This is an optimization exercise on Yosys and OpenROAD, whose aim is a short achievable clock period and few clock cycles, not a production implementation. RTL that was checked went through simulation tests only; none was proved equivalent to the original. Some runs may be left out. An edit can pass the tests and still lose a function that they never use. No functional check of the RTL was part of runs 2 and 3. Power figures rest on the tool's default switching activity, not on a simulated workload.

<file path="flow/design.v">
`timescale 1ns / 1ps
module CPU(
    input clk,
    input rst,
    output [31:0] imem_addr,
    input  [31:0] imem_rdata,
    output [31:0] dmem_addr,
    output [31:0] dmem_wdata,
    output dmem_we,
    input  [31:0] dmem_rdata
    );
    wire [31:0] nextPC,inst;
    reg [31:0] newPC;
    wire [5:0] opcode,funct;
    wire [4:0] rs,rt,rd,shamt;
    wire [15:0] imm;
    wire [25:0] addr;
    reg [4:0] rd_rt_ra;
    reg [31:0] f_mem_pc;
    wire [31:0] dataA,dataB;
    wire [31:0] f,imme,b_imme;
    wire [31:0] mem;
    wire [2:0] ALU_OP;
    wire [1:0] rd_rt_ra_s;
    wire [1:0] f_mem_pc_s;
    wire [1:0] pc_jr_b_ja_s;
    wire WriteReg;
    wire b_imme_s;
    wire imme_s;
    wire MemWrite;
    wire ZF, OF;
    InstGetter getter (
        .clk(clk),
        .rst(rst),
        .newPC(newPC),
        .imem_rdata(imem_rdata),
        .inst(inst),
        .nextPC(nextPC),
        .PCo(imem_addr)
    );
    assign {opcode,rs,rt,rd,shamt,funct} = inst;  
    assign imm = inst[15:0];  
    assign addr = inst[25:0];  
    always @(*)
        case (pc_jr_b_ja_s)
            2'b00 : newPC = nextPC;
            2'b01 : newPC = dataA;
            2'b10 : newPC = nextPC + (imme<<2);
            default: newPC = {nextPC[31:28],addr,2'b00};
        endcase
    RegHeap regs (
        .clk(clk),
        .rst(rst),
        .WriteReg(WriteReg),
        .addrA(rs),
        .addrB(rt),
        .addrW(rd_rt_ra),
        .dataW(f_mem_pc),
        .dataA(dataA),
        .dataB(dataB)
    );
    always @(*)
        case (rd_rt_ra_s)
            2'b00 : rd_rt_ra = rd;
            2'b01 : rd_rt_ra = rt;
            2'b10 : rd_rt_ra = 5'h1f;
            default: rd_rt_ra = 5'b0;
        endcase
    always @(*)
        case (f_mem_pc_s)
            2'b00 : f_mem_pc = f;
            2'b01 : f_mem_pc = mem;
            2'b10 : f_mem_pc = nextPC;
            default: f_mem_pc = 32'h0;
        endcase
    SimpleALU alu (
        .ALU_OP(ALU_OP),
        .A(dataA),
        .B(b_imme),
        .ZF(ZF),
        .OF(OF),
        .F(f)
    );
    assign imme = imme_s ? {imm[15]?16'hffff:16'h0,imm} : {16'h0,imm};
    assign b_imme = b_imme_s ? imme : dataB;
    assign dmem_addr = f;
    assign dmem_wdata = dataB;
    assign dmem_we = MemWrite;
    assign mem = dmem_rdata;
    Controller controller(
        .opcode(opcode),
        .funct(funct),
        .ZF(ZF),
        .w_r_s(rd_rt_ra_s),
        .imm_s(imme_s),
        .w_r_data_s(f_mem_pc_s),
        .rt_imm_s(b_imme_s),
        .ALU_OP(ALU_OP),
        .WriteReg(WriteReg),
        .MemWrite(MemWrite),
        .PC_s(pc_jr_b_ja_s)
    );
endmodule
`timescale 1ns / 1ps
module InstGetter(
    input clk,
    input rst,
    input [31:0] newPC,
    input [31:0] imem_rdata,
    output [31:0] inst,
    output [31:0] nextPC,
    output [31:0] PCo
    );
    reg [31:0] PC;
    assign nextPC = PC + 4;
    assign PCo = PC;
    assign inst = imem_rdata;
    always @ (posedge clk or posedge rst)
        if (rst) PC <= 32'b0;
        else PC <= newPC;
endmodule
`timescale 1ns / 1ps
module Controller(
    input [5:0] opcode,
    input [5:0] funct,
    input ZF,
    output reg [1:0] w_r_s,
    output reg imm_s,
    output reg [1:0] w_r_data_s,
    output reg rt_imm_s,
    output reg [2:0] ALU_OP,
    output reg MemWrite,
    output reg WriteReg,
    output reg [1:0] PC_s
);
    always @(*) begin
        casex (opcode)
            6'b000_000: begin  
                {w_r_s,w_r_data_s,rt_imm_s,MemWrite} = 0;
                imm_s = 1'b0;
                WriteReg = 1;
                casex(funct)
                    6'b100_000 : ALU_OP = 3'b100;
                    6'b100_010 : ALU_OP = 3'b101;
                    6'b100_1xx : ALU_OP = {1'b0,funct[1:0]};
                    6'b101_011 : ALU_OP = 3'b110;
                    6'b000_100 : ALU_OP = 3'b111;
                    default : ALU_OP = 3'b000;
                endcase
                PC_s = funct == 6'b001000;  
            end
            6'b001xxx : begin   
                {rt_imm_s,WriteReg,MemWrite,w_r_data_s,w_r_s,PC_s} = 9'b1100001_00;
                imm_s = opcode[2:0] == 3'b000;
                case(opcode[2:0])
                    3'b000 : ALU_OP = 3'b100;
                    3'b100 : ALU_OP = 3'b000;
                    3'b110 : ALU_OP = 3'b010;
                    3'b011 : ALU_OP = 3'b110;
                    default: ALU_OP = 3'b000;
                endcase
            end
            6'b100011 : {w_r_s,imm_s,w_r_data_s,rt_imm_s,MemWrite,PC_s,WriteReg,ALU_OP} = 13'b0110110001100;
            6'b101011 : {w_r_s,imm_s,w_r_data_s,rt_imm_s,MemWrite,PC_s,WriteReg,ALU_OP} = 13'b0010011000100;
            6'b00010x : begin
                {w_r_s,imm_s,rt_imm_s,w_r_data_s,ALU_OP,WriteReg,MemWrite} = 11'b00_1_0_00_101_0_0;
                PC_s = {ZF^opcode[0],1'b0};
            end
            6'b000_01x: begin
                {imm_s,rt_imm_s,ALU_OP,MemWrite,PC_s} = 8'b0_0_000_0_11;
                w_r_s = {opcode[0],1'b0};
                w_r_data_s = {opcode[0],1'b0};
                WriteReg = opcode[0];
            end
            default : {w_r_s,imm_s,w_r_data_s,rt_imm_s,MemWrite,PC_s,WriteReg,ALU_OP} = 0;
        endcase
    end
endmodule
`timescale 1ns / 1ps
module SimpleALU(
    input [2:0] ALU_OP,
    input [31:0] A,
    input [31:0] B,
    output reg ZF,
    output reg OF,
    output reg [31:0] F
    );
	 wire exSign,as;
	 wire [31:0] FAdd;
	 assign as = ALU_OP[1] ^ ALU_OP[0];
	 assign {exSign,FAdd} = A+(as?~B:B)+as;
    always @(*) begin
        casex(ALU_OP)
            3'b000 : F = A & B;
            3'b001 : F = A | B;
            3'b010 : F = A ^ B;
            3'b011 : F = ~(A | B);
            3'b10x : F = FAdd;
            3'b110 : F = {31'b0,A<B};
            3'b111 : F = B<<A;
            default: F = 32'b0;
        endcase
        ZF = ~| F;
    end
	always @(*) begin
		casex(ALU_OP)
			3'b10x : OF = A[31] ^ B[31] ^ FAdd[31] ^ exSign;
			default: OF = 0;
		endcase
	end
endmodule
`timescale 1ns / 1ps
module RegHeap(
    input [4:0] addrA,
    input [4:0] addrB,
    input [4:0] addrW,
    input [31:0] dataW,
    input WriteReg,
    input clk,
    input rst,
    output [31:0] dataA,
    output [31:0] dataB
    );
    reg [31:0] heap[31:0];
    assign dataA = heap[addrA];
    assign dataB = heap[addrB];
    integer i;
    always @(posedge clk or posedge rst)
        if (rst) for (i=0;i<32;i=i+1) heap[i] <=0;
        else if (WriteReg && addrW) heap[addrW] <= dataW;
endmodule
</file>
<file path="flow/config.mk">
export PLATFORM = sky130hd
export DESIGN_NAME = CPU
export DESIGN_NICKNAME = CPU
export VERILOG_FILES = /design/flow/design.v
export SDC_FILE = /design/flow/constraint.sdc
export NUM_CORES = 4
export LEC_CHECK = 0
export CAP_MARGIN = 20
export CORE_MARGIN = 2
export CORE_UTILIZATION = 40
export SETUP_SLACK_MARGIN = 0.5
export SLEW_MARGIN = 20
</file>
<file path="flow/run.sh">
#!/bin/bash
# synth_recipe.tcl (not shown) runs the flow's synth.tcl, then flattens the netlist and writes it again
# the make line also repeats each setting of config.mk as NAME=value (left out here)
make -C /OpenROAD-flow-scripts/flow DESIGN_CONFIG=/design/flow/config.mk WORK_HOME=/design/flow/orfs CLKGATE_MAP_FILE= SYNTH_SCRIPT=/design/flow/synth_recipe.tcl finish
</file>
<file path="flow/constraint.sdc">
create_clock -name core_clock -period 11.0 [get_ports {clk}]
set_input_delay 2.2000 -clock core_clock [delete_from_list [all_inputs] [get_ports {clk}]]
set_output_delay 2.2000 -clock core_clock [all_outputs]
set_load 0.01 [all_outputs]
</file>
run_1/pins.png
(1 px per µm) Pins as bars across the die edge, other pins in gray.
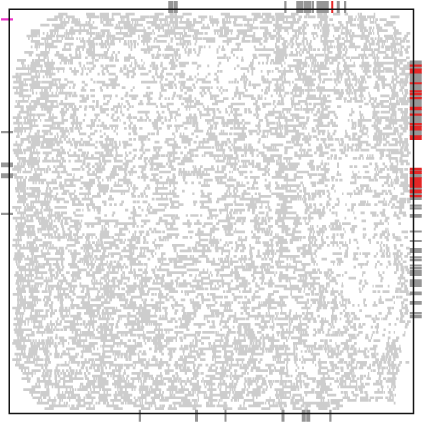
Key: dmem_rdata = red [pins 32, direction input, edge 31 right, 1 top]; clk = magenta [pins 1, direction input, edge left]
All pins by edge: 110 right, 33 top, 11 bottom, 9 left.
horizontal die dimension: 403 µm
height of the chip: 403 µm

run_1/cell_classes.png
(2 px per µm)
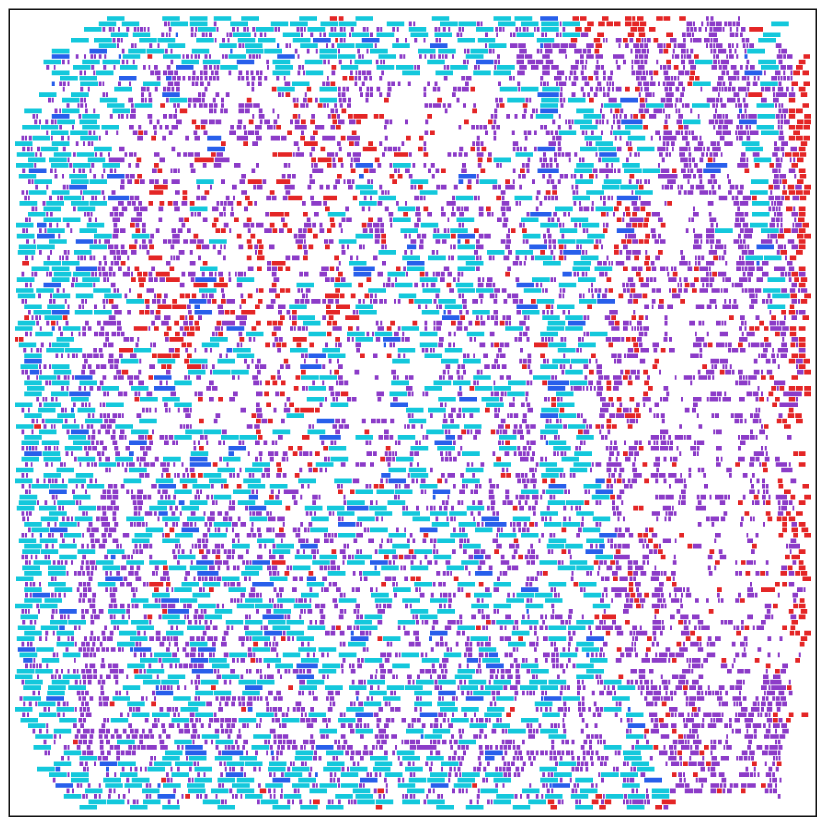
Key: other buffers and delay cells = red [cells 864, share of their area 10%]; all other logic = purple [cells 5,946, share of their area 48%]; clock drivers and dummy loads = blue [cells 207, share of their area 5.7%]; flops = cyan [cells 1,056, share of their area 36%]

run_1/met1.png
(1.5 px per µm) Supply wires on this layer in gray. Cells faint in the background.
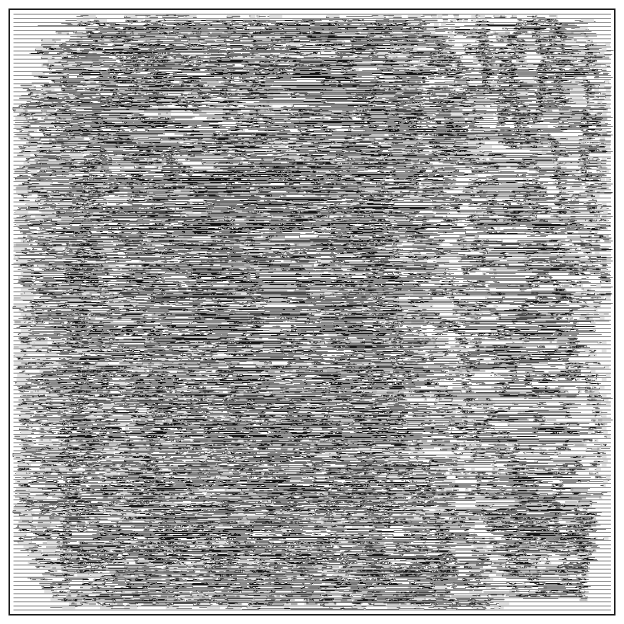
The longest straight run is 137 µm. 7,669 nets have wire on it. The wires run mostly horizontal. The layer holds 36% of the routed length. The layer carries 151 mm of wire.

==> results_dict.tcl, run 1 <==
set metrics [dict create \
    tightestPinTransition_ns 1.22 \
    drc 0 \
    synthesis.area_per_instance_um2 8.21 \
    grtUsageTotal_pct 49.7 \
    final-setup-viol-count 0 \
    layout-drive-gt1-share_pct 14.6 \
    via_count 71011 \
    slew_headroom_pct 18.6 \
    post_synthesis_cell_count 7746 \
    hold_fix_buffers_at_cts 0 \
    timing.critical_path.slowest_cell_delay_ns 0.53 \
    synth-async-reset-ratio_pct 100 \
    ys_dominant_reg_cell "dfrtp_1" \
    rsz0062_at_grt "true" \
    netlist-cell-type-count 98 \
    tns_ns 0 \
    site_row_count 146 \
    drt.antenna.violating_nets 0 \
    cts.root.buffer_cell "clkbuf_16" \
    wp_buf_inv 10 \
    yosys.area.top_type_share_pct 41.6 \
    cts_tree "yes" \
    synth_sequential_area_ratio_pct 41.6 \
    finalClockSkew_ns 0.0736 \
    holdPathEnd "regs.heap[0][22]" \
    final-max-slew-violation-count 0 \
    worst_setup_path_startpoint "imem_rdata[23]" \
    hold_path_depth 0 \
    port-buffer-count 162 \
    postLayoutCoreUtil_pct 48.1 \
    crit_top_cell "buf_4" \
    drt_iter0_drc 12391 \
    floorplan.initialDensity_pct 40.2 \
    setup.worst_path.end "dmem_addr[31]" \
    average_routed_wire_per_standard_cell_um 40.7 \
    maxUsedRoutingLayer "met5" \
    detail_route.wirelength.met1_um 151000 \
    stdcell_area_um2 76100 \
    ys_top_cells_by_area "dfrtp_1 42%, o21ai_0 8.8%, nand2_1 7.3%" \
    synth_top_cells_by_count "1,232 x nand2_1, 1,124 x o21ai_0, 1,056 x dfrtp_1, 622 x nand3_1, 607 x clkbuf_1" \
    report.final.hold_viol_count 0 \
    clkSlewWorstSetupHoldPaths_ns 0.06 \
    dieArea_um2 162000 \
    cpLargestDelayFamily "buffers and inverters" \
    outcome "finished clean" \
    global_route_total_overflow 0 \
    clkSinkCount 1056 \
    reg2reg_slack_ns 3.06 \
    critPathSlowestCell "clkdlybuf4s50_1" \
    dr_wl_met3_um 57300 \
    timing.hold.worst.class "flop to flop" \
    yosys_warnings 6 \
    routabilityCongestion 1.06 \
]
Testbench counts for the RTL of run 1, summed over its fixed seeds: cycles 425,573.
run 1: per-stage QoR:
stage	worst slack, ns	hold slack [ns]
detailed placement	-0.111	0.384
global placement	-0.189	0.383
finish	0.500	0.399
floorplan	-5.76	0.444
global route	0.348	0.416
CTS	0.490	0.399
run 1: power by group:
group          switching, mW  total, mW  leakage (nW)  internal, mW
combinational           1.70       2.55          17.6         0.851
sequential             0.360       4.52          14.6          4.16
clock                   1.84       4.40          2.04          2.56
run 1: state kept, by name, indices dropped and copies added (netlist names):
name / cells
getter.PC: 32
regs.heap: 1024
run 1: kinds of logic (layout without fill, tap and decap cells):
group / after synthesis / in the layout / share of synthesized area, %
muxes: 78 / 78 / 1.29
buffers and inverters: 881 / 1208 / 5.50
AOI/OAI and AO/OA: 2297 / 2297 / 22.8
DFF: 1056 / 1056 / 41.6
adders and majority gates: 161 / 161 / 3.19
and+or+nand+nor: 3173 / 3173 / 24.3
other: 0 / 26 / 0
xor gates and xnor gates: 100 / 100 / 1.38
run 1: metal layers:
metal,vias to the layer above,global-route usage [%]
met4,26,36.2
met2,5930,70.6
met1,34691,62.2
met3,1614,17.7
li1,28750,-
met5,-,0.149
run 1: what timing repair did:
item	CTS	global route
setup buffers	8	5
endpoints found under the setup margin	15	24
pin swaps	4	6
endpoints found under the hold margin	0	0
resized for setup	43	61
run 1: layout make-up:
cell class / count / area, µm²
fill: 15448 / 82100
inverter: 137 / 518
sequential: 1056 / 26400
clock buffer: 144 / 3130
tap: 2072 / 2590
antenna: 26 / 65.1
multi-input combinational: 5809 / 34800
timing repair buffer: 864 / 7440
clock inverter: 63 / 1060
run 1: cells in the final DEF (no fill, tap or decap), types with 45 or more instances in the layout:
cell             instances
a2111oi_0               80
a211oi_1                47
a21oi_1                196
a221oi_1                52
a22o_1                  48
a22oi_1                348
and3_1                 377
buf_4                  656
clkbuf_16              115
clkdlybuf4s50_1        149
dfrtp_1               1056
ha_1                   157
inv_1                  132
mux2i_1                 62
nand2_1               1197
nand3_1                622
nand4_1                229
nor2_1                 265
nor2_2                  45
nor3_1                  62
nor4_1                  51
o21ai_0               1106
xnor2_1                 48
xor2_1                  52
## Run 2: files that changed since run 1, shown whole
==> flow/design.v <==
`timescale 1ns / 1ps
module CPU(
    input clk,
    input rst,
    output [31:0] imem_addr,
    input  [31:0] imem_rdata,
    output [31:0] dmem_addr,
    output [31:0] dmem_wdata,
    output dmem_we,
    input  [31:0] dmem_rdata
    );
    wire        stall;         
    wire        mis;           
    wire [31:0] mis_pc;        
    wire [9:0]  f_idx;
    wire [9:0]  ras_top;
    wire [31:0] f_pc;          
    InstGetter getter (
        .clk(clk),
        .rst(rst),
        .inst(imem_rdata),
        .stall(stall),
        .mis(mis),
        .mis_pc(mis_pc),
        .idx(f_idx),
        .ras_top(ras_top)
    );
    assign imem_addr = {20'b0, f_idx, 2'b00};
    reg         d_valid;
    reg  [31:0] d_ir;
    reg  [31:0] d_pc;
    reg  [9:0]  d_ras;
    reg  [31:0] r_pc;          
    always @(posedge clk or posedge rst)
        if (rst) begin
            d_valid <= 1'b0;
            r_pc <= 32'b0;
        end else begin
            if (mis) begin
                d_valid <= 1'b0;
                r_pc <= mis_pc;
            end else if (!stall)
                d_valid <= 1'b1;
        end
    always @(posedge clk)
        if (!stall) begin
            d_ir  <= imem_rdata;
            d_pc  <= f_pc;
            d_ras <= ras_top;
        end
    wire [4:0]  rs = d_ir[25:21];
    wire [4:0]  rt = d_ir[20:16];
    wire        c_wr, c_load, c_store, c_br, c_bne, c_jr, c_j, c_link;
    wire        c_use_rs, c_use_rt, c_bimm, c_pred;
    wire [4:0]  c_rd;
    wire [31:0] c_imm;
    wire [8:0]  c_alu;
    Controller controller (
        .inst(d_ir),
        .wr(c_wr), .rd(c_rd), .load(c_load), .store(c_store),
        .br(c_br), .bne(c_bne), .pred(c_pred), .jr(c_jr), .j(c_j), .link(c_link),
        .use_rs(c_use_rs), .use_rt(c_use_rt), .bimm(c_bimm), .imm(c_imm),
        .alu(c_alu)
    );
    wire [31:0] pc4   = d_pc + 32'd4;
    wire [31:0] pcbr  = pc4 + {c_imm[29:0], 2'b00};
    wire [31:0] pcjr  = {d_pc[31:12], d_ras, 2'b00};
    wire [31:0] id_next = c_j ? {pc4[31:28], d_ir[25:0], 2'b00} :
                          (c_br & c_pred) ? pcbr :
                          (c_jr & rs == 5'd31) ? pcjr : pc4;
    assign f_pc = d_valid ? id_next : r_pc;
    reg         w_wr;
    reg  [4:0]  w_rd;
    reg  [31:0] w_res;
    wire [31:0] rf_a, rf_b;
    RegHeap regs (
        .clk(clk),
        .rst(rst),
        .WriteReg(w_wr),
        .addrA(rs),
        .addrB(rt),
        .addrW(w_rd),
        .dataW(w_res),
        .dataA(rf_a),
        .dataB(rf_b)
    );
    wire [31:0] id_a = (w_wr && w_rd == rs) ? w_res : rf_a;
    wire [31:0] id_t = (w_wr && w_rd == rt) ? w_res : rf_b;
    reg         e_wr, e_load, e_store, e_br, e_bne, e_pred, e_jr, e_link;
    reg  [4:0]  e_rd;
    reg         m_wr, m_load;
    reg  [4:0]  m_rd;
    wire        d_wr = d_valid & c_wr;
    assign stall = d_valid & e_load & e_wr &
                   ((c_use_rs & rs == e_rd) | (c_use_rt & rt == e_rd));
    wire fa_m = e_wr & (e_rd == rs);
    wire fa_w = m_wr & (m_rd == rs);
    wire ft_m = e_wr & (e_rd == rt);
    wire ft_w = m_wr & (m_rd == rt);
    reg  [31:0] e_a, e_b, e_t, e_alt, e_pnext, e_link_v;
    reg  [8:0]  e_alu;
    reg         e_fa_m, e_fa_w, e_fb_m, e_fb_w, e_ft_m, e_ft_w;
    wire        bubble = !d_valid | stall | mis;
    always @(posedge clk or posedge rst)
        if (rst) begin
            {e_wr, e_load, e_store, e_br, e_bne, e_pred, e_jr, e_link} <= 8'b0;
            e_rd <= 5'b0;
            e_alu <= 9'b0;
            {e_fa_m, e_fa_w, e_fb_m, e_fb_w, e_ft_m, e_ft_w} <= 6'b0;
        end else if (bubble) begin
            {e_wr, e_load, e_store, e_br, e_bne, e_pred, e_jr, e_link} <= 8'b0;
            e_rd <= 5'b0;
            e_alu <= 9'b0;
            {e_fa_m, e_fa_w, e_fb_m, e_fb_w, e_ft_m, e_ft_w} <= 6'b0;
        end else begin
            e_wr <= c_wr;
            e_load <= c_load;
            e_store <= c_store;
            e_br <= c_br;
            e_bne <= c_bne;
            e_pred <= c_pred;
            e_jr <= c_jr;
            e_link <= c_link;
            e_rd <= c_rd;
            e_alu <= c_alu;
            e_fa_m <= fa_m;
            e_fa_w <= fa_w & !fa_m;
            e_fb_m <= !c_bimm & ft_m;
            e_fb_w <= !c_bimm & ft_w & !ft_m;
            e_ft_m <= ft_m;
            e_ft_w <= ft_w & !ft_m;
        end
    always @(posedge clk) begin
        e_a <= id_a;
        e_b <= c_bimm ? c_imm : id_t;
        e_t <= id_t;
        e_alt <= c_pred ? pc4 : pcbr;
        e_pnext <= id_next;
        e_link_v <= pc4;
    end
    reg  [31:0] m_res;
    wire [31:0] A = e_fa_m ? m_res : e_fa_w ? w_res : e_a;
    wire [31:0] B = e_fb_m ? m_res : e_fb_w ? w_res : e_b;
    wire [31:0] T = e_ft_m ? m_res : e_ft_w ? w_res : e_t;
    wire [31:0] alu_f, alu_sum;
    SimpleALU alu (
        .op(e_alu),
        .A(A),
        .B(B),
        .link(e_link_v),
        .F(alu_f),
        .sum(alu_sum)
    );
    wire eq = (A == T);
    wire br_mis = e_br & ((eq ^ e_bne) ^ e_pred);
    wire jr_mis = e_jr & (A != e_pnext);
    assign mis = br_mis | jr_mis;
    assign mis_pc = e_jr ? A : e_alt;
    reg  [31:0] m_addr, m_wdata;
    reg         m_we;
    always @(posedge clk or posedge rst)
        if (rst) begin
            m_wr <= 1'b0;
            m_load <= 1'b0;
            m_we <= 1'b0;
            m_rd <= 5'b0;
        end else begin
            m_wr <= e_wr;
            m_load <= e_load;
            m_we <= e_store;
            m_rd <= e_rd;
        end
    always @(posedge clk) begin
        m_res <= alu_f;
        m_addr <= alu_sum;
        m_wdata <= T;
    end
    assign dmem_addr = m_addr;
    assign dmem_wdata = m_wdata;
    assign dmem_we = m_we;
    always @(posedge clk or posedge rst)
        if (rst) begin
            w_wr <= 1'b0;
            w_rd <= 5'b0;
        end else begin
            w_wr <= m_wr;
            w_rd <= m_rd;
        end
    always @(posedge clk)
        w_res <= m_load ? dmem_rdata : m_res;
endmodule
`timescale 1ns / 1ps
module InstGetter(
    input clk,
    input rst,
    input [31:0] inst,
    input stall,
    input mis,
    input [31:0] mis_pc,
    output [9:0] idx,
    output [9:0] ras_top
    );
    reg  [9:0] idx_r;
    assign idx = idx_r;
    wire [5:0] op = inst[31:26];
    wire is_j   = op[5:1] == 5'b00001;
    wire is_jal = op == 6'b000011;
    wire is_br  = op[5:1] == 5'b00010;
    wire br_tk  = is_br & ((inst[25:21] == inst[20:16]) ^ op[0]);
    wire is_ret = op == 6'b000000 && inst[5:0] == 6'b001000 && inst[25:21] == 5'd31;
    reg  [9:0] ras0, ras1, ras2, ras3;      
    reg  [9:0] cr0, cr1, cr2, cr3;          
    wire [9:0] seq = idx + 10'd1;
    wire [9:0] tgt = seq + inst[9:0];
    wire [9:0] nxt = is_j ? inst[9:0] : br_tk ? tgt : is_ret ? ras0 : seq;
    assign ras_top = ras0;
    reg        e_push, e_pop;
    reg  [9:0] e_ret;
    reg        d_push, d_pop;
    reg  [9:0] d_ret;
    wire [9:0] cn0 = e_push ? e_ret : e_pop ? cr1 : cr0;
    wire [9:0] cn1 = e_push ? cr0   : e_pop ? cr2 : cr1;
    wire [9:0] cn2 = e_push ? cr1   : e_pop ? cr3 : cr2;
    wire [9:0] cn3 = e_push ? cr2   : e_pop ? 10'd0 : cr3;
    always @(posedge clk or posedge rst)
        if (rst) begin
            idx_r <= 10'd0;
            {ras0, ras1, ras2, ras3} <= 40'b0;
            {cr0, cr1, cr2, cr3} <= 40'b0;
            {d_push, d_pop, e_push, e_pop} <= 4'b0;
            d_ret <= 10'd0;
            e_ret <= 10'd0;
        end else begin
            idx_r <= mis ? mis_pc[11:2] : stall ? idx : nxt;
            {cr0, cr1, cr2, cr3} <= {cn0, cn1, cn2, cn3};
            if (mis) begin
                {ras0, ras1, ras2, ras3} <= {cn0, cn1, cn2, cn3};
                {d_push, d_pop, e_push, e_pop} <= 4'b0;
            end else if (stall) begin
                e_push <= 1'b0;
                e_pop <= 1'b0;
            end else begin
                if (is_jal) {ras0, ras1, ras2, ras3} <= {seq, ras0, ras1, ras2};
                else if (is_ret) {ras0, ras1, ras2, ras3} <= {ras1, ras2, ras3, 10'd0};
                d_push <= is_jal;
                d_pop <= is_ret;
                d_ret <= seq;
                e_push <= d_push;
                e_pop <= d_pop;
                e_ret <= d_ret;
            end
        end
endmodule
`timescale 1ns / 1ps
module Controller(
    input [31:0] inst,
    output wr,
    output [4:0] rd,
    output load,
    output store,
    output br,
    output bne,
    output pred,
    output jr,
    output j,
    output link,
    output use_rs,
    output use_rt,
    output bimm,
    output [31:0] imm,
    output reg [8:0] alu
);
    wire [5:0] op = inst[31:26];
    wire [5:0] fn = inst[5:0];
    wire rtype = op == 6'b000000;
    wire itype = op[5:3] == 3'b001;
    assign load  = op == 6'b100011;
    assign store = op == 6'b101011;
    assign br    = op[5:1] == 5'b00010;
    assign bne   = op[0];
    assign pred  = br & ((inst[25:21] == inst[20:16]) ^ op[0]);
    assign jr    = rtype & fn == 6'b001000;
    assign j     = op[5:1] == 5'b00001;
    assign link  = op == 6'b000011;
    assign rd = rtype ? inst[15:11] : link ? 5'd31 : inst[20:16];
    assign wr = (rtype | itype | load | link) & (rd != 5'd0);
    assign use_rs = rtype | itype | load | store | br;
    assign use_rt = rtype | store | br;
    assign bimm   = itype | load | store;
    wire sext = !itype | op[2:0] == 3'b000;
    assign imm = {sext & inst[15] ? 16'hffff : 16'h0000, inst[15:0]};
    always @(*) begin
        alu = 9'b0;
        if (link) alu[8] = 1'b1;
        else if (rtype)
            casez (fn)
                6'b100000: alu[0] = 1'b1;
                6'b100010: alu[1] = 1'b1;
                6'b100100: alu[2] = 1'b1;
                6'b100101: alu[3] = 1'b1;
                6'b100110: alu[4] = 1'b1;
                6'b100111: alu[5] = 1'b1;
                6'b101011: alu[6] = 1'b1;
                6'b000100: alu[7] = 1'b1;
                default:   alu[2] = 1'b1;
            endcase
        else if (itype)
            case (op[2:0])
                3'b000:  alu[0] = 1'b1;
                3'b110:  alu[4] = 1'b1;
                3'b011:  alu[6] = 1'b1;
                default: alu[2] = 1'b1;
            endcase
        else alu[0] = 1'b1;
    end
endmodule
`timescale 1ns / 1ps
module SimpleALU(
    input [8:0] op,
    input [31:0] A,
    input [31:0] B,
    input [31:0] link,
    output [31:0] F,
    output [31:0] sum
    );
    assign sum = A + B;
    wire [31:0] diff = A - B;
    wire        lt = A < B;
    wire [31:0] shl = (|A[31:5]) ? 32'b0 : (B << A[4:0]);
    assign F = ({32{op[0]}} & sum)
             | ({32{op[1]}} & diff)
             | ({32{op[2]}} & (A & B))
             | ({32{op[3]}} & (A | B))
             | ({32{op[4]}} & (A ^ B))
             | ({32{op[5]}} & ~(A | B))
             | ({32{op[6]}} & {31'b0, lt})
             | ({32{op[7]}} & shl)
             | ({32{op[8]}} & link);
endmodule
`timescale 1ns / 1ps
module RegHeap(
    input [4:0] addrA,
    input [4:0] addrB,
    input [4:0] addrW,
    input [31:0] dataW,
    input WriteReg,
    input clk,
    input rst,
    output [31:0] dataA,
    output [31:0] dataB
    );
    reg [31:0] heap[31:1];
    reg [31:1] written;
    assign dataA = (addrA == 5'd0 || !written[addrA]) ? 32'b0 : heap[addrA];
    assign dataB = (addrB == 5'd0 || !written[addrB]) ? 32'b0 : heap[addrB];
    always @(posedge clk or posedge rst)
        if (rst) written <= 31'b0;
        else if (WriteReg && addrW != 5'd0) written[addrW] <= 1'b1;
    always @(posedge clk)
        if (WriteReg && addrW != 5'd0) heap[addrW] <= dataW;
endmodule
run_2/met1.png
(1.5 px per µm) Supply wires on this layer in gray. Cells faint in the background.
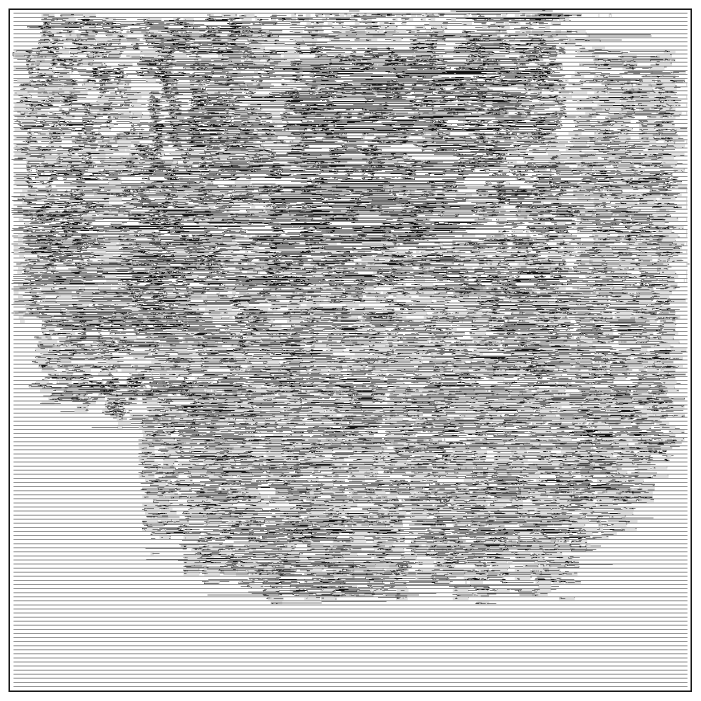
The layer holds 41% of the routed length. The longest straight run is 154 µm. The wires run mostly horizontal.
vias post-DR: 53,968
global routing met1 resource utilization: 36.1%
total wire length: 272,000 µm

run_2/met2.png
(1 px per µm) Cells faint in the background.
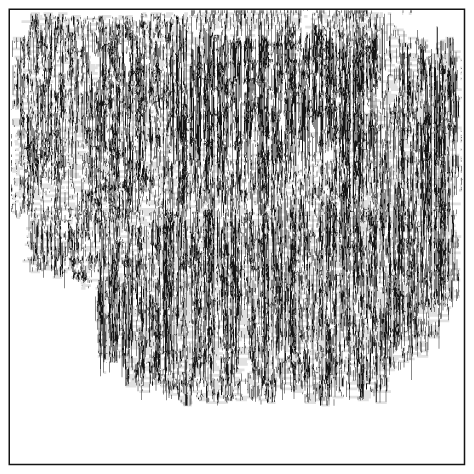
The wires run mostly vertical. The longest straight run is 144 µm. The layer carries 124 mm of wire. The layer holds 46% of the routed length. 5,276 nets have wire on it.

==> run 2 against run 1 <==
Effect of this change:
- non-clock buffer count fell by 571
- first-iteration DRC count fell by 45%
- synthesized cell count fell by 24%
- sequential share of layout area rose by 14 points
- die area rose by 27%
- clock-buffer cell count rose by 81
- critical path depth fell by 10
- largest cell class is now sequential cells
- sequential power rose by 81%
- area after synthesis rose by 27%
- cell count fell by 14%
- critical path type is now flop to flop
- clock skew fell by 0.010 ns
==> results_dict.tcl, run 2 <==
set metrics [dict create \
    outcome "finished clean" \
    post_place_worst_slack_ns 4.94 \
    die_height_um 454 \
    ys_dominant_reg_cell "edfxtp_1" \
    worst_r2r_endpoint "m_res[28]" \
    final-max-slew-violation-count 0 \
    yosys.area.top_type_share_pct 39.6 \
    average_routed_wire_per_standard_cell_um 30.9 \
    tns_ns 0 \
    hold_fix_buffers_at_cts 0 \
    post_synthesis_cell_count 5912 \
    global_route_total_overflow 0 \
    cts_setup_buffers 0 \
    reg2reg_slack_ns 4.79 \
    synth-async-reset-ratio_pct 13.6 \
    site_row_count 165 \
    synth.most_common_cell "edfxtp_1" \
    worst_slack_ns 4.79 \
    port-buffer-count 140 \
    grtUsageTotal_pct 26.1 \
    drc 0 \
    synth_sequential_area_ratio_pct 54.5 \
    synth-edff-count 1066 \
    report.final.hold_viol_count 0 \
    setup.worst_path.end_class "flop" \
    via_per_inst 6.14 \
    irDropWorstVdd_mv 0.168 \
    drv.max_cap_violation_count 0 \
    finalCriticalPeriod_ns 6.21 \
    clock_latency_on_the_worst_skew_pair_ns 0.85 \
    hold_ws_ns 0.356 \
    netlist.top_cell.by_area "edfxtp_1" \
    dieArea_um2 206000 \
    slew_headroom_pct 20.0 \
    hold_path_depth 0 \
    cp-start-kind "flop" \
    finalClockSkew_ns 0.0632 \
    max_reg_flops 992 \
    ioPinCount 163 \
    global_route_wire_length_before_repair_um 389000 \
    floorplan.initialDensity_pct 40.1 \
    drt_iter0_drc 6762 \
    setup.worst_path.end "m_res[28]" \
    clkSlewWorstSetupHoldPaths_ns 0.06 \
    routabilityCongestion 0.983 \
    tightestPinTransition_ns 1.19 \
    yosys_warnings 4 \
    worst_ep_required_time_ns 11.72 \
    postLayoutCoreUtil_pct 45.2 \
    total_leakage_power_nw 32.4 \
    mostFrequentLayoutCell "edfxtp_1" \
    timing.hold.worst.class "flop to flop" \
    worstRegToRegCells 16 \
    period_share_pct 56.5 \
    cts.root.buffer_cell "clkbuf_16" \
    cts_resizes 0 \
    netlist-cell-type-count 95 \
    power_per_cell_area_nw_per_um2 198 \
    ys_top_cells_by_area "edfxtp_1 40%, mux4_2 16%, dfxtp_1 8.1%" \
    rsz0062_at_grt "false" \
    layout-drive-gt1-share_pct 20.5 \
    clkSinkCount 1613 \
    first_global_vias 53543 \
    synthesis.area_per_instance_um2 13.7 \
    die-width_um 454 \
    layout.cells.most_common_list "1,066 x edfxtp_1, 592 x mux4_2, 501 x nand2_1" \
    cp_data_arrival_time_ns 6.93 \
    antenna_found_initial 6 \
    maxClockFrequency_ghz 0.161 \
    max_flop_register "regs.heap" \
    cts_tree "yes" \
    core_area_um2 202000 \
    worst_setup_path_startpoint "e_fa_m" \
    timing.setup.critical_path_class "flop to flop" \
    critPathMaxFanout 39 \
    synth_top_cells_by_count "1,066 x edfxtp_1, 592 x mux4_2, 501 x nand2_1, 354 x nor2_1, 351 x mux2i_1" \
    htree_num_levels 4 \
    final-setup-viol-count 0 \
    drt.antenna.violating_nets 0 \
]
[run 2: power breakdown]
| group | internal, mW | switching [mW] |
|---|---|---|
| sequential | 7.40 | 0.763 |
| combinational | 1.59 | 2.38 |
| clock | 3.32 | 2.56 |
| total | 12.3 | 5.70 |
[run 2: logic make-up (layout without fill, tap and decap cells)]
logic type,count (synthesis),count (layout),synth area share (%)
other,1,26,0.00464
AO/OA/AOI/OAI,1076,1076,8.37
XOR/XNOR,236,236,2.58
adder cells (fa/ha/maj),155,155,2.43
multiplexers,1078,1078,22.9
AND/OR/NAND/NOR,1173,1173,6.38
flip-flops,1613,1613,54.5
buffers and inverters,580,760,2.91
[run 2: worst min-delay path by stage]
stage                     startpoint  endpoint  slack (ns)
after floorplan              e_store      m_we        0.33
after global placement       e_store      m_we        0.34
after detailed placement     e_store      m_we        0.34
after CTS                    e_store      m_we        0.36
after global routing         e_store      m_we        0.37
final                        e_store      m_we        0.36
[run 2: per-layer routing]
metal  vias up  global-route usage (%)  share of wire [%]  wire length (µm)
met1     27970                    36.1                 41            112000
met4         4                    12.7                5.5             14900
met5         -                       0             0.0099                27
met3       529                    4.05                7.5             20400
li1      22906                       -                  -                 -
met2      2559                    40.4                 46            124000
[run 2: cell type report]
type,count,area [µm²]
clock inverters,94,1040
repair buffers,293,2590
clock buffers,225,4690
inverters,148,564
multi-input cells,3740,34800
well taps,2672,3340
diodes,4,10.0
flip-flops and latches,1613,44100
fillers,17716,111000
[run 2: through the flow]
step	total power, mW	std cells	instance area, µm²
4_1_cts	18.0	8785	91100
3_3_place_gp	12.1	8465	85400
6_report	18.0	8789	91200
3_5_place_dp	12.2	8466	85400
5_1_grt	18.7	8785	91200
2_1_floorplan	10.5	5933	81000
[run 2: critical path, stage by stage (launching register included)]
cell and delay [ns]:
dfrtp_4 0.63, buf_4 0.56, o21a_1 0.21, buf_4 0.43, inv_1 0.28, buf_4 0.29, fa_1 0.47, a211oi_1 0.24
nor2_1 0.12, o41ai_2 0.50, o211ai_1 0.32, a31oi_1 0.70, o21ai_0 0.31, a21oi_1 0.37, o311ai_0 0.18, o221ai_1 0.11
or3b_1 0.35
==> run 3, diff against run 2 <==
--- a/flow/config.mk
+++ b/flow/config.mk
@@ -5,8 +5,9 @@
 export SDC_FILE = /design/flow/constraint.sdc
 export NUM_CORES = 4
 export LEC_CHECK = 0
+export ABC_CLOCK_PERIOD_IN_PS = 3000
 export CAP_MARGIN = 20
 export CORE_MARGIN = 2
 export CORE_UTILIZATION = 40
-export SETUP_SLACK_MARGIN = 0.5
+export SETUP_SLACK_MARGIN = 5
 export SLEW_MARGIN = 20
run_3/cts_layout.png
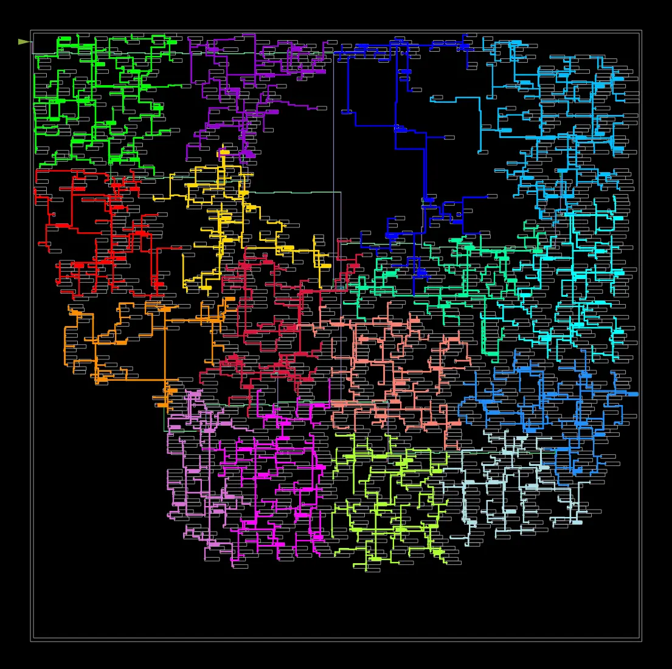
number of sequential storage elements: 1,613
H-tree depth reported by CTS: 4
TritonCTS buffer count: 170
cell chosen for the clock root: clkbuf_16
number of sinks handled by clock tree synthesis: 1,613

run_3/pins.png
(1 px per µm) Pins as bars across the die edge, other pins in gray.
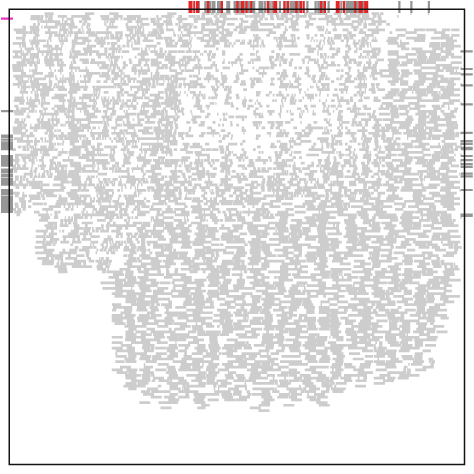
Key: clk = magenta [pins 1, direction input, edge left]; dmem_rdata = red [pins 32, direction input, edge top]
All pins by edge: 99 top, 45 left, 19 right.
height of the chip: 454 µm
horizontal die dimension: 454 µm
count of input and output buffers: 140

==> run 3 against run 2 <==
Effect of this change:
- still clean
- utilization hardly changed
- clock skew is 0.020 ns lower
- largest cell class unchanged
- global-route usage is 0.33 points lower
- register-to-register slack better by 0.44 ns
- hold slack better by 0.014 ns
- combinational power hardly changed
- non-clock buffer count is 4 higher
- cell area hardly changed
- synthesized cell count stayed put
==> results_dict.tcl, run 3 <==
set metrics [dict create \
    global_route.usage.met2_pct 39.2 \
    synth_seq_cells 1613 \
    dieArea_um2 206000 \
    multiInputGateArea_um2 34900 \
    tightestPinTransition_ns 1.22 \
    irDropWorstVdd_mv 0.192 \
    routabilityCongestion 0.994 \
    synth_sequential_area_ratio_pct 54.5 \
    detailed_place_hpwl_um 174000 \
    via_per_inst 6.13 \
    total_power_mw 18.0 \
    yosys.area.top_type_share_pct 39.6 \
    timing.hold.worst.class "flop to flop" \
    gr-usage-met1_pct 35.9 \
    ys_top_cells_by_area "edfxtp_1 40%, mux4_2 16%, dfxtp_1 8.1%" \
    via_count 53856 \
    critPathMaxFanout 39 \
    fillerInstances 17715 \
    cp-start-kind "flop" \
    r2r-start "e_fa_m" \
    average_routed_wire_per_standard_cell_um 30.5 \
    rsz0062_at_grt "true" \
    drt_iter0_drc 6438 \
    postLayoutCoreUtil_pct 45.2 \
    postRouteWirelength_um 268000 \
    antenna_found_initial 4 \
    syn_area_um2 80900 \
    yosys_warnings 4 \
    clock_latency_on_the_worst_skew_pair_ns 0.83 \
    nNetsFinal 6191 \
    core_area_um2 202000 \
    drtPass1Iterations 8 \
    first_global_vias 53196 \
    outcome "finished clean" \
    reg2reg_slack_ns 5.23 \
    worst_slack_ns 5.23 \
    netlist.top_cell.by_area "edfxtp_1" \
    synth-async-reset-ratio_pct 13.6 \
    seq_area_um2 44100 \
    cts_tree "yes" \
    hold_ws_ns 0.369 \
    areaGrowthSynthToFinish_pct 12.8 \
    synth_top_cells_by_count "1,066 x edfxtp_1, 592 x mux4_2, 501 x nand2_1, 354 x nor2_1, 351 x mux2i_1" \
    clkSlewWorstSetupHoldPaths_ns 0.07 \
    mostFrequentLayoutCell "edfxtp_1" \
    place.detailed.instances 8470 \
    slew_headroom_pct 17.6 \
    global_route_wire_length_before_repair_um 384000 \
    ioPinCount 163 \
    total_leakage_power_nw 32.5 \
    cp_data_arrival_time_ns 6.48 \
    tns_ns 0 \
    final-max-slew-violation-count 0 \
    placed_cell_area_um2 85500 \
    grt_start_max_net_pins 163 \
    gr-max-usage-layer "met2" \
    ys_dominant_reg_cell "edfxtp_1" \
    setup.worst_path.end "m_res[28]" \
    worst_setup_path_startpoint "e_fa_m" \
    synth.most_common_cell "edfxtp_1" \
    stdcell_area_um2 91300 \
    period_share_pct 52.5 \
    drc 0 \
    synthesis.area_per_instance_um2 13.7 \
    drv.max_cap_violation_count 0 \
    worst_ep_required_time_ns 11.71 \
    worst_r2r_endpoint "m_res[28]" \
    worstRegToRegCells 16 \
    layoutNonFillerInstCount 8790 \
    post_synthesis_cell_count 5912 \
    floorplan.initialDensity_pct 40.1 \
    layout-drive-gt1-share_pct 20.7 \
    grt_use_met3_pct 4.51 \
    site_row_count 165 \
    netlist-cell-type-count 95 \
    finalCriticalPeriod_ns 5.77 \
    drt.antenna.violating_nets 0 \
    finalClockSkew_ns 0.0433 \
    final-setup-viol-count 0 \
    post_place_worst_slack_ns 5.02 \
    power_per_cell_area_nw_per_um2 197 \
    report.final.hold_viol_count 0 \
    timing.setup.critical_path_class "flop to flop" \
    layout.cells.most_common_list "1,066 x edfxtp_1, 592 x mux4_2, 500 x nand2_1" \
    synth-edff-count 1066 \
    max_flop_register "regs.heap" \
    setup.worst_path.end_class "flop" \
    max_reg_flops 992 \
    global_route_total_overflow 0 \
    grtUsageTotal_pct 25.8 \
    maxClockFrequency_ghz 0.173 \
    clock_tree.buffer_depth 3 \
]
[run 3: cells by family after synthesis]
| logic type | Yosys count | share of synthesized area (%) |
|---|---|---|
| AOI/OAI and AO/OA | 1076 | 8.37 |
| xor gates and xnor gates | 236 | 2.58 |
| adders and majority gates | 155 | 2.43 |
| buffers and inverters | 580 | 2.91 |
| DFF | 1613 | 54.5 |
| muxes | 1078 | 22.9 |
| other | 1 | 0.00464 |
| and+or+nand+nor | 1173 | 6.38 |
[run 3: repair_timing]
action / 4_1_cts / 5_1_grt
buffers inserted: 0 / 0
hold buffers: 0 / 0
gates resized for setup: 1 / 2
setup endpoints to repair: 1 / 3
pin swaps: 0 / 0
[run 3: worst max-delay path: stages, from the launching register on]
cell      delay, ns
dfrtp_4        0.65
buf_4          0.56
o21a_1         0.21
buf_4          0.41
inv_1          0.08
buf_4          0.27
fa_1           0.47
a211oi_1       0.23
nor2_1         0.13
o41ai_2        0.45
o211ai_1       0.36
a31oi_2        0.49
o21ai_0        0.23
a21oi_1        0.36
o311ai_0       0.18
o221ai_1       0.11
or3b_1         0.37
[run 3: worst min-delay path by stage]
| stage | to | from | depth (start not counted) | slack [ns] |
|---|---|---|---|---|
| global route | m_we | e_store | 0 | 0.38 |
| global placement | e_link_v[0] | d_pc[0] | 0 | 0.34 |
| floorplan | m_we | e_store | 0 | 0.33 |
| CTS | e_link_v[0] | d_pc[0] | 0 | 0.37 |
| detailed placement | m_we | e_store | 0 | 0.35 |
| finish | m_we | e_store | 0 | 0.37 |
[run 3: area by class of cell]
class                   count  share of cell area, %
well taps                2672                   3.66
flip-flops and latches   1613                   48.3
repair buffers            297                   2.88
clock buffers             229                   5.19
multi-input cells        3740                   38.2
clock inverters            86                   1.11
diodes                      5                 0.0137
inverters                 148                  0.614
[run 3: where the power goes]
group	switching (mW)	internal, mW
Combinational	2.41	1.59
Sequential	0.677	7.39
Clock	2.56	3.33
Total	5.65	12.3
[run 3: per-layer routing]
layer / part of all wire (%) / wire (µm)
met3: 8.4 / 22500
met4: 5.5 / 14800
met2: 45 / 121000
met5: 0.019 / 50
met1: 41 / 110000
--- run 4 (changed files replaced; the others as in run 3) ---
removed: flow/run.sh
==> flow/design.v <==
`timescale 1ns / 1ps
module CPU(
    input clk,
    input rst,
    output [31:0] imem_addr,
    input  [31:0] imem_rdata,
    output [31:0] dmem_addr,
    output [31:0] dmem_wdata,
    output dmem_we,
    input  [31:0] dmem_rdata
    );
    wire        stall;         
    wire        ex_mis;        
    wire        id_mis;        
    wire        mis = ex_mis | id_mis;
    wire [31:0] mis_pc;        
    wire [9:0]  f_idx;
    wire        f_jrp_v;
    wire [9:0]  f_jrp;
    wire [31:0] f_pc;          
    wire        li_v;
    wire [4:0]  li_rd;
    wire [9:0]  li_idx;
    InstGetter getter (
        .clk(clk),
        .rst(rst),
        .inst(imem_rdata),
        .stall(stall),
        .mis(mis),
        .mis_pc(mis_pc),
        .li_v(li_v),
        .li_rd(li_rd),
        .li_idx(li_idx),
        .idx(f_idx),
        .jrp_v(f_jrp_v),
        .jrp(f_jrp)
    );
    assign imem_addr = {20'b0, f_idx, 2'b00};
    reg         d_valid;
    reg  [31:0] d_ir;
    reg  [31:0] d_pc;
    reg  [31:0] d_boff;        
    reg         d_jrp_v;
    reg  [9:0]  d_jrp;
    reg  [31:0] r_pc;          
    always @(posedge clk or posedge rst)
        if (rst) begin
            d_valid <= 1'b0;
            r_pc <= 32'b0;
        end else begin
            if (mis) begin
                d_valid <= 1'b0;
                r_pc <= mis_pc;
            end else if (!stall)
                d_valid <= 1'b1;
        end
    always @(posedge clk)
        if (!stall) begin
            d_ir    <= imem_rdata;
            d_pc    <= f_pc;
            d_boff  <= {{14{imem_rdata[15]}}, imem_rdata[15:0], 2'b00} + 32'd4;
            d_jrp_v <= f_jrp_v;
            d_jrp   <= f_jrp;
        end
    wire [4:0]  rs = d_ir[25:21];
    wire [4:0]  rt = d_ir[20:16];
    wire        c_wr, c_load, c_store, c_br, c_bne, c_jr, c_j, c_link;
    wire        c_use_rs, c_use_rt, c_bimm, c_pred;
    wire [4:0]  c_rd;
    wire [31:0] c_imm;
    wire [8:0]  c_alu;
    Controller controller (
        .inst(d_ir),
        .wr(c_wr), .rd(c_rd), .load(c_load), .store(c_store),
        .br(c_br), .bne(c_bne), .pred(c_pred), .jr(c_jr), .j(c_j), .link(c_link),
        .use_rs(c_use_rs), .use_rt(c_use_rt), .bimm(c_bimm), .imm(c_imm),
        .alu(c_alu)
    );
    assign li_v = d_valid & d_ir[31:26] == 6'b001000 & rs == 5'd0 & rt != 5'd0;
    assign li_rd = rt;
    assign li_idx = d_ir[11:2];
    wire [31:0] pc4   = d_pc + 32'd4;
    wire [31:0] pcbr  = d_pc + d_boff;
    wire [31:0] pcjr  = {d_pc[31:12], d_jrp, 2'b00};
    wire [31:0] id_next = c_j ? {pc4[31:28], d_ir[25:0], 2'b00} :
                          (c_br & c_pred) ? pcbr :
                          (c_jr & d_jrp_v) ? pcjr : pc4;
    wire [31:0] id_alt = c_pred ? pc4 : pcbr;
    assign f_pc = d_valid ? id_next : r_pc;
    reg         w_wr;
    reg  [4:0]  w_rd;
    reg  [31:0] w_res;
    wire [31:0] rf_a, rf_b;
    RegHeap regs (
        .clk(clk),
        .rst(rst),
        .WriteReg(w_wr),
        .addrA(rs),
        .addrB(rt),
        .addrW(w_rd),
        .dataW(w_res),
        .dataA(rf_a),
        .dataB(rf_b)
    );
    wire [31:0] id_a = (w_wr && w_rd == rs) ? w_res : rf_a;
    wire [31:0] id_t = (w_wr && w_rd == rt) ? w_res : rf_b;
    reg         e_wr, e_load, e_store, e_br, e_bne, e_pred, e_jr, e_link, e_addi;
    reg  [4:0]  e_rd;
    reg  [31:0] e_a, e_b, e_t;
    reg         m_wr, m_load;
    reg  [4:0]  m_rd;
    reg  [31:0] m_res;
    wire [31:0] alu_f;
    assign stall = d_valid & e_load & e_wr &
                   ((c_use_rs & rs == e_rd) | (c_use_rt & rt == e_rd));
    wire fa_e = e_wr & (e_rd == rs);
    wire fa_m = m_wr & (m_rd == rs);
    wire ft_e = e_wr & (e_rd == rt);
    wire ft_m = m_wr & (m_rd == rt);
    wire [31:0] mem_v = m_load ? dmem_rdata : m_res;
    wire [31:0] nx_a = fa_e ? alu_f : fa_m ? mem_v : id_a;
    wire [31:0] nx_t = ft_e ? alu_f : ft_m ? mem_v : id_t;
    reg  [31:0] e_negimm;
    wire        fz = e_addi & ((rt == 5'd0 & fa_e) | (rs == 5'd0 & ft_e));
    wire        fz_eq = (e_a == e_negimm);
    assign id_mis = d_valid & c_br & fz & ((fz_eq ^ c_bne) ^ c_pred) & !ex_mis;
    reg  [31:0] e_alt, e_pnext, e_link_v;
    reg  [8:0]  e_alu;
    wire        bubble = !d_valid | stall | ex_mis;
    always @(posedge clk or posedge rst)
        if (rst) begin
            {e_wr, e_load, e_store, e_br, e_bne, e_pred, e_jr, e_link, e_addi} <= 9'b0;
            e_rd <= 5'b0;
            e_alu <= 9'b0;
        end else if (bubble) begin
            {e_wr, e_load, e_store, e_br, e_bne, e_pred, e_jr, e_link, e_addi} <= 9'b0;
            e_rd <= 5'b0;
            e_alu <= 9'b0;
        end else begin
            e_wr <= c_wr;
            e_load <= c_load;
            e_store <= c_store;
            e_br <= c_br & !fz;
            e_bne <= c_bne;
            e_pred <= c_pred;
            e_jr <= c_jr;
            e_link <= c_link;
            e_addi <= c_wr & c_bimm & c_alu[0] & !c_load & !c_store;
            e_rd <= c_rd;
            e_alu <= c_alu;
        end
    always @(posedge clk) begin
        e_a <= nx_a;
        e_b <= c_bimm ? c_imm : nx_t;
        e_t <= nx_t;
        e_alt <= id_alt;
        e_pnext <= id_next;
        e_link_v <= pc4;
        e_negimm <= 32'd0 - c_imm;
    end
    wire [31:0] alu_sum;
    SimpleALU alu (
        .op(e_alu),
        .A(e_a),
        .B(e_b),
        .link(e_link_v),
        .F(alu_f),
        .sum(alu_sum)
    );
    wire eq = (e_a == e_t);
    wire br_mis = e_br & ((eq ^ e_bne) ^ e_pred);
    wire jr_mis = e_jr & (e_a != e_pnext);
    assign ex_mis = br_mis | jr_mis;
    assign mis_pc = !ex_mis ? id_alt : e_jr ? e_a : e_alt;
    reg  [31:0] m_addr, m_wdata;
    reg         m_we;
    always @(posedge clk or posedge rst)
        if (rst) begin
            m_wr <= 1'b0;
            m_load <= 1'b0;
            m_we <= 1'b0;
            m_rd <= 5'b0;
        end else begin
            m_wr <= e_wr;
            m_load <= e_load;
            m_we <= e_store;
            m_rd <= e_rd;
        end
    always @(posedge clk) begin
        m_res <= alu_f;
        m_addr <= alu_sum;
        m_wdata <= e_t;
    end
    assign dmem_addr = m_addr;
    assign dmem_wdata = m_wdata;
    assign dmem_we = m_we;
    always @(posedge clk or posedge rst)
        if (rst) begin
            w_wr <= 1'b0;
            w_rd <= 5'b0;
        end else begin
            w_wr <= m_wr;
            w_rd <= m_rd;
        end
    always @(posedge clk)
        w_res <= mem_v;
endmodule
`timescale 1ns / 1ps
module InstGetter(
    input clk,
    input rst,
    input [31:0] inst,
    input stall,
    input mis,
    input [31:0] mis_pc,
    input li_v,              
    input [4:0] li_rd,
    input [9:0] li_idx,      
    output [9:0] idx,
    output jrp_v,            
    output [9:0] jrp
    );
    reg  [9:0] idx_r;
    assign idx = idx_r;
    wire [5:0] op = inst[31:26];
    wire is_j   = op[5:1] == 5'b00001;
    wire is_jal = op == 6'b000011;
    wire is_br  = op[5:1] == 5'b00010;
    wire br_tk  = is_br & ((inst[25:21] == inst[20:16]) ^ op[0]);
    wire is_jr  = op == 6'b000000 && inst[5:0] == 6'b001000;
    wire is_ret = is_jr && inst[25:21] == 5'd31;
    wire is_jli = is_jr && li_v && inst[25:21] == li_rd;
    reg  [9:0] ras0, ras1, ras2, ras3;      
    reg  [9:0] cr0, cr1, cr2, cr3;          
    wire [9:0] seq = idx + 10'd1;
    wire [9:0] tgt = seq + inst[9:0];
    assign jrp_v = is_jli | is_ret;
    assign jrp = is_jli ? li_idx : ras0;
    wire [9:0] nxt = is_j ? inst[9:0] : br_tk ? tgt : jrp_v ? jrp : seq;
    reg        e_push, e_pop;
    reg  [9:0] e_ret;
    reg        d_push, d_pop;
    reg  [9:0] d_ret;
    wire [9:0] cn0 = e_push ? e_ret : e_pop ? cr1 : cr0;
    wire [9:0] cn1 = e_push ? cr0   : e_pop ? cr2 : cr1;
    wire [9:0] cn2 = e_push ? cr1   : e_pop ? cr3 : cr2;
    wire [9:0] cn3 = e_push ? cr2   : e_pop ? 10'd0 : cr3;
    always @(posedge clk or posedge rst)
        if (rst) begin
            idx_r <= 10'd0;
            {ras0, ras1, ras2, ras3} <= 40'b0;
            {cr0, cr1, cr2, cr3} <= 40'b0;
            {d_push, d_pop, e_push, e_pop} <= 4'b0;
            d_ret <= 10'd0;
            e_ret <= 10'd0;
        end else begin
            idx_r <= mis ? mis_pc[11:2] : stall ? idx : nxt;
            {cr0, cr1, cr2, cr3} <= {cn0, cn1, cn2, cn3};
            if (mis) begin
                {ras0, ras1, ras2, ras3} <= {cn0, cn1, cn2, cn3};
                {d_push, d_pop, e_push, e_pop} <= 4'b0;
            end else if (stall) begin
                e_push <= 1'b0;
                e_pop <= 1'b0;
            end else begin
                if (is_jal) {ras0, ras1, ras2, ras3} <= {seq, ras0, ras1, ras2};
                else if (is_ret) {ras0, ras1, ras2, ras3} <= {ras1, ras2, ras3, 10'd0};
                d_push <= is_jal;
                d_pop <= is_ret;
                d_ret <= seq;
                e_push <= d_push;
                e_pop <= d_pop;
                e_ret <= d_ret;
            end
        end
endmodule
`timescale 1ns / 1ps
module Controller(
    input [31:0] inst,
    output wr,
    output [4:0] rd,
    output load,
    output store,
    output br,
    output bne,
    output pred,
    output jr,
    output j,
    output link,
    output use_rs,
    output use_rt,
    output bimm,
    output [31:0] imm,
    output reg [8:0] alu
);
    wire [5:0] op = inst[31:26];
    wire [5:0] fn = inst[5:0];
    wire rtype = op == 6'b000000;
    wire itype = op[5:3] == 3'b001;
    assign load  = op == 6'b100011;
    assign store = op == 6'b101011;
    assign br    = op[5:1] == 5'b00010;
    assign bne   = op[0];
    assign pred  = br & ((inst[25:21] == inst[20:16]) ^ op[0]);
    assign jr    = rtype & fn == 6'b001000;
    assign j     = op[5:1] == 5'b00001;
    assign link  = op == 6'b000011;
    assign rd = rtype ? inst[15:11] : link ? 5'd31 : inst[20:16];
    assign wr = (rtype | itype | load | link) & (rd != 5'd0);
    assign use_rs = rtype | itype | load | store | br;
    assign use_rt = rtype | store | br;
    assign bimm   = itype | load | store;
    wire sext = !itype | op[2:0] == 3'b000;
    assign imm = {sext & inst[15] ? 16'hffff : 16'h0000, inst[15:0]};
    always @(*) begin
        alu = 9'b0;
        if (link) alu[8] = 1'b1;
        else if (rtype)
            casez (fn)
                6'b100000: alu[0] = 1'b1;
                6'b100010: alu[1] = 1'b1;
                6'b100100: alu[2] = 1'b1;
                6'b100101: alu[3] = 1'b1;
                6'b100110: alu[4] = 1'b1;
                6'b100111: alu[5] = 1'b1;
                6'b101011: alu[6] = 1'b1;
                6'b000100: alu[7] = 1'b1;
                default:   alu[2] = 1'b1;
            endcase
        else if (itype)
            case (op[2:0])
                3'b000:  alu[0] = 1'b1;
                3'b110:  alu[4] = 1'b1;
                3'b011:  alu[6] = 1'b1;
                default: alu[2] = 1'b1;
            endcase
        else alu[0] = 1'b1;
    end
endmodule
`timescale 1ns / 1ps
module SimpleALU(
    input [8:0] op,
    input [31:0] A,
    input [31:0] B,
    input [31:0] link,
    output [31:0] F,
    output [31:0] sum
    );
    assign sum = A + B;
    wire [31:0] diff = A - B;
    wire        lt = A < B;
    wire [31:0] shl = (|A[31:5]) ? 32'b0 : (B << A[4:0]);
    assign F = ({32{op[0]}} & sum)
             | ({32{op[1]}} & diff)
             | ({32{op[2]}} & (A & B))
             | ({32{op[3]}} & (A | B))
             | ({32{op[4]}} & (A ^ B))
             | ({32{op[5]}} & ~(A | B))
             | ({32{op[6]}} & {31'b0, lt})
             | ({32{op[7]}} & shl)
             | ({32{op[8]}} & link);
endmodule
`timescale 1ns / 1ps
module RegHeap(
    input [4:0] addrA,
    input [4:0] addrB,
    input [4:0] addrW,
    input [31:0] dataW,
    input WriteReg,
    input clk,
    input rst,
    output [31:0] dataA,
    output [31:0] dataB
    );
    reg [31:0] heap[31:1];
    reg [31:1] written;
    assign dataA = (addrA == 5'd0 || !written[addrA]) ? 32'b0 : heap[addrA];
    assign dataB = (addrB == 5'd0 || !written[addrB]) ? 32'b0 : heap[addrB];
    always @(posedge clk or posedge rst)
        if (rst) written <= 31'b0;
        else if (WriteReg && addrW != 5'd0) written[addrW] <= 1'b1;
    always @(posedge clk)
        if (WriteReg && addrW != 5'd0) heap[addrW] <= dataW;
endmodule
==> flow/flow/run.sh <==
#!/bin/bash
# Standard layout, with the resizer's setup repair aiming further below the
# clock period (same clock and constraints; only repair_timing's margin).
set -euo pipefail
bash standard.sh SETUP_SLACK_MARGIN=7.5 finish > standard_flow.log 2>&1
==> flow/standard.sh <==
#!/bin/bash
# synth_recipe.tcl (not shown) runs the flow's synth.tcl, then flattens the netlist and writes it again
# the make line also repeats each setting of config.mk as NAME=value (left out here)
make -C /OpenROAD-flow-scripts/flow DESIGN_CONFIG=/design/flow/config.mk WORK_HOME=/design/flow/orfs CLKGATE_MAP_FILE= SYNTH_SCRIPT=/design/flow/synth_recipe.tcl "${@:-finish}"
run_4/pins.png
(1 px per µm) Pins as bars across the die edge, other pins in gray.
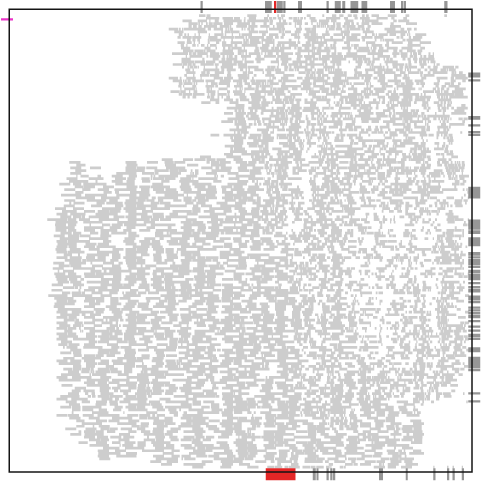
horizontal die dimension: 461 µm
height of the chip: 461 µm

run_4/cts_layout.png
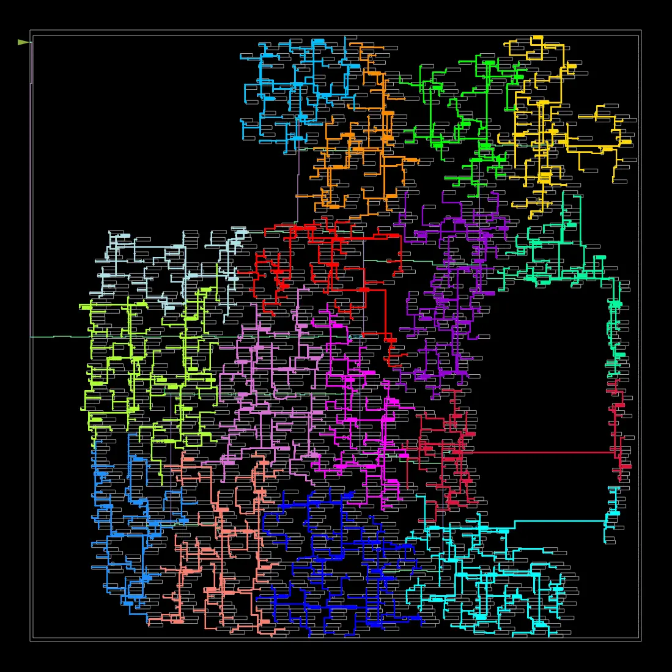
TritonCTS buffer count: 172
number of sinks handled by clock tree synthesis: 1,658
number of sequential storage elements: 1,658

==> run 4 against run 3 <==
Effect of this change:
- clock power increased by 3%
- area after synthesis increased by 3.3%
- clock-buffer cell count decreased by 12
- hold slack got worse by 0.023 ns
- setup slack improved by 2.0 ns
- utilization increased by 2.3 points
- sequential share of layout area decreased by 2.4 points
- critical path type unchanged
- sequential cell count increased by 45
- largest cell class unchanged
- via count increased by 9.0%
- first-iteration DRC count increased by 24%
==> results_dict.tcl, run 4 <==
set metrics [dict create \
    yosys_warnings 4 \
    total_leakage_power_nw 35.3 \
    routabilityCongestion 0.983 \
    yosys.area.top_type_share_pct 38.9 \
    worst_r2r_endpoint "getter.idx_r[9]" \
    global_route_wire_length_before_repair_um 421000 \
    wp_buf_inv 2 \
    ys_top_cells_by_area "edfxtp_1 39%, mux4_2 17%, dfxtp_1 8.6%" \
    port-buffer-count 140 \
    final-setup-viol-count 0 \
    setup.worst_path.end_class "flop" \
    maxUsedRoutingLayer "met5" \
    switching_power_mw 6.52 \
    post_synthesis_cell_count 6194 \
    drt.antenna.violating_nets 0 \
    timing.critical_path.slowest_cell_delay_ns 0.80 \
    finalCriticalPeriod_ns 3.74 \
    grtUsageTotal_pct 27.7 \
    max_reg_flops 992 \
    mostFrequentLayoutCell "edfxtp_1" \
    netlist.top_cell.by_area "edfxtp_1" \
    switching_share_pct 33.0 \
    ys_dominant_reg_cell "edfxtp_1" \
    clock_latency_on_the_worst_skew_pair_ns 0.88 \
    synthesis.area_per_instance_um2 13.5 \
    met2_wirelength_um 135000 \
    synth-async-reset-ratio_pct 12.9 \
    synth.most_common_cell "edfxtp_1" \
    dieArea_um2 213000 \
    detail_route.wirelength.met1_um 117000 \
    ioPinCount 163 \
    path_cells "buf_4, ha_1, nand3_1, nor2_1, xnor2_1, inv_1, ha_2, nor2_1, o41ai_2, xnor2_1, a211oi_1, or4_1, nand3_1" \
    critPathMaxFanout 8 \
    site_row_count 167 \
    irDropWorstVdd_mv 0.136 \
    dr_wl_met3_um 29200 \
    worst_slack_ns 7.26 \
    max_flop_register "regs.heap" \
    finalClockSkew_ns 0.0726 \
    final-max-slew-violation-count 0 \
    period_share_pct 34.0 \
    rsz0062_at_grt "true" \
    clock_tree.buffer_depth 3 \
    tightestPinTransition_ns 1.16 \
    hold_path_depth 0 \
    reg2reg_slack_ns 7.26 \
    synth-edff-count 1084 \
    seqPwrFrac_pct 44.5 \
    outcome "finished clean" \
    cts_tree "yes" \
    first_global_vias 56843 \
    via_per_inst 6.29 \
    holdPathEnd "m_we" \
    drv.max_cap_violation_count 0 \
    synth_seq_cells 1658 \
    layout.cells.most_common_list "1,084 x edfxtp_1, 619 x mux4_2, 429 x nand2_1" \
    power_per_cell_area_nw_per_um2 201 \
    share_clk_of_total_power_pct 30.6 \
    detailed_place_hpwl_um 185000 \
    timing.hold.worst.class "flop to flop" \
    synth_sequential_area_ratio_pct 54.0 \
    cp_data_arrival_time_ns 4.49 \
    postLayoutCoreUtil_pct 47.5 \
    layout-drive-gt1-share_pct 29.5 \
    htree_num_levels 4 \
    r2r-start "getter.idx_r[0]" \
    areaGrowthSynthToFinish_pct 18.0 \
    cts.root.buffer_cell "clkbuf_16" \
    floorplan.initialDensity_pct 40.3 \
    global_route_total_overflow 0 \
    nNetsFinal 6614 \
    core_area_um2 207000 \
    antenna_found_initial 16 \
    critPathSlowestCell "xnor2_1" \
    drtPass1Iterations 8 \
    internal_power_mw 13.3 \
    total_power_mw 19.8 \
    drt_iter0_drc 7995 \
    synth_top_cells_by_count "1,084 x edfxtp_1, 619 x mux4_2, 443 x nand2_1, 402 x nor2_1, 360 x dfxtp_1" \
    drc 0 \
    maxClockFrequency_ghz 0.268 \
    netlist-cell-type-count 91 \
    cp-start-kind "flop" \
    worstRegToRegCells 13 \
    min_from "e_store" \
    postRouteWirelength_um 300000 \
    grt_start_max_net_pins 150 \
    clkSlewWorstSetupHoldPaths_ns 0.06 \
    via_count 58703 \
    syn_area_um2 83600 \
    post_place_worst_slack_ns 4.95 \
    worst_ep_required_time_ns 11.75 \
    report.final.hold_viol_count 0 \
    tns_ns 0 \
    cpLargestDelayFamily "XOR/XNOR gates" \
    timing.setup.critical_path_class "flop to flop" \
    average_routed_wire_per_standard_cell_um 32.2 \
    combPwrFrac_pct 25.0 \
    slew_headroom_pct 22.5 \
]
Testbench counts for the RTL of run 4, summed over its fixed seeds: cycles 435,520.
[run 4: cell types whose count changed after synthesis, sizes merged, moves of 34 or more]
cell   delta
inv      +52
mux2i   -115
nand2    -58
nand3    +34
nor2     +45
o21ai   -104
xor2     +57
[run 4: power by group through the flow]
stage	Clock (mW)	Sequential [mW]	Combinational (mW)
after floorplan	0	8.35	2.82
after global placement	0	8.88	4.13
after detailed placement	0	8.90	4.14
after global routing	6.36	8.85	5.24
after CTS	6.11	8.74	4.58
final	6.04	8.79	4.94
[run 4: worst max-delay path by stage]
stage | depth (start not counted) | startpoint | slack, ns | to
after global placement | 10 | imem_rdata[28] | 4.93 | getter.idx_r[1]
after floorplan | 1 | rst | 6.02 | d_valid
after detailed placement | 10 | imem_rdata[28] | 4.95 | getter.idx_r[1]
after CTS | 1 | m_we | 7.29 | dmem_we
after global routing | 13 | getter.idx_r[0] | 7.22 | getter.idx_r[9]
final | 13 | getter.idx_r[0] | 7.26 | getter.idx_r[9]
[run 4: timing repair]
action | 4_1_cts | 5_1_grt
resized for setup | 760 | 237
hold buffers | 0 | 0
setup endpoints to repair | 490 | 392
endpoints found under the hold margin | 0 | 0
setup buffers | 103 | 73
pin swaps | 48 | 69
cloned | 20 | 5
[run 4: area by class of cell]
class	instances	area, µm²
Clock buffer	217	4710
Clock inverter	101	1180
Tap cell	2788	3490
Antenna cell	12	30.0
Multi-Input combinational cell	3893	38200
Timing Repair Buffer	464	4840
Sequential cell	1658	45300
Fill cell	17871	109000
Inverter	199	805
[run 4: cell families (layout without fill, tap and decap cells)]
kind of cell / count (synthesis) / after routing / share of synthesized area, %
AOI/OAI and AO/OA: 1078 / 1080 / 8.53
xor gates and xnor gates: 296 / 296 / 3.12
adders and majority gates: 160 / 160 / 2.43
buffers and inverters: 672 / 981 / 3.23
DFF: 1658 / 1658 / 54.0
muxes: 997 / 997 / 21.4
other: 1 / 34 / 0.00449
and+or+nand+nor: 1332 / 1338 / 7.31
[run 4: per-stage QoR]
stage | std cells | hold WS, ns | area (µm²)
final | 9332 | 0.346 | 98600
after global routing | 9322 | 0.344 | 98600
after global placement | 8800 | 0.356 | 88300
after detailed placement | 8801 | 0.375 | 88300
after floorplan | 6215 | 0.331 | 84200
after CTS | 9242 | 0.345 | 96800
[run 4: layer usage]
metal	vias up	GRT usage, %
met5	-	0
met4	6	15.1
met3	686	5.76
met2	3268	42.3
met1	30366	37.0
li1	24377	-
==> run 5, diff against run 4 <==
--- a/flow/design.v
+++ b/flow/design.v
@@ -15,6 +15,7 @@
     wire        mis = ex_mis | id_mis;
     wire [31:0] mis_pc;        
     wire [9:0]  f_idx;
+    wire [9:0]  f_imem_idx;
     wire        f_jrp_v;
     wire [9:0]  f_jrp;
     wire [31:0] f_pc;          
@@ -28,14 +29,16 @@
         .stall(stall),
         .mis(mis),
         .mis_pc(mis_pc),
+        .rst_s(rst),
         .li_v(li_v),
         .li_rd(li_rd),
         .li_idx(li_idx),
         .idx(f_idx),
+        .imem_idx(f_imem_idx),
         .jrp_v(f_jrp_v),
         .jrp(f_jrp)
     );
-    assign imem_addr = {20'b0, f_idx, 2'b00};
+    assign imem_addr = {20'b0, f_imem_idx, 2'b00};
     reg         d_valid;
     reg  [31:0] d_ir;
     reg  [31:0] d_pc;
@@ -178,14 +181,14 @@
         if (rst) begin
             m_wr <= 1'b0;
             m_load <= 1'b0;
-            m_we <= 1'b0;
             m_rd <= 5'b0;
         end else begin
             m_wr <= e_wr;
             m_load <= e_load;
-            m_we <= e_store;
             m_rd <= e_rd;
         end
+    always @(posedge clk)
+        m_we <= e_store;
     always @(posedge clk) begin
         m_res <= alu_f;
         m_addr <= alu_sum;
@@ -213,30 +216,39 @@
     input stall,
     input mis,
     input [31:0] mis_pc,
+    input rst_s,             
     input li_v,              
     input [4:0] li_rd,
     input [9:0] li_idx,      
     output [9:0] idx,
+    output [9:0] imem_idx,
     output jrp_v,            
     output [9:0] jrp
     );
     reg  [9:0] idx_r;
+    reg  [9:0] idx_o;         
     assign idx = idx_r;
+    assign imem_idx = idx_o;
     wire [5:0] op = inst[31:26];
-    wire is_j   = op[5:1] == 5'b00001;
     wire is_jal = op == 6'b000011;
-    wire is_br  = op[5:1] == 5'b00010;
-    wire br_tk  = is_br & ((inst[25:21] == inst[20:16]) ^ op[0]);
     wire is_jr  = op == 6'b000000 && inst[5:0] == 6'b001000;
     wire is_ret = is_jr && inst[25:21] == 5'd31;
-    wire is_jli = is_jr && li_v && inst[25:21] == li_rd;
+    wire li_hit = li_v && inst[25:21] == li_rd;
     reg  [9:0] ras0, ras1, ras2, ras3;      
     reg  [9:0] cr0, cr1, cr2, cr3;          
     wire [9:0] seq = idx + 10'd1;
     wire [9:0] tgt = seq + inst[9:0];
-    assign jrp_v = is_jli | is_ret;
-    assign jrp = is_jli ? li_idx : ras0;
-    wire [9:0] nxt = is_j ? inst[9:0] : br_tk ? tgt : jrp_v ? jrp : seq;
+    assign jrp_v = is_jr;
+    assign jrp = li_hit ? li_idx : ras0;
+    wire       ctl  = op[5:3] == 3'b000 && !(op[2] && op[1]);
+    wire       jr_f = !op[0] && inst[5:0] == 6'b001000;
+    wire       br_t = (inst[25:21] == inst[20:16]) ^ op[0];
+    wire [9:0] c_br = br_t ? tgt : seq;
+    wire [9:0] c_jr = jr_f ? jrp : seq;
+    wire [9:0] cand = op[2] ? c_br : op[1] ? inst[9:0] : c_jr;
+    wire [9:0] nxt  = ctl ? cand : seq;
+    wire       go   = !stall & !mis;
+    wire       hold = stall & !mis;
     reg        e_push, e_pop;
     reg  [9:0] e_ret;
     reg        d_push, d_pop;
@@ -245,6 +257,9 @@
     wire [9:0] cn1 = e_push ? cr0   : e_pop ? cr2 : cr1;
     wire [9:0] cn2 = e_push ? cr1   : e_pop ? cr3 : cr2;
     wire [9:0] cn3 = e_push ? cr2   : e_pop ? 10'd0 : cr3;
+    wire [9:0] idx_nx = ({10{mis}} & mis_pc[11:2]) | ({10{hold}} & idx) | ({10{go}} & nxt);
+    always @(posedge clk)
+        idx_o <= rst_s ? 10'd0 : idx_nx;
     always @(posedge clk or posedge rst)
         if (rst) begin
             idx_r <= 10'd0;
@@ -254,7 +269,7 @@
             d_ret <= 10'd0;
             e_ret <= 10'd0;
         end else begin
-            idx_r <= mis ? mis_pc[11:2] : stall ? idx : nxt;
+            idx_r <= idx_nx;
             {cr0, cr1, cr2, cr3} <= {cn0, cn1, cn2, cn3};
             if (mis) begin
                 {ras0, ras1, ras2, ras3} <= {cn0, cn1, cn2, cn3};
@@ -263,8 +278,8 @@
                 e_push <= 1'b0;
                 e_pop <= 1'b0;
             end else begin
-                if (is_jal) {ras0, ras1, ras2, ras3} <= {seq, ras0, ras1, ras2};
-                else if (is_ret) {ras0, ras1, ras2, ras3} <= {ras1, ras2, ras3, 10'd0};
+                if (d_push) {ras0, ras1, ras2, ras3} <= {d_ret, ras0, ras1, ras2};
+                else if (d_pop) {ras0, ras1, ras2, ras3} <= {ras1, ras2, ras3, 10'd0};
                 d_push <= is_jal;
                 d_pop <= is_ret;
                 d_ret <= seq;
run_5/cell_classes.png
(1.5 px per µm)
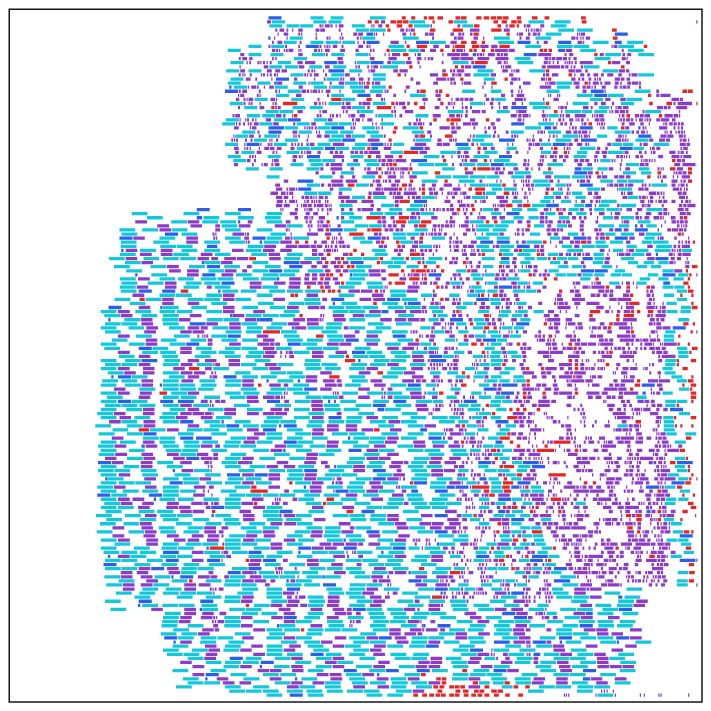
Key: all other logic = purple [cells 4,036, share of their area 41%]; flops = cyan [cells 1,668, share of their area 48%]; clock drivers and dummy loads = blue [cells 317, share of their area 6.3%]; other buffers and delay cells = red [cells 495, share of their area 5.2%]

run_5/cts_layout.png
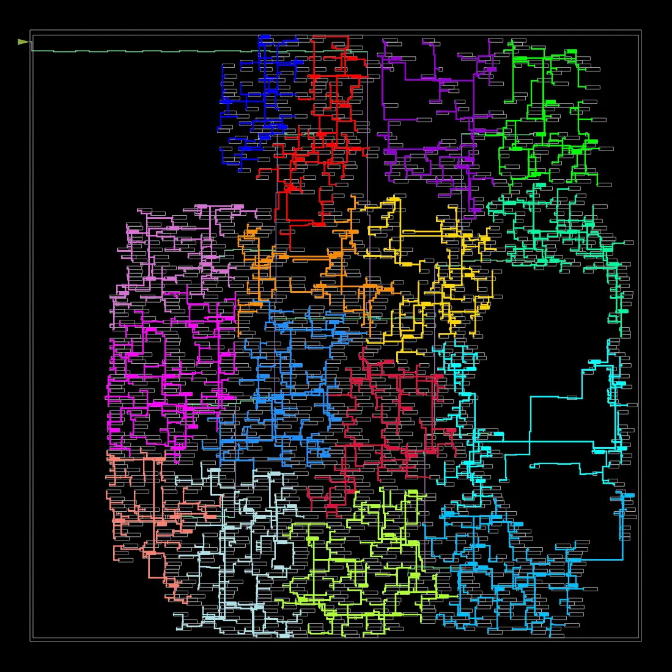
number of sinks handled by clock tree synthesis: 1,668
number of sequential storage elements: 1,668
TritonCTS buffer count: 175

==> run 5 against run 4 <==
Effect of this change:
- hold slack improved by 0.0050 ns
- via count fell by 2.6%
- maximum frequency fell by 0.79%
- still clean on timing, DRC and antenna
- sequential power barely moved
- utilization rose by 0.070 points
- clock skew fell by 0.0038 ns
- sequential cell count rose by 10
- critical path depth rose by 1
- clock power rose by 2%
- clock-buffer cell count rose by 26
- sequential share of layout area rose by 0.14 points
- combinational power rose by 0.8%
==> results_dict.tcl, run 5 <==
set metrics [dict create \
    drt_iter0_drc 7177 \
    total_leakage_power_nw 35.5 \
    syn_area_um2 83500 \
    max_reg_flops 992 \
    tightestPinTransition_ns 1.17 \
    synth_seq_cells 1668 \
    ioPinCount 163 \
    period_share_pct 34.2 \
    ys_top_cells_by_area "edfxtp_1 39%, mux4_2 16%, dfxtp_1 8.9%" \
    global_route_wire_length_before_repair_um 409000 \
    netlist-cell-type-count 106 \
    yosys_warnings 4 \
    via_per_inst 6.14 \
    power_per_cell_area_nw_per_um2 202 \
    max_flop_register "regs.heap" \
    report.final.hold_viol_count 0 \
    post_synthesis_cell_count 6139 \
    port-buffer-count 140 \
    synth.most_common_cell "edfxtp_1" \
    maxClockFrequency_ghz 0.266 \
    htree_num_levels 4 \
    layout.cells.most_common_list "1,084 x edfxtp_1, 605 x mux4_2, 394 x nand2_1" \
    cts_tree "yes" \
    wp_buf_inv 4 \
    dieArea_um2 212000 \
    nNetsFinal 6602 \
    synth-async-reset-ratio_pct 12.8 \
    placed_cell_area_um2 88200 \
    average_routed_wire_per_standard_cell_um 31.2 \
    hold_ws_ns 0.351 \
    clock_latency_on_the_worst_skew_pair_ns 0.86 \
    synth_sequential_area_ratio_pct 54.3 \
    yosys.area.top_type_share_pct 39.0 \
    mostFrequentLayoutCell "edfxtp_1" \
    synth-edff-count 1084 \
    setup.worst_path.end_class "flop" \
    drtPass1Iterations 6 \
    antenna_found_initial 8 \
    die_height_um 461 \
    cp-start-kind "input port" \
    worst_ep_required_time_ns 11.73 \
    drv.max_cap_violation_count 0 \
    grt_start_max_net_pins 94 \
    rsz0062_at_grt "true" \
    timing.hold.worst.class "flop to flop" \
    critPathMaxFanout 4 \
    layoutNonFillerInstCount 9309 \
    tns_ns 0 \
    routabilityCongestion 0.957 \
    floorplan.initialDensity_pct 40.3 \
    clock_tree.buffer_depth 3 \
    core_area_um2 207000 \
    netlist.top_cell.by_area "edfxtp_1" \
    slew_headroom_pct 22.1 \
    global_route_total_overflow 0 \
    critPathSlowestCell "or4b_4" \
    outcome "finished clean" \
    grtUsageTotal_pct 26.8 \
    drt.antenna.violating_nets 0 \
    drc 0 \
    timing.setup.critical_path_class "input port to flop" \
    via_count 57189 \
    stdcell_area_um2 98600 \
    cts.root.buffer_cell "clkbuf_16" \
    cpLargestDelayFamily "simple AND/OR/NAND/NOR gates" \
    clkSlewWorstSetupHoldPaths_ns 0.06 \
    site_row_count 167 \
    place.detailed.instances 8781 \
    ys_dominant_reg_cell "edfxtp_1" \
    die-width_um 461 \
    irDropWorstVdd_mv 0.172 \
    cp_data_arrival_time_ns 4.49 \
    postLayoutCoreUtil_pct 47.6 \
    postRouteWirelength_um 290000 \
    detailed_place_hpwl_um 185000 \
    path_cells "buf_12, inv_12, ha_4, or4b_4, nor3b_4, buf_6, nand2_8, o221a_4, buf_6, nor3_4, nor3_2, nor3_2, o21ai_1, and2_1" \
    synthesis.area_per_instance_um2 13.6 \
    first_global_vias 55992 \
    final-max-slew-violation-count 0 \
    finalCriticalPeriod_ns 3.77 \
    timing.critical_path.slowest_cell_delay_ns 0.47 \
    layout-drive-gt1-share_pct 29.0 \
    areaGrowthSynthToFinish_pct 18.2 \
]
Testbench counts for the RTL of run 5, summed over its fixed seeds: cycles 435,520.
[run 5: changes by cell type after synthesis, sizes merged, moves of 19 or more]
cell and change:
a221o -19, nand2 -38, a21oi +120, o31ai -30
nor2 -57, o21ai +29, a31oi -28, xnor2 -32
mux2 -48, xor2 +26, mux2i +98, nand4 -20
a211oi -31, and3 -19
[run 5: layout make-up]
class / instances / area, µm²
Multi-Input combinational cell: 3833 / 37900
Clock inverter: 74 / 975
Fill cell: 17937 / 109000
Clock buffer: 243 / 4970
Sequential cell: 1668 / 45500
Timing Repair Buffer: 495 / 4900
Inverter: 201 / 848
Timing Repair inverter: 2 / 12.5
Tap cell: 2788 / 3490
Antenna cell: 5 / 12.5
[run 5: repair_timing]
item                                    4_1_cts  5_1_grt
resized for setup                           811      216
pin swaps                                    96       90
endpoints found under the setup margin      588      318
buffers inserted                            125       69
hold buffers                                  0        0
gates cloned                                  9        3
[run 5: metrics by stage]
stage / power, mW / setup slack, ns
2_1_floorplan: 11.1 / 5.08
3_3_place_gp: 12.9 / 5.02
3_5_place_dp: 12.9 / 5.03
4_1_cts: 19.6 / 7.23
5_1_grt: 20.6 / 7.13
6_report: 19.9 / 7.23
[run 5: cells by family after synthesis]
group | Yosys count | synth area share, %
AOI/OAI and AO/OA | 1149 | 8.88
DFF | 1668 | 54.3
buffers and inverters | 661 | 3.25
other | 1 | 0.00449
and+or+nand+nor | 1177 | 6.52
adders and majority gates | 160 | 2.43
xor gates and xnor gates | 290 | 3.05
muxes | 1033 | 21.6
[run 5: final timing paths]
kind	endpoint	cells past startpoint	slack, ns	from
setup reg to reg	e_b[16]	17	7.24	e_a[0]
max in group asynchronous	r_pc[20]	4	7.62	rst
min in group asynchronous	regs.written[11]	2	2.27	rst
hold reg to reg	m_wdata[16]	0	0.35	e_t[16]
hold / removal	m_wdata[16]	0	0.35	e_t[16]
setup / recovery	getter.idx_o[0]	14	7.23	imem_rdata[0]
[run 5: metal layers]
| layer | global-route usage (%) | vias up | routed length [µm] |
|---|---|---|---|
| li1 | - | 24124 | - |
| met1 | 35.9 | 29625 | 114000 |
| met2 | 41.9 | 2877 | 134000 |
| met3 | 5.11 | 561 | 25700 |
| met4 | 13.3 | 2 | 16200 |
| met5 | 0 | - | 7 |
[run 5: power by group]
part	switching, mW	internal (mW)
clock network	2.58	3.56
registers	0.995	7.77
logic	2.82	2.16
==> run 6, diff against run 5 <==
--- a/flow/design.v
+++ b/flow/design.v
@@ -17,6 +17,9 @@
     wire [9:0]  f_idx;
     wire [9:0]  f_imem_idx;
     wire        f_jrp_v;
+    wire        f_bpred;
+    wire        lx_set, lx_next;
+    wire [9:0]  lx_pc;
     wire [9:0]  f_jrp;
     wire [31:0] f_pc;          
     wire        li_v;
@@ -36,6 +39,10 @@
         .idx(f_idx),
         .imem_idx(f_imem_idx),
         .jrp_v(f_jrp_v),
+        .bpred(f_bpred),
+        .lx_set(lx_set),
+        .lx_next(lx_next),
+        .lx_pc(lx_pc),
         .jrp(f_jrp)
     );
     assign imem_addr = {20'b0, f_imem_idx, 2'b00};
@@ -45,6 +52,7 @@
     reg  [31:0] d_boff;        
     reg         d_jrp_v;
     reg  [9:0]  d_jrp;
+    reg         d_bpred;       
     reg  [31:0] r_pc;          
     always @(posedge clk or posedge rst)
         if (rst) begin
@@ -63,6 +71,7 @@
             d_pc    <= f_pc;
             d_boff  <= {{14{imem_rdata[15]}}, imem_rdata[15:0], 2'b00} + 32'd4;
             d_jrp_v <= f_jrp_v;
+            d_bpred <= f_bpred;
             d_jrp   <= f_jrp;
         end
     wire [4:0]  rs = d_ir[25:21];
@@ -86,9 +95,9 @@
     wire [31:0] pcbr  = d_pc + d_boff;
     wire [31:0] pcjr  = {d_pc[31:12], d_jrp, 2'b00};
     wire [31:0] id_next = c_j ? {pc4[31:28], d_ir[25:0], 2'b00} :
-                          (c_br & c_pred) ? pcbr :
+                          (c_br & d_bpred) ? pcbr :
                           (c_jr & d_jrp_v) ? pcjr : pc4;
-    wire [31:0] id_alt = c_pred ? pc4 : pcbr;
+    wire [31:0] id_alt = d_bpred ? pc4 : pcbr;
     assign f_pc = d_valid ? id_next : r_pc;
     reg         w_wr;
     reg  [4:0]  w_rd;
@@ -121,45 +130,63 @@
     wire ft_e = e_wr & (e_rd == rt);
     wire ft_m = m_wr & (m_rd == rt);
     wire [31:0] mem_v = m_load ? dmem_rdata : m_res;
-    wire [31:0] nx_a = fa_e ? alu_f : fa_m ? mem_v : id_a;
-    wire [31:0] nx_t = ft_e ? alu_f : ft_m ? mem_v : id_t;
+    wire        sa_e = fa_e;
+    wire        sa_l = !fa_e & fa_m & m_load;
+    wire        sa_m = !fa_e & fa_m & !m_load;
+    wire        sa_r = !fa_e & !fa_m;
+    wire        st_e = ft_e;
+    wire        st_l = !ft_e & ft_m & m_load;
+    wire        st_m = !ft_e & ft_m & !m_load;
+    wire        st_r = !ft_e & !ft_m;
+    wire [31:0] nx_a = ({32{sa_e}} & alu_f) | ({32{sa_l}} & dmem_rdata)
+                     | ({32{sa_m}} & m_res) | ({32{sa_r}} & id_a);
+    wire [31:0] nx_t = ({32{st_e}} & alu_f) | ({32{st_l}} & dmem_rdata)
+                     | ({32{st_m}} & m_res) | ({32{st_r}} & id_t);
+    wire [31:0] nx_b = ({32{c_bimm}} & c_imm)
+                     | ({32{!c_bimm & st_e}} & alu_f) | ({32{!c_bimm & st_l}} & dmem_rdata)
+                     | ({32{!c_bimm & st_m}} & m_res) | ({32{!c_bimm & st_r}} & id_t);
     reg  [31:0] e_negimm;
     wire        fz = e_addi & ((rt == 5'd0 & fa_e) | (rs == 5'd0 & ft_e));
     wire        fz_eq = (e_a == e_negimm);
-    assign id_mis = d_valid & c_br & fz & ((fz_eq ^ c_bne) ^ c_pred) & !ex_mis;
+    wire        fz_tk = fz_eq ^ c_bne;
+    assign id_mis = d_valid & c_br & fz & (fz_tk ^ d_bpred) & !ex_mis;
+    reg  [31:0] e_neg2imm;
+    wire        fz_nx = (e_a == e_neg2imm);
+    assign lx_set = d_valid & c_br & fz & !ex_mis;
+    assign lx_next = fz_tk & !(fz_nx ^ c_bne) & c_pred;
+    assign lx_pc = d_pc[11:2];
     reg  [31:0] e_alt, e_pnext, e_link_v;
     reg  [8:0]  e_alu;
     wire        bubble = !d_valid | stall | ex_mis;
     always @(posedge clk or posedge rst)
         if (rst) begin
-            {e_wr, e_load, e_store, e_br, e_bne, e_pred, e_jr, e_link, e_addi} <= 9'b0;
-            e_rd <= 5'b0;
-            e_alu <= 9'b0;
+            {e_wr, e_load, e_store, e_br, e_jr} <= 5'b0;
         end else if (bubble) begin
-            {e_wr, e_load, e_store, e_br, e_bne, e_pred, e_jr, e_link, e_addi} <= 9'b0;
-            e_rd <= 5'b0;
-            e_alu <= 9'b0;
+            {e_wr, e_load, e_store, e_br, e_jr} <= 5'b0;
         end else begin
             e_wr <= c_wr;
             e_load <= c_load;
             e_store <= c_store;
             e_br <= c_br & !fz;
-            e_bne <= c_bne;
-            e_pred <= c_pred;
             e_jr <= c_jr;
-            e_link <= c_link;
-            e_addi <= c_wr & c_bimm & c_alu[0] & !c_load & !c_store;
-            e_rd <= c_rd;
-            e_alu <= c_alu;
         end
     always @(posedge clk) begin
+        e_bne <= c_bne;
+        e_pred <= d_bpred;
+        e_link <= c_link;
+        e_addi <= c_wr & c_bimm & c_alu[0] & !c_load & !c_store;
+        e_rd <= c_rd;
+        e_alu <= c_alu;
+    end
+    always @(posedge clk) begin
         e_a <= nx_a;
-        e_b <= c_bimm ? c_imm : nx_t;
+        e_b <= nx_b;
         e_t <= nx_t;
         e_alt <= id_alt;
         e_pnext <= id_next;
         e_link_v <= pc4;
         e_negimm <= 32'd0 - c_imm;
+        e_neg2imm <= 32'd0 - {c_imm[30:0], 1'b0};
     end
     wire [31:0] alu_sum;
     SimpleALU alu (
@@ -222,9 +249,28 @@
     input [9:0] li_idx,      
     output [9:0] idx,
     output [9:0] imem_idx,
+    output bpred,            
+    input lx_set,            
+    input lx_next,           
+    input [9:0] lx_pc,
     output jrp_v,            
     output [9:0] jrp
     );
+    function [9:0] ks_add10(input [9:0] a, input [9:0] b);
+        reg [9:0] g, p, g1, p1, g2, p2, g3, p3, g4;
+        begin
+            g = a & b;
+            p = a ^ b;
+            g1 = g | (p & {g[8:0], 1'b0});
+            p1 = p & {p[8:0], 1'b0};
+            g2 = g1 | (p1 & {g1[7:0], 2'b0});
+            p2 = p1 & {p1[7:0], 2'b0};
+            g3 = g2 | (p2 & {g2[5:0], 4'b0});
+            p3 = p2 & {p2[5:0], 4'b0};
+            g4 = g3 | (p3 & {g3[1:0], 8'b0});
+            ks_add10 = p ^ {g4[8:0], 1'b0};
+        end
+    endfunction
     reg  [9:0] idx_r;
     reg  [9:0] idx_o;         
     assign idx = idx_r;
@@ -237,18 +283,25 @@
     reg  [9:0] ras0, ras1, ras2, ras3;      
     reg  [9:0] cr0, cr1, cr2, cr3;          
     wire [9:0] seq = idx + 10'd1;
-    wire [9:0] tgt = seq + inst[9:0];
+    wire [9:0] tgt = ks_add10(seq, inst[9:0]);
     assign jrp_v = is_jr;
     assign jrp = li_hit ? li_idx : ras0;
     wire       ctl  = op[5:3] == 3'b000 && !(op[2] && op[1]);
     wire       jr_f = !op[0] && inst[5:0] == 6'b001000;
-    wire       br_t = (inst[25:21] == inst[20:16]) ^ op[0];
+    reg        lx_v;
+    reg  [9:0] lx_idx;
+    wire       lx_hit = lx_v && idx == lx_idx;
+    wire       br_t = !lx_hit && ((inst[25:21] == inst[20:16]) ^ op[0]);
+    assign bpred = op[5:1] == 5'b00010 && br_t;
     wire [9:0] c_br = br_t ? tgt : seq;
     wire [9:0] c_jr = jr_f ? jrp : seq;
     wire [9:0] cand = op[2] ? c_br : op[1] ? inst[9:0] : c_jr;
     wire [9:0] nxt  = ctl ? cand : seq;
     wire       go   = !stall & !mis;
     wire       hold = stall & !mis;
+    wire       go_o   = go & !rst_s;
+    wire       hold_o = hold & !rst_s;
+    wire       mis_o  = mis & !rst_s;
     reg        e_push, e_pop;
     reg  [9:0] e_ret;
     reg        d_push, d_pop;
@@ -259,7 +312,7 @@
     wire [9:0] cn3 = e_push ? cr2   : e_pop ? 10'd0 : cr3;
     wire [9:0] idx_nx = ({10{mis}} & mis_pc[11:2]) | ({10{hold}} & idx) | ({10{go}} & nxt);
     always @(posedge clk)
-        idx_o <= rst_s ? 10'd0 : idx_nx;
+        idx_o <= ({10{mis_o}} & mis_pc[11:2]) | ({10{hold_o}} & idx) | ({10{go_o}} & nxt);
     always @(posedge clk or posedge rst)
         if (rst) begin
             idx_r <= 10'd0;
@@ -267,9 +320,15 @@
             {cr0, cr1, cr2, cr3} <= 40'b0;
             {d_push, d_pop, e_push, e_pop} <= 4'b0;
             d_ret <= 10'd0;
+            lx_v <= 1'b0;
+            lx_idx <= 10'd0;
             e_ret <= 10'd0;
         end else begin
             idx_r <= idx_nx;
+            if (lx_set) begin
+                lx_v <= lx_next;
+                lx_idx <= lx_pc;
+            end
             {cr0, cr1, cr2, cr3} <= {cn0, cn1, cn2, cn3};
             if (mis) begin
                 {ras0, ras1, ras2, ras3} <= {cn0, cn1, cn2, cn3};
run_6/met1.png
(1.5 px per µm) Supply wires on this layer in gray. Cells faint in the background.
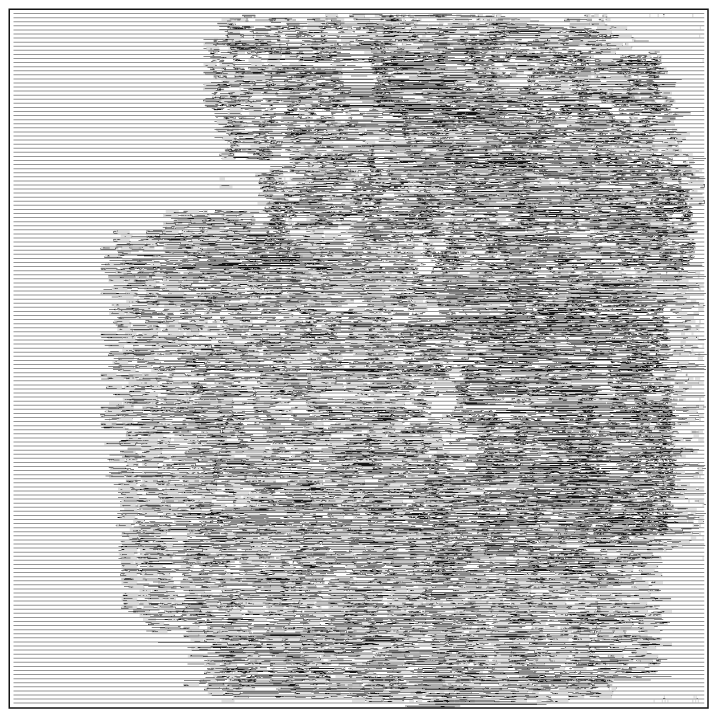
The wires run mostly horizontal. The layer holds 39% of the routed length. The longest straight run is 110 µm.

run_6/met2.png
(1 px per µm) Cells faint in the background.
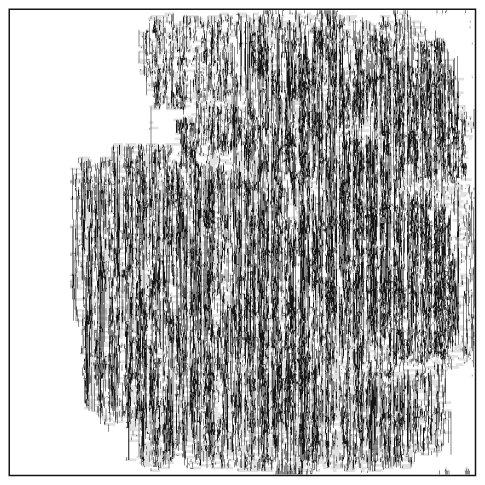
The layer carries 139 mm of wire. 5,823 nets have wire on it.
total wire length: 304,000 µm
met2 layer usage reported by global route: 42.7%
vias post-DR: 59,188

==> run 6 against run 5 <==
Effect of this change:
- sequential cell count is 12 higher
- register-to-register slack better by 0.08 ns
- sequential power is 0.6% higher
- cell count is 1.5% higher
- largest power group unchanged
- via count is 3.5% higher
==> results_dict.tcl, run 6 <==
set metrics [dict create \
    areaGrowthSynthToFinish_pct 17.4 \
    htree_num_levels 4 \
    comb_power_mw 5.04 \
    synthesis.area_per_instance_um2 13.5 \
    finalClockSkew_ns 0.0615 \
    first_global_vias 57513 \
    post_synthesis_cell_count 6285 \
    netlist-cell-type-count 105 \
    drtPass1Iterations 6 \
    tightestPinTransition_ns 1.17 \
    die-width_um 465 \
    cp_data_arrival_time_ns 4.43 \
    ys_dominant_reg_cell "edfxtp_1" \
    global_route_total_overflow 0 \
    tns_ns 0 \
    grtUsageTotal_pct 27.4 \
    via_per_inst 6.27 \
    combPwrFrac_pct 25.2 \
    cp-start-kind "flop" \
    netlist.top_cell.by_area "edfxtp_1" \
    cts_made_buffers 178 \
    irDropWorstVdd_mv 0.193 \
    n_antenna_cell 0 \
    die_height_um 465 \
    timing.hold.worst.class "flop to flop" \
    share_clk_of_total_power_pct 30.7 \
    power_per_cell_area_nw_per_um2 201 \
    drt.antenna.violating_nets 0 \
    clock_tree.buffer_depth 3 \
    crit_top_cell "nor2_4" \
    layout-drive-gt1-share_pct 28.7 \
    slew_headroom_pct 22.0 \
    rsz0062_at_grt "true" \
    synth-edff-count 1085 \
    yosys_warnings 4 \
    path_cells "inv_4, ha_4, nor2_4, o21ai_2, a21oi_2, a31oi_1, nor2_2, nand3_1, ha_1, or4_4, nor2_4, a41oi_2, nor4b_2, or4b_4, o21bai_1" \
    detailed_place_hpwl_um 192000 \
    drv.max_cap_violation_count 0 \
    dieArea_um2 216000 \
    finalCriticalPeriod_ns 3.68 \
    ys_top_cells_by_area "edfxtp_1 38%, mux4_2 16%, dfxtp_1 9.1%" \
    multiInputGateArea_um2 38900 \
    clkSinkCount 1680 \
    cpLargestDelayFamily "simple AND/OR/NAND/NOR gates" \
    timing.critical_path.slowest_cell_delay_ns 0.56 \
    cts_tree "yes" \
    site_row_count 169 \
    outcome "finished clean" \
    report.final.hold_viol_count 0 \
    clock_latency_on_the_worst_skew_pair_ns 0.86 \
    power_clock_mw 6.14 \
    synth_top_cells_by_count "1,085 x edfxtp_1, 608 x mux4_2, 388 x dfxtp_1, 382 x nor2_1, 357 x nand2_1" \
    final-max-slew-violation-count 0 \
    final-setup-viol-count 0 \
    drt_iter0_drc 8189 \
    synth-async-reset-ratio_pct 12.3 \
    wp_buf_inv 1 \
    setup.worst_path.end_class "flop" \
    switching_power_mw 6.55 \
    total_leakage_power_nw 35.6 \
    switching_share_pct 32.8 \
    synth_seq_cells 1680 \
    period_share_pct 33.4 \
    place.detailed.instances 8934 \
    critPathSlowestCell "or4b_4" \
    mostFrequentLayoutCell "edfxtp_1" \
    cts.root.buffer_cell "clkbuf_16" \
    clkSlewWorstSetupHoldPaths_ns 0.06 \
    yosys.area.top_type_share_pct 38.4 \
    floorplan.initialDensity_pct 40.1 \
    port-buffer-count 140 \
    synth.most_common_cell "edfxtp_1" \
    worst_ep_required_time_ns 11.75 \
    timing.setup.critical_path_class "flop to flop" \
    synth_sequential_area_ratio_pct 53.6 \
    routabilityCongestion 0.973 \
    core_area_um2 212000 \
    grt_start_max_net_pins 95 \
    layout.cells.most_common_list "1,085 x edfxtp_1, 608 x mux4_2, 346 x nand2_1" \
    seq_area_um2 45800 \
    nNetsFinal 6696 \
    drc 0 \
    internal_power_mw 13.5 \
    power.sequential.total_mw 8.82 \
]
Testbench counts for the RTL of run 6, summed over its fixed seeds: cycles 432,174.
-- run 6: cell types whose count changed after synthesis, sizes merged, moves of 28 or more --
cell / delta
buf: +43
a211oi: +28
mux2: +36
xor2: -49
nor2: +38
nand2: -47
xnor2: +80
a21oi: -73
nand4: +37
-- run 6: metal layers --
metal  track usage, %  share of wire (%)  vias to the layer above
li1                 -                  -                    24697
met1             36.7                 39                    30502
met2             42.7                 46                     3303
met3             5.40                9.3                      678
met4             13.4                5.6                        8
met5                0              0.015                        -
-- run 6: cell families after synthesis --
kind of cell | after synthesis | share of synthesized area (%)
fa+ha+maj | 160 | 2.39
flops | 1680 | 53.6
simple gates | 1242 | 6.89
other cells | 1 | 0.00442
mux | 1045 | 21.4
compound gates | 1171 | 9.06
buf+inv | 665 | 3.29
xor+xnor | 321 | 3.31
-- run 6: per-stage QoR --
stage	cell area [µm²]	setup slack (ns)	power [mW]	util [%]	hold slack, ns
2_1_floorplan	85300	5.18	11.3	-	0.324
3_3_place_gp	89600	5.53	13.1	42.3	0.335
3_5_place_dp	89600	5.54	13.2	42.3	0.327
4_1_cts	97700	7.37	19.6	46.2	0.341
5_1_grt	99700	7.11	20.7	47.1	0.347
6_report	99700	7.32	20.0	47.1	0.342
-- run 6: final cells by class --
type / instances / share of cell area, %
multi-input combinational: 3962 / 39.0
clock inverter: 89 / 0.801
clock buffer: 245 / 5.19
timing repair inverter: 3 / 0.0213
timing repair buffer: 463 / 4.78
sequential: 1680 / 45.9
tap: 2821 / 3.54
inverter: 182 / 0.742
-- run 6: repair_timing --
| action | 4_1_cts | 5_1_grt |
|---|---|---|
| endpoints found under the setup margin | 599 | 305 |
| resized for setup | 770 | 281 |
| cloned | 12 | 6 |
| setup buffers | 74 | 85 |
| hold buffers | 0 | 0 |
| pin swaps | 48 | 102 |
-- run 6: worst paths after layout --
| kind | from | to | slack (ns) | cells past startpoint |
|---|---|---|---|---|
| worst max-delay path | w_rd[0] | regs.written[23] | 7.32 | 15 |
| worst min-delay path | e_store | m_we | 0.34 | 0 |
| worst max register to register | w_rd[0] | regs.written[23] | 7.32 | 15 |
| worst min register to register | e_store | m_we | 0.34 | 0 |
| max in group asynchronous | rst | getter.e_push | 7.76 | 5 |
| min in group asynchronous | rst | getter.idx_r[5] | 2.33 | 2 |
==> run 7, diff against run 6 <==
--- a/flow/design.v
+++ b/flow/design.v
@@ -31,6 +31,7 @@
         .inst(imem_rdata),
         .stall(stall),
         .mis(mis),
+        .ex_mis(ex_mis),
         .mis_pc(mis_pc),
         .rst_s(rst),
         .li_v(li_v),
@@ -59,11 +60,11 @@
             d_valid <= 1'b0;
             r_pc <= 32'b0;
         end else begin
-            if (mis) begin
+            if (mis)
                 d_valid <= 1'b0;
-                r_pc <= mis_pc;
-            end else if (!stall)
+            else if (!stall)
                 d_valid <= 1'b1;
+            r_pc <= mis_pc;
         end
     always @(posedge clk)
         if (!stall) begin
@@ -114,8 +115,9 @@
         .dataA(rf_a),
         .dataB(rf_b)
     );
-    wire [31:0] id_a = (w_wr && w_rd == rs) ? w_res : rf_a;
-    wire [31:0] id_t = (w_wr && w_rd == rt) ? w_res : rf_b;
+    wire        fa_w, ft_w;
+    wire [31:0] id_a = fa_w ? w_res : rf_a;
+    wire [31:0] id_t = ft_w ? w_res : rf_b;
     reg         e_wr, e_load, e_store, e_br, e_bne, e_pred, e_jr, e_link, e_addi;
     reg  [4:0]  e_rd;
     reg  [31:0] e_a, e_b, e_t;
@@ -123,13 +125,28 @@
     reg  [4:0]  m_rd;
     reg  [31:0] m_res;
     wire [31:0] alu_f;
-    assign stall = d_valid & e_load & e_wr &
-                   ((c_use_rs & rs == e_rd) | (c_use_rt & rt == e_rd));
-    wire fa_e = e_wr & (e_rd == rs);
-    wire fa_m = m_wr & (m_rd == rs);
-    wire ft_e = e_wr & (e_rd == rt);
-    wire ft_m = m_wr & (m_rd == rt);
+    reg  fa_e, fa_m, fa_w_r, ft_e, ft_m, ft_w_r;
+    assign fa_w = fa_w_r;
+    assign ft_w = ft_w_r;
+    wire [4:0] f_rs = imem_rdata[25:21];
+    wire [4:0] f_rt = imem_rdata[20:16];
+    wire d_wr = d_valid & c_wr;
+    always @(posedge clk or posedge rst)
+        if (rst) begin
+            {fa_e, fa_m, fa_w_r, ft_e, ft_m, ft_w_r} <= 6'b0;
+        end else if (stall) begin
+            {fa_e, fa_m, fa_w_r} <= {1'b0, fa_e, fa_m};
+            {ft_e, ft_m, ft_w_r} <= {1'b0, ft_e, ft_m};
+        end else begin
+            fa_e <= d_wr & (c_rd == f_rs);
+            fa_m <= e_wr & (e_rd == f_rs);
+            fa_w_r <= m_wr & (m_rd == f_rs);
+            ft_e <= d_wr & (c_rd == f_rt);
+            ft_m <= e_wr & (e_rd == f_rt);
+            ft_w_r <= m_wr & (m_rd == f_rt);
+        end
     wire [31:0] mem_v = m_load ? dmem_rdata : m_res;
+    assign stall = d_valid & e_load & ((c_use_rs & fa_e) | (c_use_rt & ft_e));
     wire        sa_e = fa_e;
     wire        sa_l = !fa_e & fa_m & m_load;
     wire        sa_m = !fa_e & fa_m & !m_load;
@@ -242,6 +259,7 @@
     input [31:0] inst,
     input stall,
     input mis,
+    input ex_mis,            
     input [31:0] mis_pc,
     input rst_s,             
     input li_v,              
@@ -280,8 +298,7 @@
     wire is_jr  = op == 6'b000000 && inst[5:0] == 6'b001000;
     wire is_ret = is_jr && inst[25:21] == 5'd31;
     wire li_hit = li_v && inst[25:21] == li_rd;
-    reg  [9:0] ras0, ras1, ras2, ras3;      
-    reg  [9:0] cr0, cr1, cr2, cr3;          
+    reg  [9:0] ras0, ras1, ras2, ras3;
     wire [9:0] seq = idx + 10'd1;
     wire [9:0] tgt = ks_add10(seq, inst[9:0]);
     assign jrp_v = is_jr;
@@ -293,58 +310,45 @@
     wire       lx_hit = lx_v && idx == lx_idx;
     wire       br_t = !lx_hit && ((inst[25:21] == inst[20:16]) ^ op[0]);
     assign bpred = op[5:1] == 5'b00010 && br_t;
-    wire [9:0] c_br = br_t ? tgt : seq;
-    wire [9:0] c_jr = jr_f ? jrp : seq;
-    wire [9:0] cand = op[2] ? c_br : op[1] ? inst[9:0] : c_jr;
-    wire [9:0] nxt  = ctl ? cand : seq;
     wire       go   = !stall & !mis;
     wire       hold = stall & !mis;
     wire       go_o   = go & !rst_s;
     wire       hold_o = hold & !rst_s;
     wire       mis_o  = mis & !rst_s;
-    reg        e_push, e_pop;
-    reg  [9:0] e_ret;
-    reg        d_push, d_pop;
+    wire       tk   = ctl && op[2] && br_t;
+    wire [9:0] c_jr = jr_f ? jrp : seq;
+    wire [9:0] oth  = (ctl && !op[2]) ? (op[1] ? inst[9:0] : c_jr) : seq;
+    wire [9:0] rest   = ({10{mis}} & mis_pc[11:2]) | ({10{hold}} & idx) | ({10{go}} & oth);
+    wire [9:0] rest_o = ({10{mis_o}} & mis_pc[11:2]) | ({10{hold_o}} & idx) | ({10{go_o}} & oth);
+    reg        d_push, d_pop;     
     reg  [9:0] d_ret;
-    wire [9:0] cn0 = e_push ? e_ret : e_pop ? cr1 : cr0;
-    wire [9:0] cn1 = e_push ? cr0   : e_pop ? cr2 : cr1;
-    wire [9:0] cn2 = e_push ? cr1   : e_pop ? cr3 : cr2;
-    wire [9:0] cn3 = e_push ? cr2   : e_pop ? 10'd0 : cr3;
-    wire [9:0] idx_nx = ({10{mis}} & mis_pc[11:2]) | ({10{hold}} & idx) | ({10{go}} & nxt);
+    wire [9:0] idx_nx = (go & tk) ? tgt : rest;
     always @(posedge clk)
-        idx_o <= ({10{mis_o}} & mis_pc[11:2]) | ({10{hold_o}} & idx) | ({10{go_o}} & nxt);
+        idx_o <= (go_o & tk) ? tgt : rest_o;
     always @(posedge clk or posedge rst)
         if (rst) begin
             idx_r <= 10'd0;
             {ras0, ras1, ras2, ras3} <= 40'b0;
-            {cr0, cr1, cr2, cr3} <= 40'b0;
-            {d_push, d_pop, e_push, e_pop} <= 4'b0;
+            {d_push, d_pop} <= 2'b0;
             d_ret <= 10'd0;
             lx_v <= 1'b0;
             lx_idx <= 10'd0;
-            e_ret <= 10'd0;
         end else begin
             idx_r <= idx_nx;
             if (lx_set) begin
                 lx_v <= lx_next;
                 lx_idx <= lx_pc;
             end
-            {cr0, cr1, cr2, cr3} <= {cn0, cn1, cn2, cn3};
-            if (mis) begin
-                {ras0, ras1, ras2, ras3} <= {cn0, cn1, cn2, cn3};
-                {d_push, d_pop, e_push, e_pop} <= 4'b0;
-            end else if (stall) begin
-                e_push <= 1'b0;
-                e_pop <= 1'b0;
-            end else begin
+            if (!ex_mis && !stall) begin
                 if (d_push) {ras0, ras1, ras2, ras3} <= {d_ret, ras0, ras1, ras2};
                 else if (d_pop) {ras0, ras1, ras2, ras3} <= {ras1, ras2, ras3, 10'd0};
+            end
+            if (mis) begin
+                {d_push, d_pop} <= 2'b0;
+            end else if (!stall) begin
                 d_push <= is_jal;
                 d_pop <= is_ret;
                 d_ret <= seq;
-                e_push <= d_push;
-                e_pop <= d_pop;
-                e_ret <= d_ret;
             end
         end
 endmodule
run_7/cts_layout.png
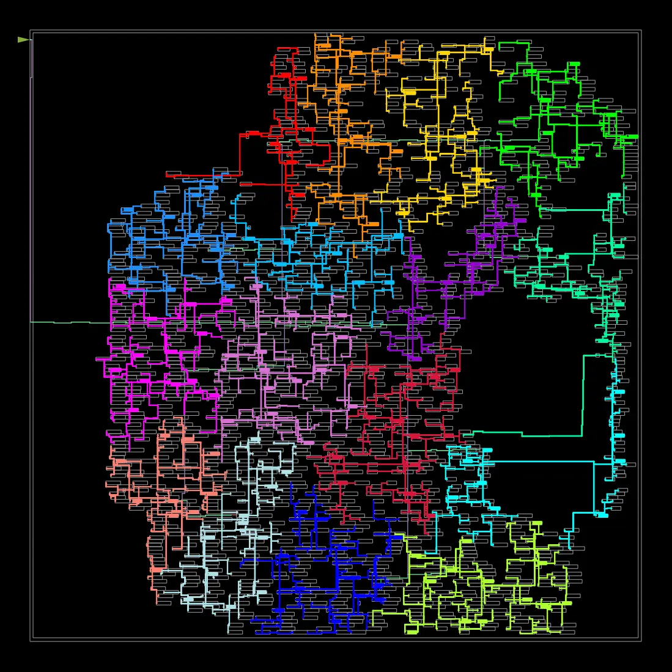
number of sequential storage elements: 1,634
TritonCTS buffer count: 171

run_7/met1.png
(1.5 px per µm) Supply wires on this layer in gray. Cells faint in the background.
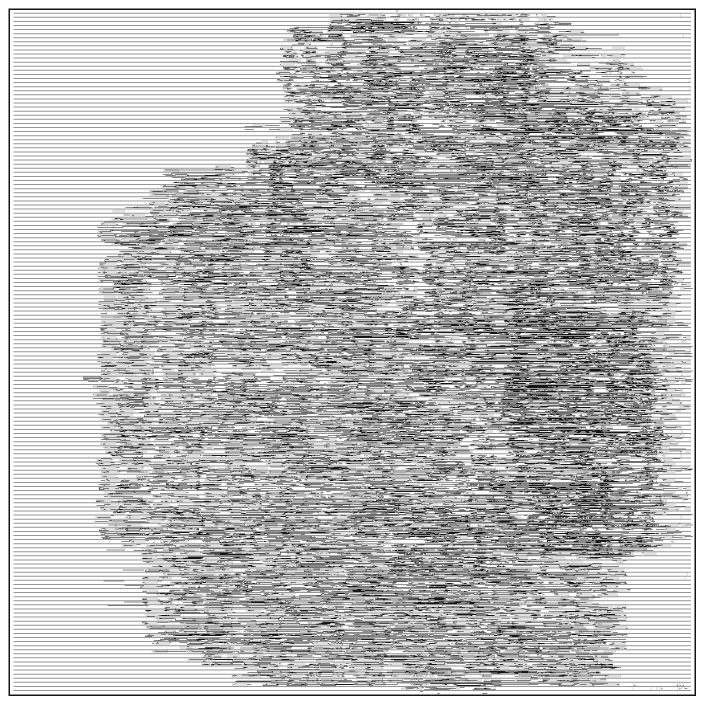
The wires run mostly horizontal. The layer carries 112 mm of wire.
global routing met1 resource utilization: 36.1%
total wire length: 288,000 µm
vias post-DR: 56,009

==> run 7 against run 6 <==
Effect of this change:
- non-clock buffer count grew 1
- cell area shrank 3.9%
- sequential cell count is 46 lower
- global-route usage decreased by 0.53 points
- clock-buffer cell count fell by 17
- hold slack gained 0.018 ns
- wire length shrank 5.2%
- maximum frequency increased by 3.0%
- clock skew up 0.018 ns
- clock power decreased by 6.5%
- highest routed layer unchanged
- first-iteration DRC count down 13%
- utilization is 0.12 points lower
==> results_dict.tcl, run 7 <==
set metrics [dict create \
    via_per_inst 6.23 \
    power_per_cell_area_nw_per_um2 200 \
    tightestPinTransition_ns 1.12 \
    dr_wl_met3_um 27100 \
    total_leakage_power_nw 34.3 \
    holdPathEnd "m_wdata[1]" \
    seqPwrFrac_pct 44.6 \
    detailed_place_hpwl_um 176000 \
    share_clk_of_total_power_pct 29.9 \
    layout.cells.most_common_list "1,085 x edfxtp_1, 604 x mux4_2, 324 x a21oi_1" \
    met2_wirelength_um 134000 \
    timing.setup.critical_path_class "flop to flop" \
    report.final.hold_viol_count 0 \
    yosys.area.top_type_share_pct 39.8 \
    period_share_pct 32.5 \
    finalClockSkew_ns 0.0796 \
    worstRegToRegCells 11 \
    maxUsedRoutingLayer "met5" \
    synth_seq_cells 1634 \
    post_synthesis_cell_count 5932 \
    dieArea_um2 208000 \
    ys_dominant_reg_cell "edfxtp_1" \
    finalCriticalPeriod_ns 3.57 \
    layout-drive-gt1-share_pct 28.5 \
    tns_ns 0 \
    cp-start-kind "flop" \
    gr-max-usage-layer "met2" \
    global_route.usage.met2_pct 42.3 \
    yosys_warnings 4 \
    clock_latency_on_the_worst_skew_pair_ns 0.87 \
    ys_top_cells_by_area "edfxtp_1 40%, mux4_2 17%, dfxtp_1 9.5%" \
    cts.root.buffer_cell "clkbuf_16" \
    outcome "finished clean" \
    path_cells "buf_12, buf_4, mux4_2, mux2i_1, nor2_1, a21oi_1, o22ai_1, nor2_1, o2111ai_1, a41o_1, a211o_1" \
    syn_area_um2 81900 \
    hold_path_depth 0 \
    slew_headroom_pct 25.1 \
    postLayoutCoreUtil_pct 47.0 \
    hold_fix_buffers_at_cts 0 \
    r2r-start "e_a[0]" \
    antenna_found_initial 13 \
    drtPass1Iterations 7 \
    worst_ep_required_time_ns 11.73 \
    worst_slack_ns 7.43 \
    drt.antenna.violating_nets 0 \
    rsz0062_at_grt "true" \
    drt_iter0_drc 7146 \
    mostFrequentLayoutCell "edfxtp_1" \
    final-max-slew-violation-count 0 \
    drc 0 \
    switching_share_pct 32.9 \
    die_height_um 456 \
    combPwrFrac_pct 25.5 \
    detail_route.wirelength.met1_um 112000 \
    timing.hold.worst.class "flop to flop" \
    reg2reg_slack_ns 7.43 \
    synth-async-reset-ratio_pct 9.85 \
    setup.worst_path.end_class "flop" \
    synth_sequential_area_ratio_pct 54.2 \
    synthesis.area_per_instance_um2 13.8 \
    routabilityCongestion 0.965 \
    clkSinkCount 1634 \
    clock_tree.buffer_depth 3 \
    htree_num_levels 4 \
    maxClockFrequency_ghz 0.280 \
    synth-edff-count 1085 \
    grt_start_max_net_pins 115 \
    critPathMaxFanout 8 \
    global_route_wire_length_before_repair_um 404000 \
    average_routed_wire_per_standard_cell_um 32.1 \
    irDropWorstVdd_mv 0.193 \
    core_area_um2 204000 \
    internal_power_mw 12.9 \
    crit_top_cell "nor2_1" \
    wp_buf_inv 2 \
    first_global_vias 54628 \
    global_route_total_overflow 0 \
    cp_data_arrival_time_ns 4.30 \
    cpLargestDelayFamily "compound AO/OA/AOI/OAI gates" \
    areaGrowthSynthToFinish_pct 17.1 \
    grtUsageTotal_pct 26.9 \
    netlist.top_cell.by_area "edfxtp_1" \
    post_place_worst_slack_ns 5.44 \
    synth.most_common_cell "edfxtp_1" \
    site_row_count 166 \
    cts_tree "yes" \
    max_reg_flops 992 \
    max_flop_register "regs.heap" \
    netlist-cell-type-count 96 \
    grt_use_met3_pct 4.97 \
    synth_top_cells_by_count "1,085 x edfxtp_1, 604 x mux4_2, 388 x dfxtp_1, 357 x a21oi_1, 339 x nor2_1" \
    floorplan.initialDensity_pct 40.1 \
    worst_r2r_endpoint "e_b[27]" \
    drv.max_cap_violation_count 0 \
    nNetsFinal 6369 \
    die-width_um 456 \
    port-buffer-count 140 \
]
Testbench counts for the RTL of run 7, summed over its fixed seeds: cycles 432,174.
run 7: changes by cell type in the layout (fill, tap and decap cells not counted), moves of 19 or more:
cell and delta:
nand2_1 -40, buf_6 -21, mux2i_1 -27, dfrtp_1 -47, a22o_1 +19, o21ai_0 -44
a211oi_1 -34, nor2_1 -40, xor2_1 +27, clkbuf_8 -19, a21oi_1 +21
run 7: power by group through the flow:
stage | Clock [mW] | Combinational, mW | Sequential (mW)
after CTS | 5.80 | 4.46 | 8.55
after floorplan | 0 | 2.88 | 8.19
after global placement | 0 | 4.11 | 8.66
after global routing | 6.06 | 5.19 | 8.64
after detailed placement | 0 | 4.13 | 8.69
final | 5.74 | 4.90 | 8.57
run 7: how the worst max path moves through the flow:
stage / from / to / slack (ns) / cells past startpoint
after global placement: imem_rdata[25] / getter.idx_o[8] / 5.46 / 9
after detailed placement: imem_rdata[25] / getter.idx_o[8] / 5.44 / 9
after CTS: m_wdata[1] / dmem_wdata[1] / 7.39 / 1
after global routing: imem_rdata[0] / getter.idx_o[8] / 7.39 / 13
final: e_a[0] / e_b[27] / 7.43 / 11
after floorplan: rst / getter.idx_o[6] / 5.90 / 2
run 7: area by class of cell:
class / count / area, µm² / area share, %
Antenna cell: 7 / 17.5 / 0.0183
Tap cell: 2688 / 3360 / 3.51
Inverter: 195 / 776 / 0.809
Timing Repair Buffer: 464 / 4840 / 5.05
Sequential cell: 1634 / 44600 / 46.5
Clock inverter: 93 / 815 / 0.850
Timing Repair inverter: 1 / 5.00 / 0.00522
Clock buffer: 228 / 4680 / 4.88
Multi-Input combinational cell: 3676 / 36700 / 38.3
run 7: kinds of logic after synthesis:
family          count (synthesis)  share of synthesized area (%)
flops                        1634                           54.2
simple gates                 1088                           6.25
compound gates               1063                           8.49
mux                          1003                           21.7
buf+inv                       645                           3.27
xor+xnor                      338                           3.63
fa+ha+maj                     160                           2.48
other cells                     1                        0.00458
run 7: through the flow:
stage | hold WS [ns] | cells | area (µm²)
2_1_floorplan | 0.324 | 5953 | 82200
3_3_place_gp | 0.357 | 8466 | 86300
3_5_place_dp | 0.362 | 8468 | 86300
4_1_cts | 0.361 | 8873 | 93800
5_1_grt | 0.372 | 8981 | 95800
6_report | 0.360 | 8986 | 95800
run 7: timing repair:
action,4_1_cts,5_1_grt
setup endpoints to repair,568,232
resized for setup,677,271
setup buffers,70,98
pin swaps,50,87
gates cloned,14,7
==> run 8, diff against run 7 <==
--- a/flow/design.v
+++ b/flow/design.v
@@ -54,6 +54,8 @@
     reg         d_jrp_v;
     reg  [9:0]  d_jrp;
     reg         d_bpred;       
+    reg  [31:0] d_rs_oh;       
+    reg  [31:0] d_rt_oh;
     reg  [31:0] r_pc;          
     always @(posedge clk or posedge rst)
         if (rst) begin
@@ -73,6 +75,8 @@
             d_boff  <= {{14{imem_rdata[15]}}, imem_rdata[15:0], 2'b00} + 32'd4;
             d_jrp_v <= f_jrp_v;
             d_bpred <= f_bpred;
+            d_rs_oh <= 32'd1 << imem_rdata[25:21];
+            d_rt_oh <= 32'd1 << imem_rdata[20:16];
             d_jrp   <= f_jrp;
         end
     wire [4:0]  rs = d_ir[25:21];
@@ -100,17 +104,15 @@
                           (c_jr & d_jrp_v) ? pcjr : pc4;
     wire [31:0] id_alt = d_bpred ? pc4 : pcbr;
     assign f_pc = d_valid ? id_next : r_pc;
-    reg         w_wr;
-    reg  [4:0]  w_rd;
     reg  [31:0] w_res;
+    reg  [31:1] w_en;          
     wire [31:0] rf_a, rf_b;
     RegHeap regs (
         .clk(clk),
         .rst(rst),
-        .WriteReg(w_wr),
-        .addrA(rs),
-        .addrB(rt),
-        .addrW(w_rd),
+        .selA(d_rs_oh),
+        .selB(d_rt_oh),
+        .wen(w_en),
         .dataW(w_res),
         .dataA(rf_a),
         .dataB(rf_b)
@@ -241,13 +243,13 @@
     assign dmem_addr = m_addr;
     assign dmem_wdata = m_wdata;
     assign dmem_we = m_we;
+    integer wi;
     always @(posedge clk or posedge rst)
         if (rst) begin
-            w_wr <= 1'b0;
-            w_rd <= 5'b0;
+            w_en <= 31'b0;
         end else begin
-            w_wr <= m_wr;
-            w_rd <= m_rd;
+            for (wi = 1; wi < 32; wi = wi + 1)
+                w_en[wi] <= m_wr && m_rd == wi;
         end
     always @(posedge clk)
         w_res <= mem_v;
@@ -440,23 +442,30 @@
 endmodule
 `timescale 1ns / 1ps
 module RegHeap(
-    input [4:0] addrA,
-    input [4:0] addrB,
-    input [4:0] addrW,
+    input [31:0] selA,
+    input [31:0] selB,
+    input [31:1] wen,
     input [31:0] dataW,
-    input WriteReg,
     input clk,
     input rst,
-    output [31:0] dataA,
-    output [31:0] dataB
+    output reg [31:0] dataA,
+    output reg [31:0] dataB
     );
     reg [31:0] heap[31:1];
     reg [31:1] written;
-    assign dataA = (addrA == 5'd0 || !written[addrA]) ? 32'b0 : heap[addrA];
-    assign dataB = (addrB == 5'd0 || !written[addrB]) ? 32'b0 : heap[addrB];
+    integer k;
+    always @(*) begin
+        dataA = 32'b0;
+        dataB = 32'b0;
+        for (k = 1; k < 32; k = k + 1) begin
+            dataA = dataA | ({32{selA[k] & written[k]}} & heap[k]);
+            dataB = dataB | ({32{selB[k] & written[k]}} & heap[k]);
+        end
+    end
     always @(posedge clk or posedge rst)
         if (rst) written <= 31'b0;
-        else if (WriteReg && addrW != 5'd0) written[addrW] <= 1'b1;
+        else written <= written | wen;
     always @(posedge clk)
-        if (WriteReg && addrW != 5'd0) heap[addrW] <= dataW;
+        for (k = 1; k < 32; k = k + 1)
+            if (wen[k]) heap[k] <= dataW;
 endmodule
run_8/cell_classes.png
(1.5 px per µm)
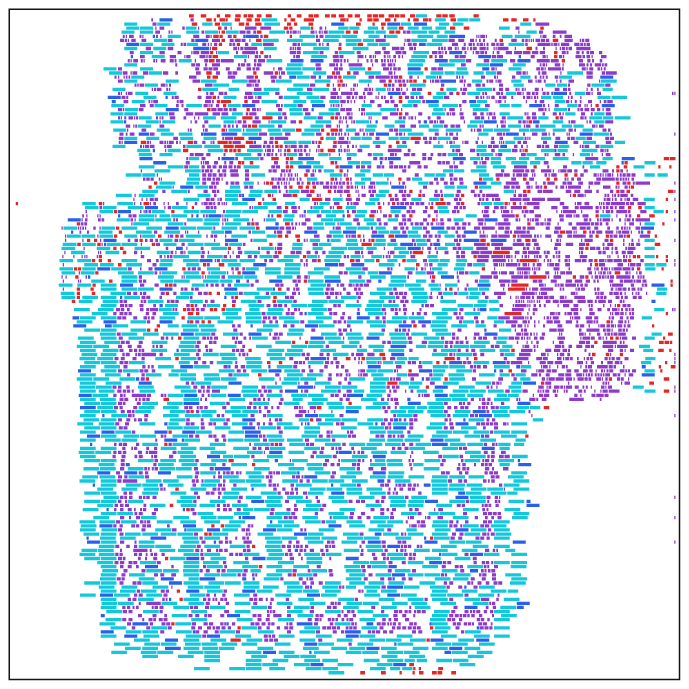
placeable core region: 195,000 µm²
site row count: 162
sequential fraction of total cell area: 50.9%
post-route design area: 92,100 µm²
Finished Core Util: 47.3%

run_8/cts_layout.png
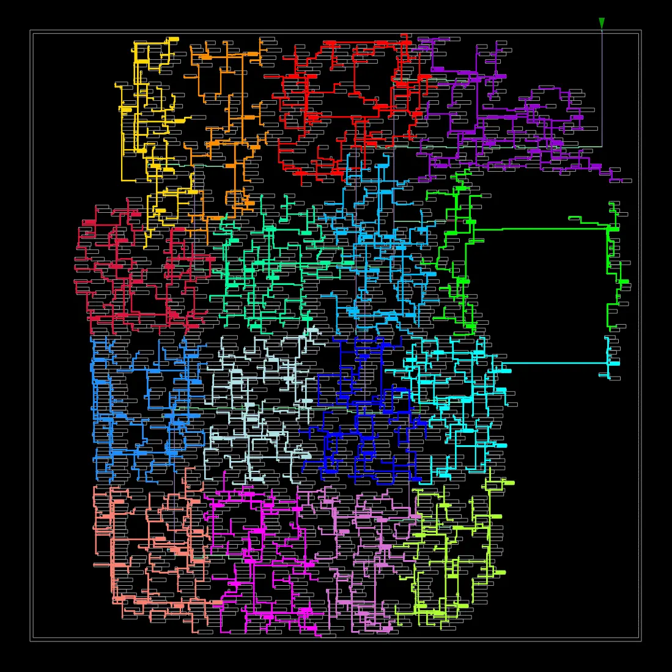
number of sinks handled by clock tree synthesis: 1,711
TritonCTS buffer count: 178
number of sequential storage elements: 1,711

==> run 8 against run 7 <==
Effect of this change:
- still clean
- first-iteration DRC count up 100%
- power up 2.1%
- global-route usage up 9.1 points
- cell area down 3.9%
- clock-buffer cell count up 1
- utilization up 0.35 points
- largest power group unchanged
==> results_dict.tcl, run 8 <==
set metrics [dict create \
    outcome "finished clean" \
    layout.cells.most_common_list "1,147 x edfxtp_1, 460 x a22oi_1, 308 x buf_4" \
    drc 0 \
    nNetsFinal 6756 \
    synth-async-reset-ratio_pct 10.9 \
    via_count 65875 \
    timing.setup.critical_path_class "flop to flop" \
    tns_ns 0 \
    average_routed_wire_per_standard_cell_um 40.0 \
    switching_power_mw 6.16 \
    final-setup-viol-count 0 \
    share_clk_of_total_power_pct 33.0 \
    cp-start-kind "flop" \
    synth_top_cells_by_count "1,147 x edfxtp_1, 461 x a22oi_1, 388 x clkbuf_1, 378 x dfxtp_1, 301 x nand2_1" \
    layoutNonFillerInstCount 9259 \
    gr-max-usage-layer "met2" \
    slew_headroom_pct 12.7 \
    internal_power_mw 13.4 \
    cts.root.buffer_cell "clkbuf_16" \
    antenna_found_initial 36 \
    detailed_place_hpwl_um 214000 \
    switching_share_pct 31.4 \
    dieArea_um2 199000 \
    power_per_cell_area_nw_per_um2 213 \
    netlist-cell-type-count 97 \
    floorplan.initialDensity_pct 40.1 \
    synth_seq_cells 1711 \
    max_reg_flops 992 \
    ys_top_cells_by_area "edfxtp_1 44%, dfxtp_1 9.7%, dfrtp_1 6.0%" \
    routabilityCongestion 0.966 \
    hold_fix_buffers_at_cts 0 \
    clock_latency_on_the_worst_skew_pair_ns 0.87 \
    period_share_pct 33.6 \
    finalClockSkew_ns 0.0461 \
    timing.hold.worst.class "flop to flop" \
    total_power_mw 19.6 \
    die-width_um 446 \
    maxClockFrequency_ghz 0.271 \
    placed_cell_area_um2 82400 \
    drt.antenna.violating_nets 0 \
    critPathMaxFanout 46 \
    gr-usage-met1_pct 45.5 \
    yosys_warnings 5 \
    worst_ep_required_time_ns 11.72 \
    synth_sequential_area_ratio_pct 59.7 \
    global_route_wire_length_before_repair_um 498000 \
    hold_ws_ns 0.388 \
    drtPass1Iterations 11 \
    rsz0062_at_grt "true" \
    grt_use_met3_pct 14.2 \
    syn_area_um2 78100 \
    grt_start_max_net_pins 109 \
    worst_slack_ns 7.31 \
    fillerInstances 17174 \
    clock_tree.buffer_depth 3 \
    finalCriticalPeriod_ns 3.69 \
    cts_tree "yes" \
    port-buffer-count 140 \
    tightestPinTransition_ns 1.30 \
    clkSlewWorstSetupHoldPaths_ns 0.06 \
    netlist.top_cell.by_area "edfxtp_1" \
    via_per_inst 7.11 \
    first_global_vias 61325 \
    setup.worst_path.end_class "flop" \
    max_flop_register "regs.heap" \
    total_leakage_power_nw 33.1 \
    synthesis.area_per_instance_um2 12.3 \
    grtUsageTotal_pct 36.0 \
    place.detailed.instances 8726 \
    final-max-slew-violation-count 0 \
    global_route_total_overflow 0 \
    drv.max_cap_violation_count 0 \
    irDropWorstVdd_mv 0.163 \
    combPwrFrac_pct 22.5 \
    postRouteWirelength_um 371000 \
    global_route.usage.met2_pct 49.7 \
    report.final.hold_viol_count 0 \
    synth-edff-count 1147 \
    post_synthesis_cell_count 6357 \
    mostFrequentLayoutCell "edfxtp_1" \
    drt_iter0_drc 14309 \
    die_height_um 446 \
    ys_dominant_reg_cell "edfxtp_1" \
    seqPwrFrac_pct 44.5 \
    areaGrowthSynthToFinish_pct 17.9 \
    yosys.area.top_type_share_pct 44.1 \
    htree_num_levels 4 \
    cp_data_arrival_time_ns 4.41 \
    synth.most_common_cell "edfxtp_1" \
    ioPinCount 163 \
    post_place_worst_slack_ns 5.35 \
    layout-drive-gt1-share_pct 20.3 \
]
Testbench counts for the RTL of run 8, summed over its fixed seeds: cycles 432,174.
run 8: changes by cell type in the layout (fill, tap and decap cells not counted), sizes merged, moves of 114 or more:
cell    delta
a22o     +234
a21oi    -114
nand4    +134
a22oi    +441
a221oi   +256
mux4     -577
mux2i    -170
run 8: layer usage:
metal | vias up | wire length (µm)
met4 | 32 | 34000
li1 | 25202 | -
met3 | 1923 | 60000
met2 | 6753 | 148000
met1 | 31965 | 128000
met5 | - | 227
run 8: worst paths after layout:
check	start	end	slack, ns	depth (start not counted)
worst min-delay path	e_t[13]	m_wdata[13]	0.39	0
min in group asynchronous	rst	getter.lx_idx[4]	1.96	3
worst max register to register	e_t[3]	getter.idx_o[8]	7.31	11
worst max-delay path	e_t[3]	getter.idx_o[8]	7.31	11
max in group asynchronous	rst	ft_w_r	7.91	4
worst min register to register	e_t[13]	m_wdata[13]	0.39	0
run 8: area by class of cell:
class                           instances  area, µm²  share of cell area [%]
Tap cell                             2542       3180                    3.45
Inverter                              162        659                   0.716
Antenna cell                           19       47.5                  0.0516
Timing Repair Buffer                  494       4380                    4.76
Multi-Input combinational cell       3996      30700                    33.4
Timing Repair inverter                  1       5.00                 0.00543
Clock buffer                          229       4970                    5.40
Sequential cell                      1711      46900                    50.9
Clock inverter                        105       1230                    1.34
run 8: critical path, stage by stage (launching register included):
cell      delay [ns]
dfxtp_1         0.62
xnor2_1         0.17
nand4_1         0.37
nor4_4          0.43
a21oi_1         0.15
a311oi_4        0.38
buf_8           0.27
buf_12          0.26
nor2_1          0.08
a21o_1          0.26
a221o_1         0.39
and2_1          0.16
run 8: what timing repair did:
action,CTS,global route
pin swaps,78,93
resized for setup,716,205
endpoints found under the setup margin,589,278
setup buffers,99,73
gates cloned,8,0
run 8: power groups by stage:
stage,Combinational [mW],Sequential [mW],Clock [mW]
floorplan,2.30,8.40,0
global placement,3.52,8.79,0
detailed placement,3.54,8.80,0
CTS,3.91,8.68,6.45
global route,4.62,8.76,6.70
finish,4.41,8.73,6.46
run 8: cells by family after synthesis:
family          synth area share [%]
mux                             3.90
compound gates                  18.0
simple gates                    8.86
buf+inv                         3.39
flops                           59.7
fa+ha+maj                       2.38
other cells                  0.00480
xor+xnor                        3.71

==> port drivers added, routing unchanged <==
The flow's constraints put no driver on any port. The routed layouts listed below were extracted and timed again, unchanged, in two steps.
Step 1 assumes that a clkbuf_16 drives the clock port and a buf_2 every other input.
Step 2, shift: input delay + t, output delay - t, t = (earliest + latest rising clock arrival at the registers) / 2. This alone moves slack from input paths to output paths.
Three values: ideal ports, drivers, drivers and shift; two values: the first two.
run	shift t [ns]	setup slack, ns	hold WS [ns]	latest minus earliest clock arrival (ns)	worst slew at a driven data input, ns
run 1	0.877	0.500 / 0.474 / 0.474	0.399 / 0.399 / 0.399	0.073 / 0.074	0.07
run 2	0.908	4.788 / 4.788 / 4.788	0.356 / 0.356 / 0.356	0.076 / 0.076	0.09
run 3	0.911	5.230 / 5.230 / 5.230	0.369 / 0.369 / 0.369	0.047 / 0.047	0.08
run 4	0.926	7.264 / 7.247 / 6.419	0.346 / 0.346 / 0.346	0.075 / 0.075	0.08
run 5	0.916	7.235 / 7.242 / 6.356	0.351 / 0.351 / 0.351	0.069 / 0.069	0.18
run 6	0.928	7.321 / 7.321 / 6.646	0.342 / 0.342 / 0.342	0.065 / 0.066	0.10
run 7	0.913	7.427 / 7.348 / 6.586	0.360 / 0.360 / 0.360	0.080 / 0.080	0.07
run 8	0.936	7.306 / 7.306 / 6.400	0.388 / 0.388 / 0.388	0.049 / 0.049	0.24
After both steps every run listed still meets setup and hold. The setup slack of run 8, which loses most, moves by 0.000 ns with the drivers and by -0.906 ns with both steps.
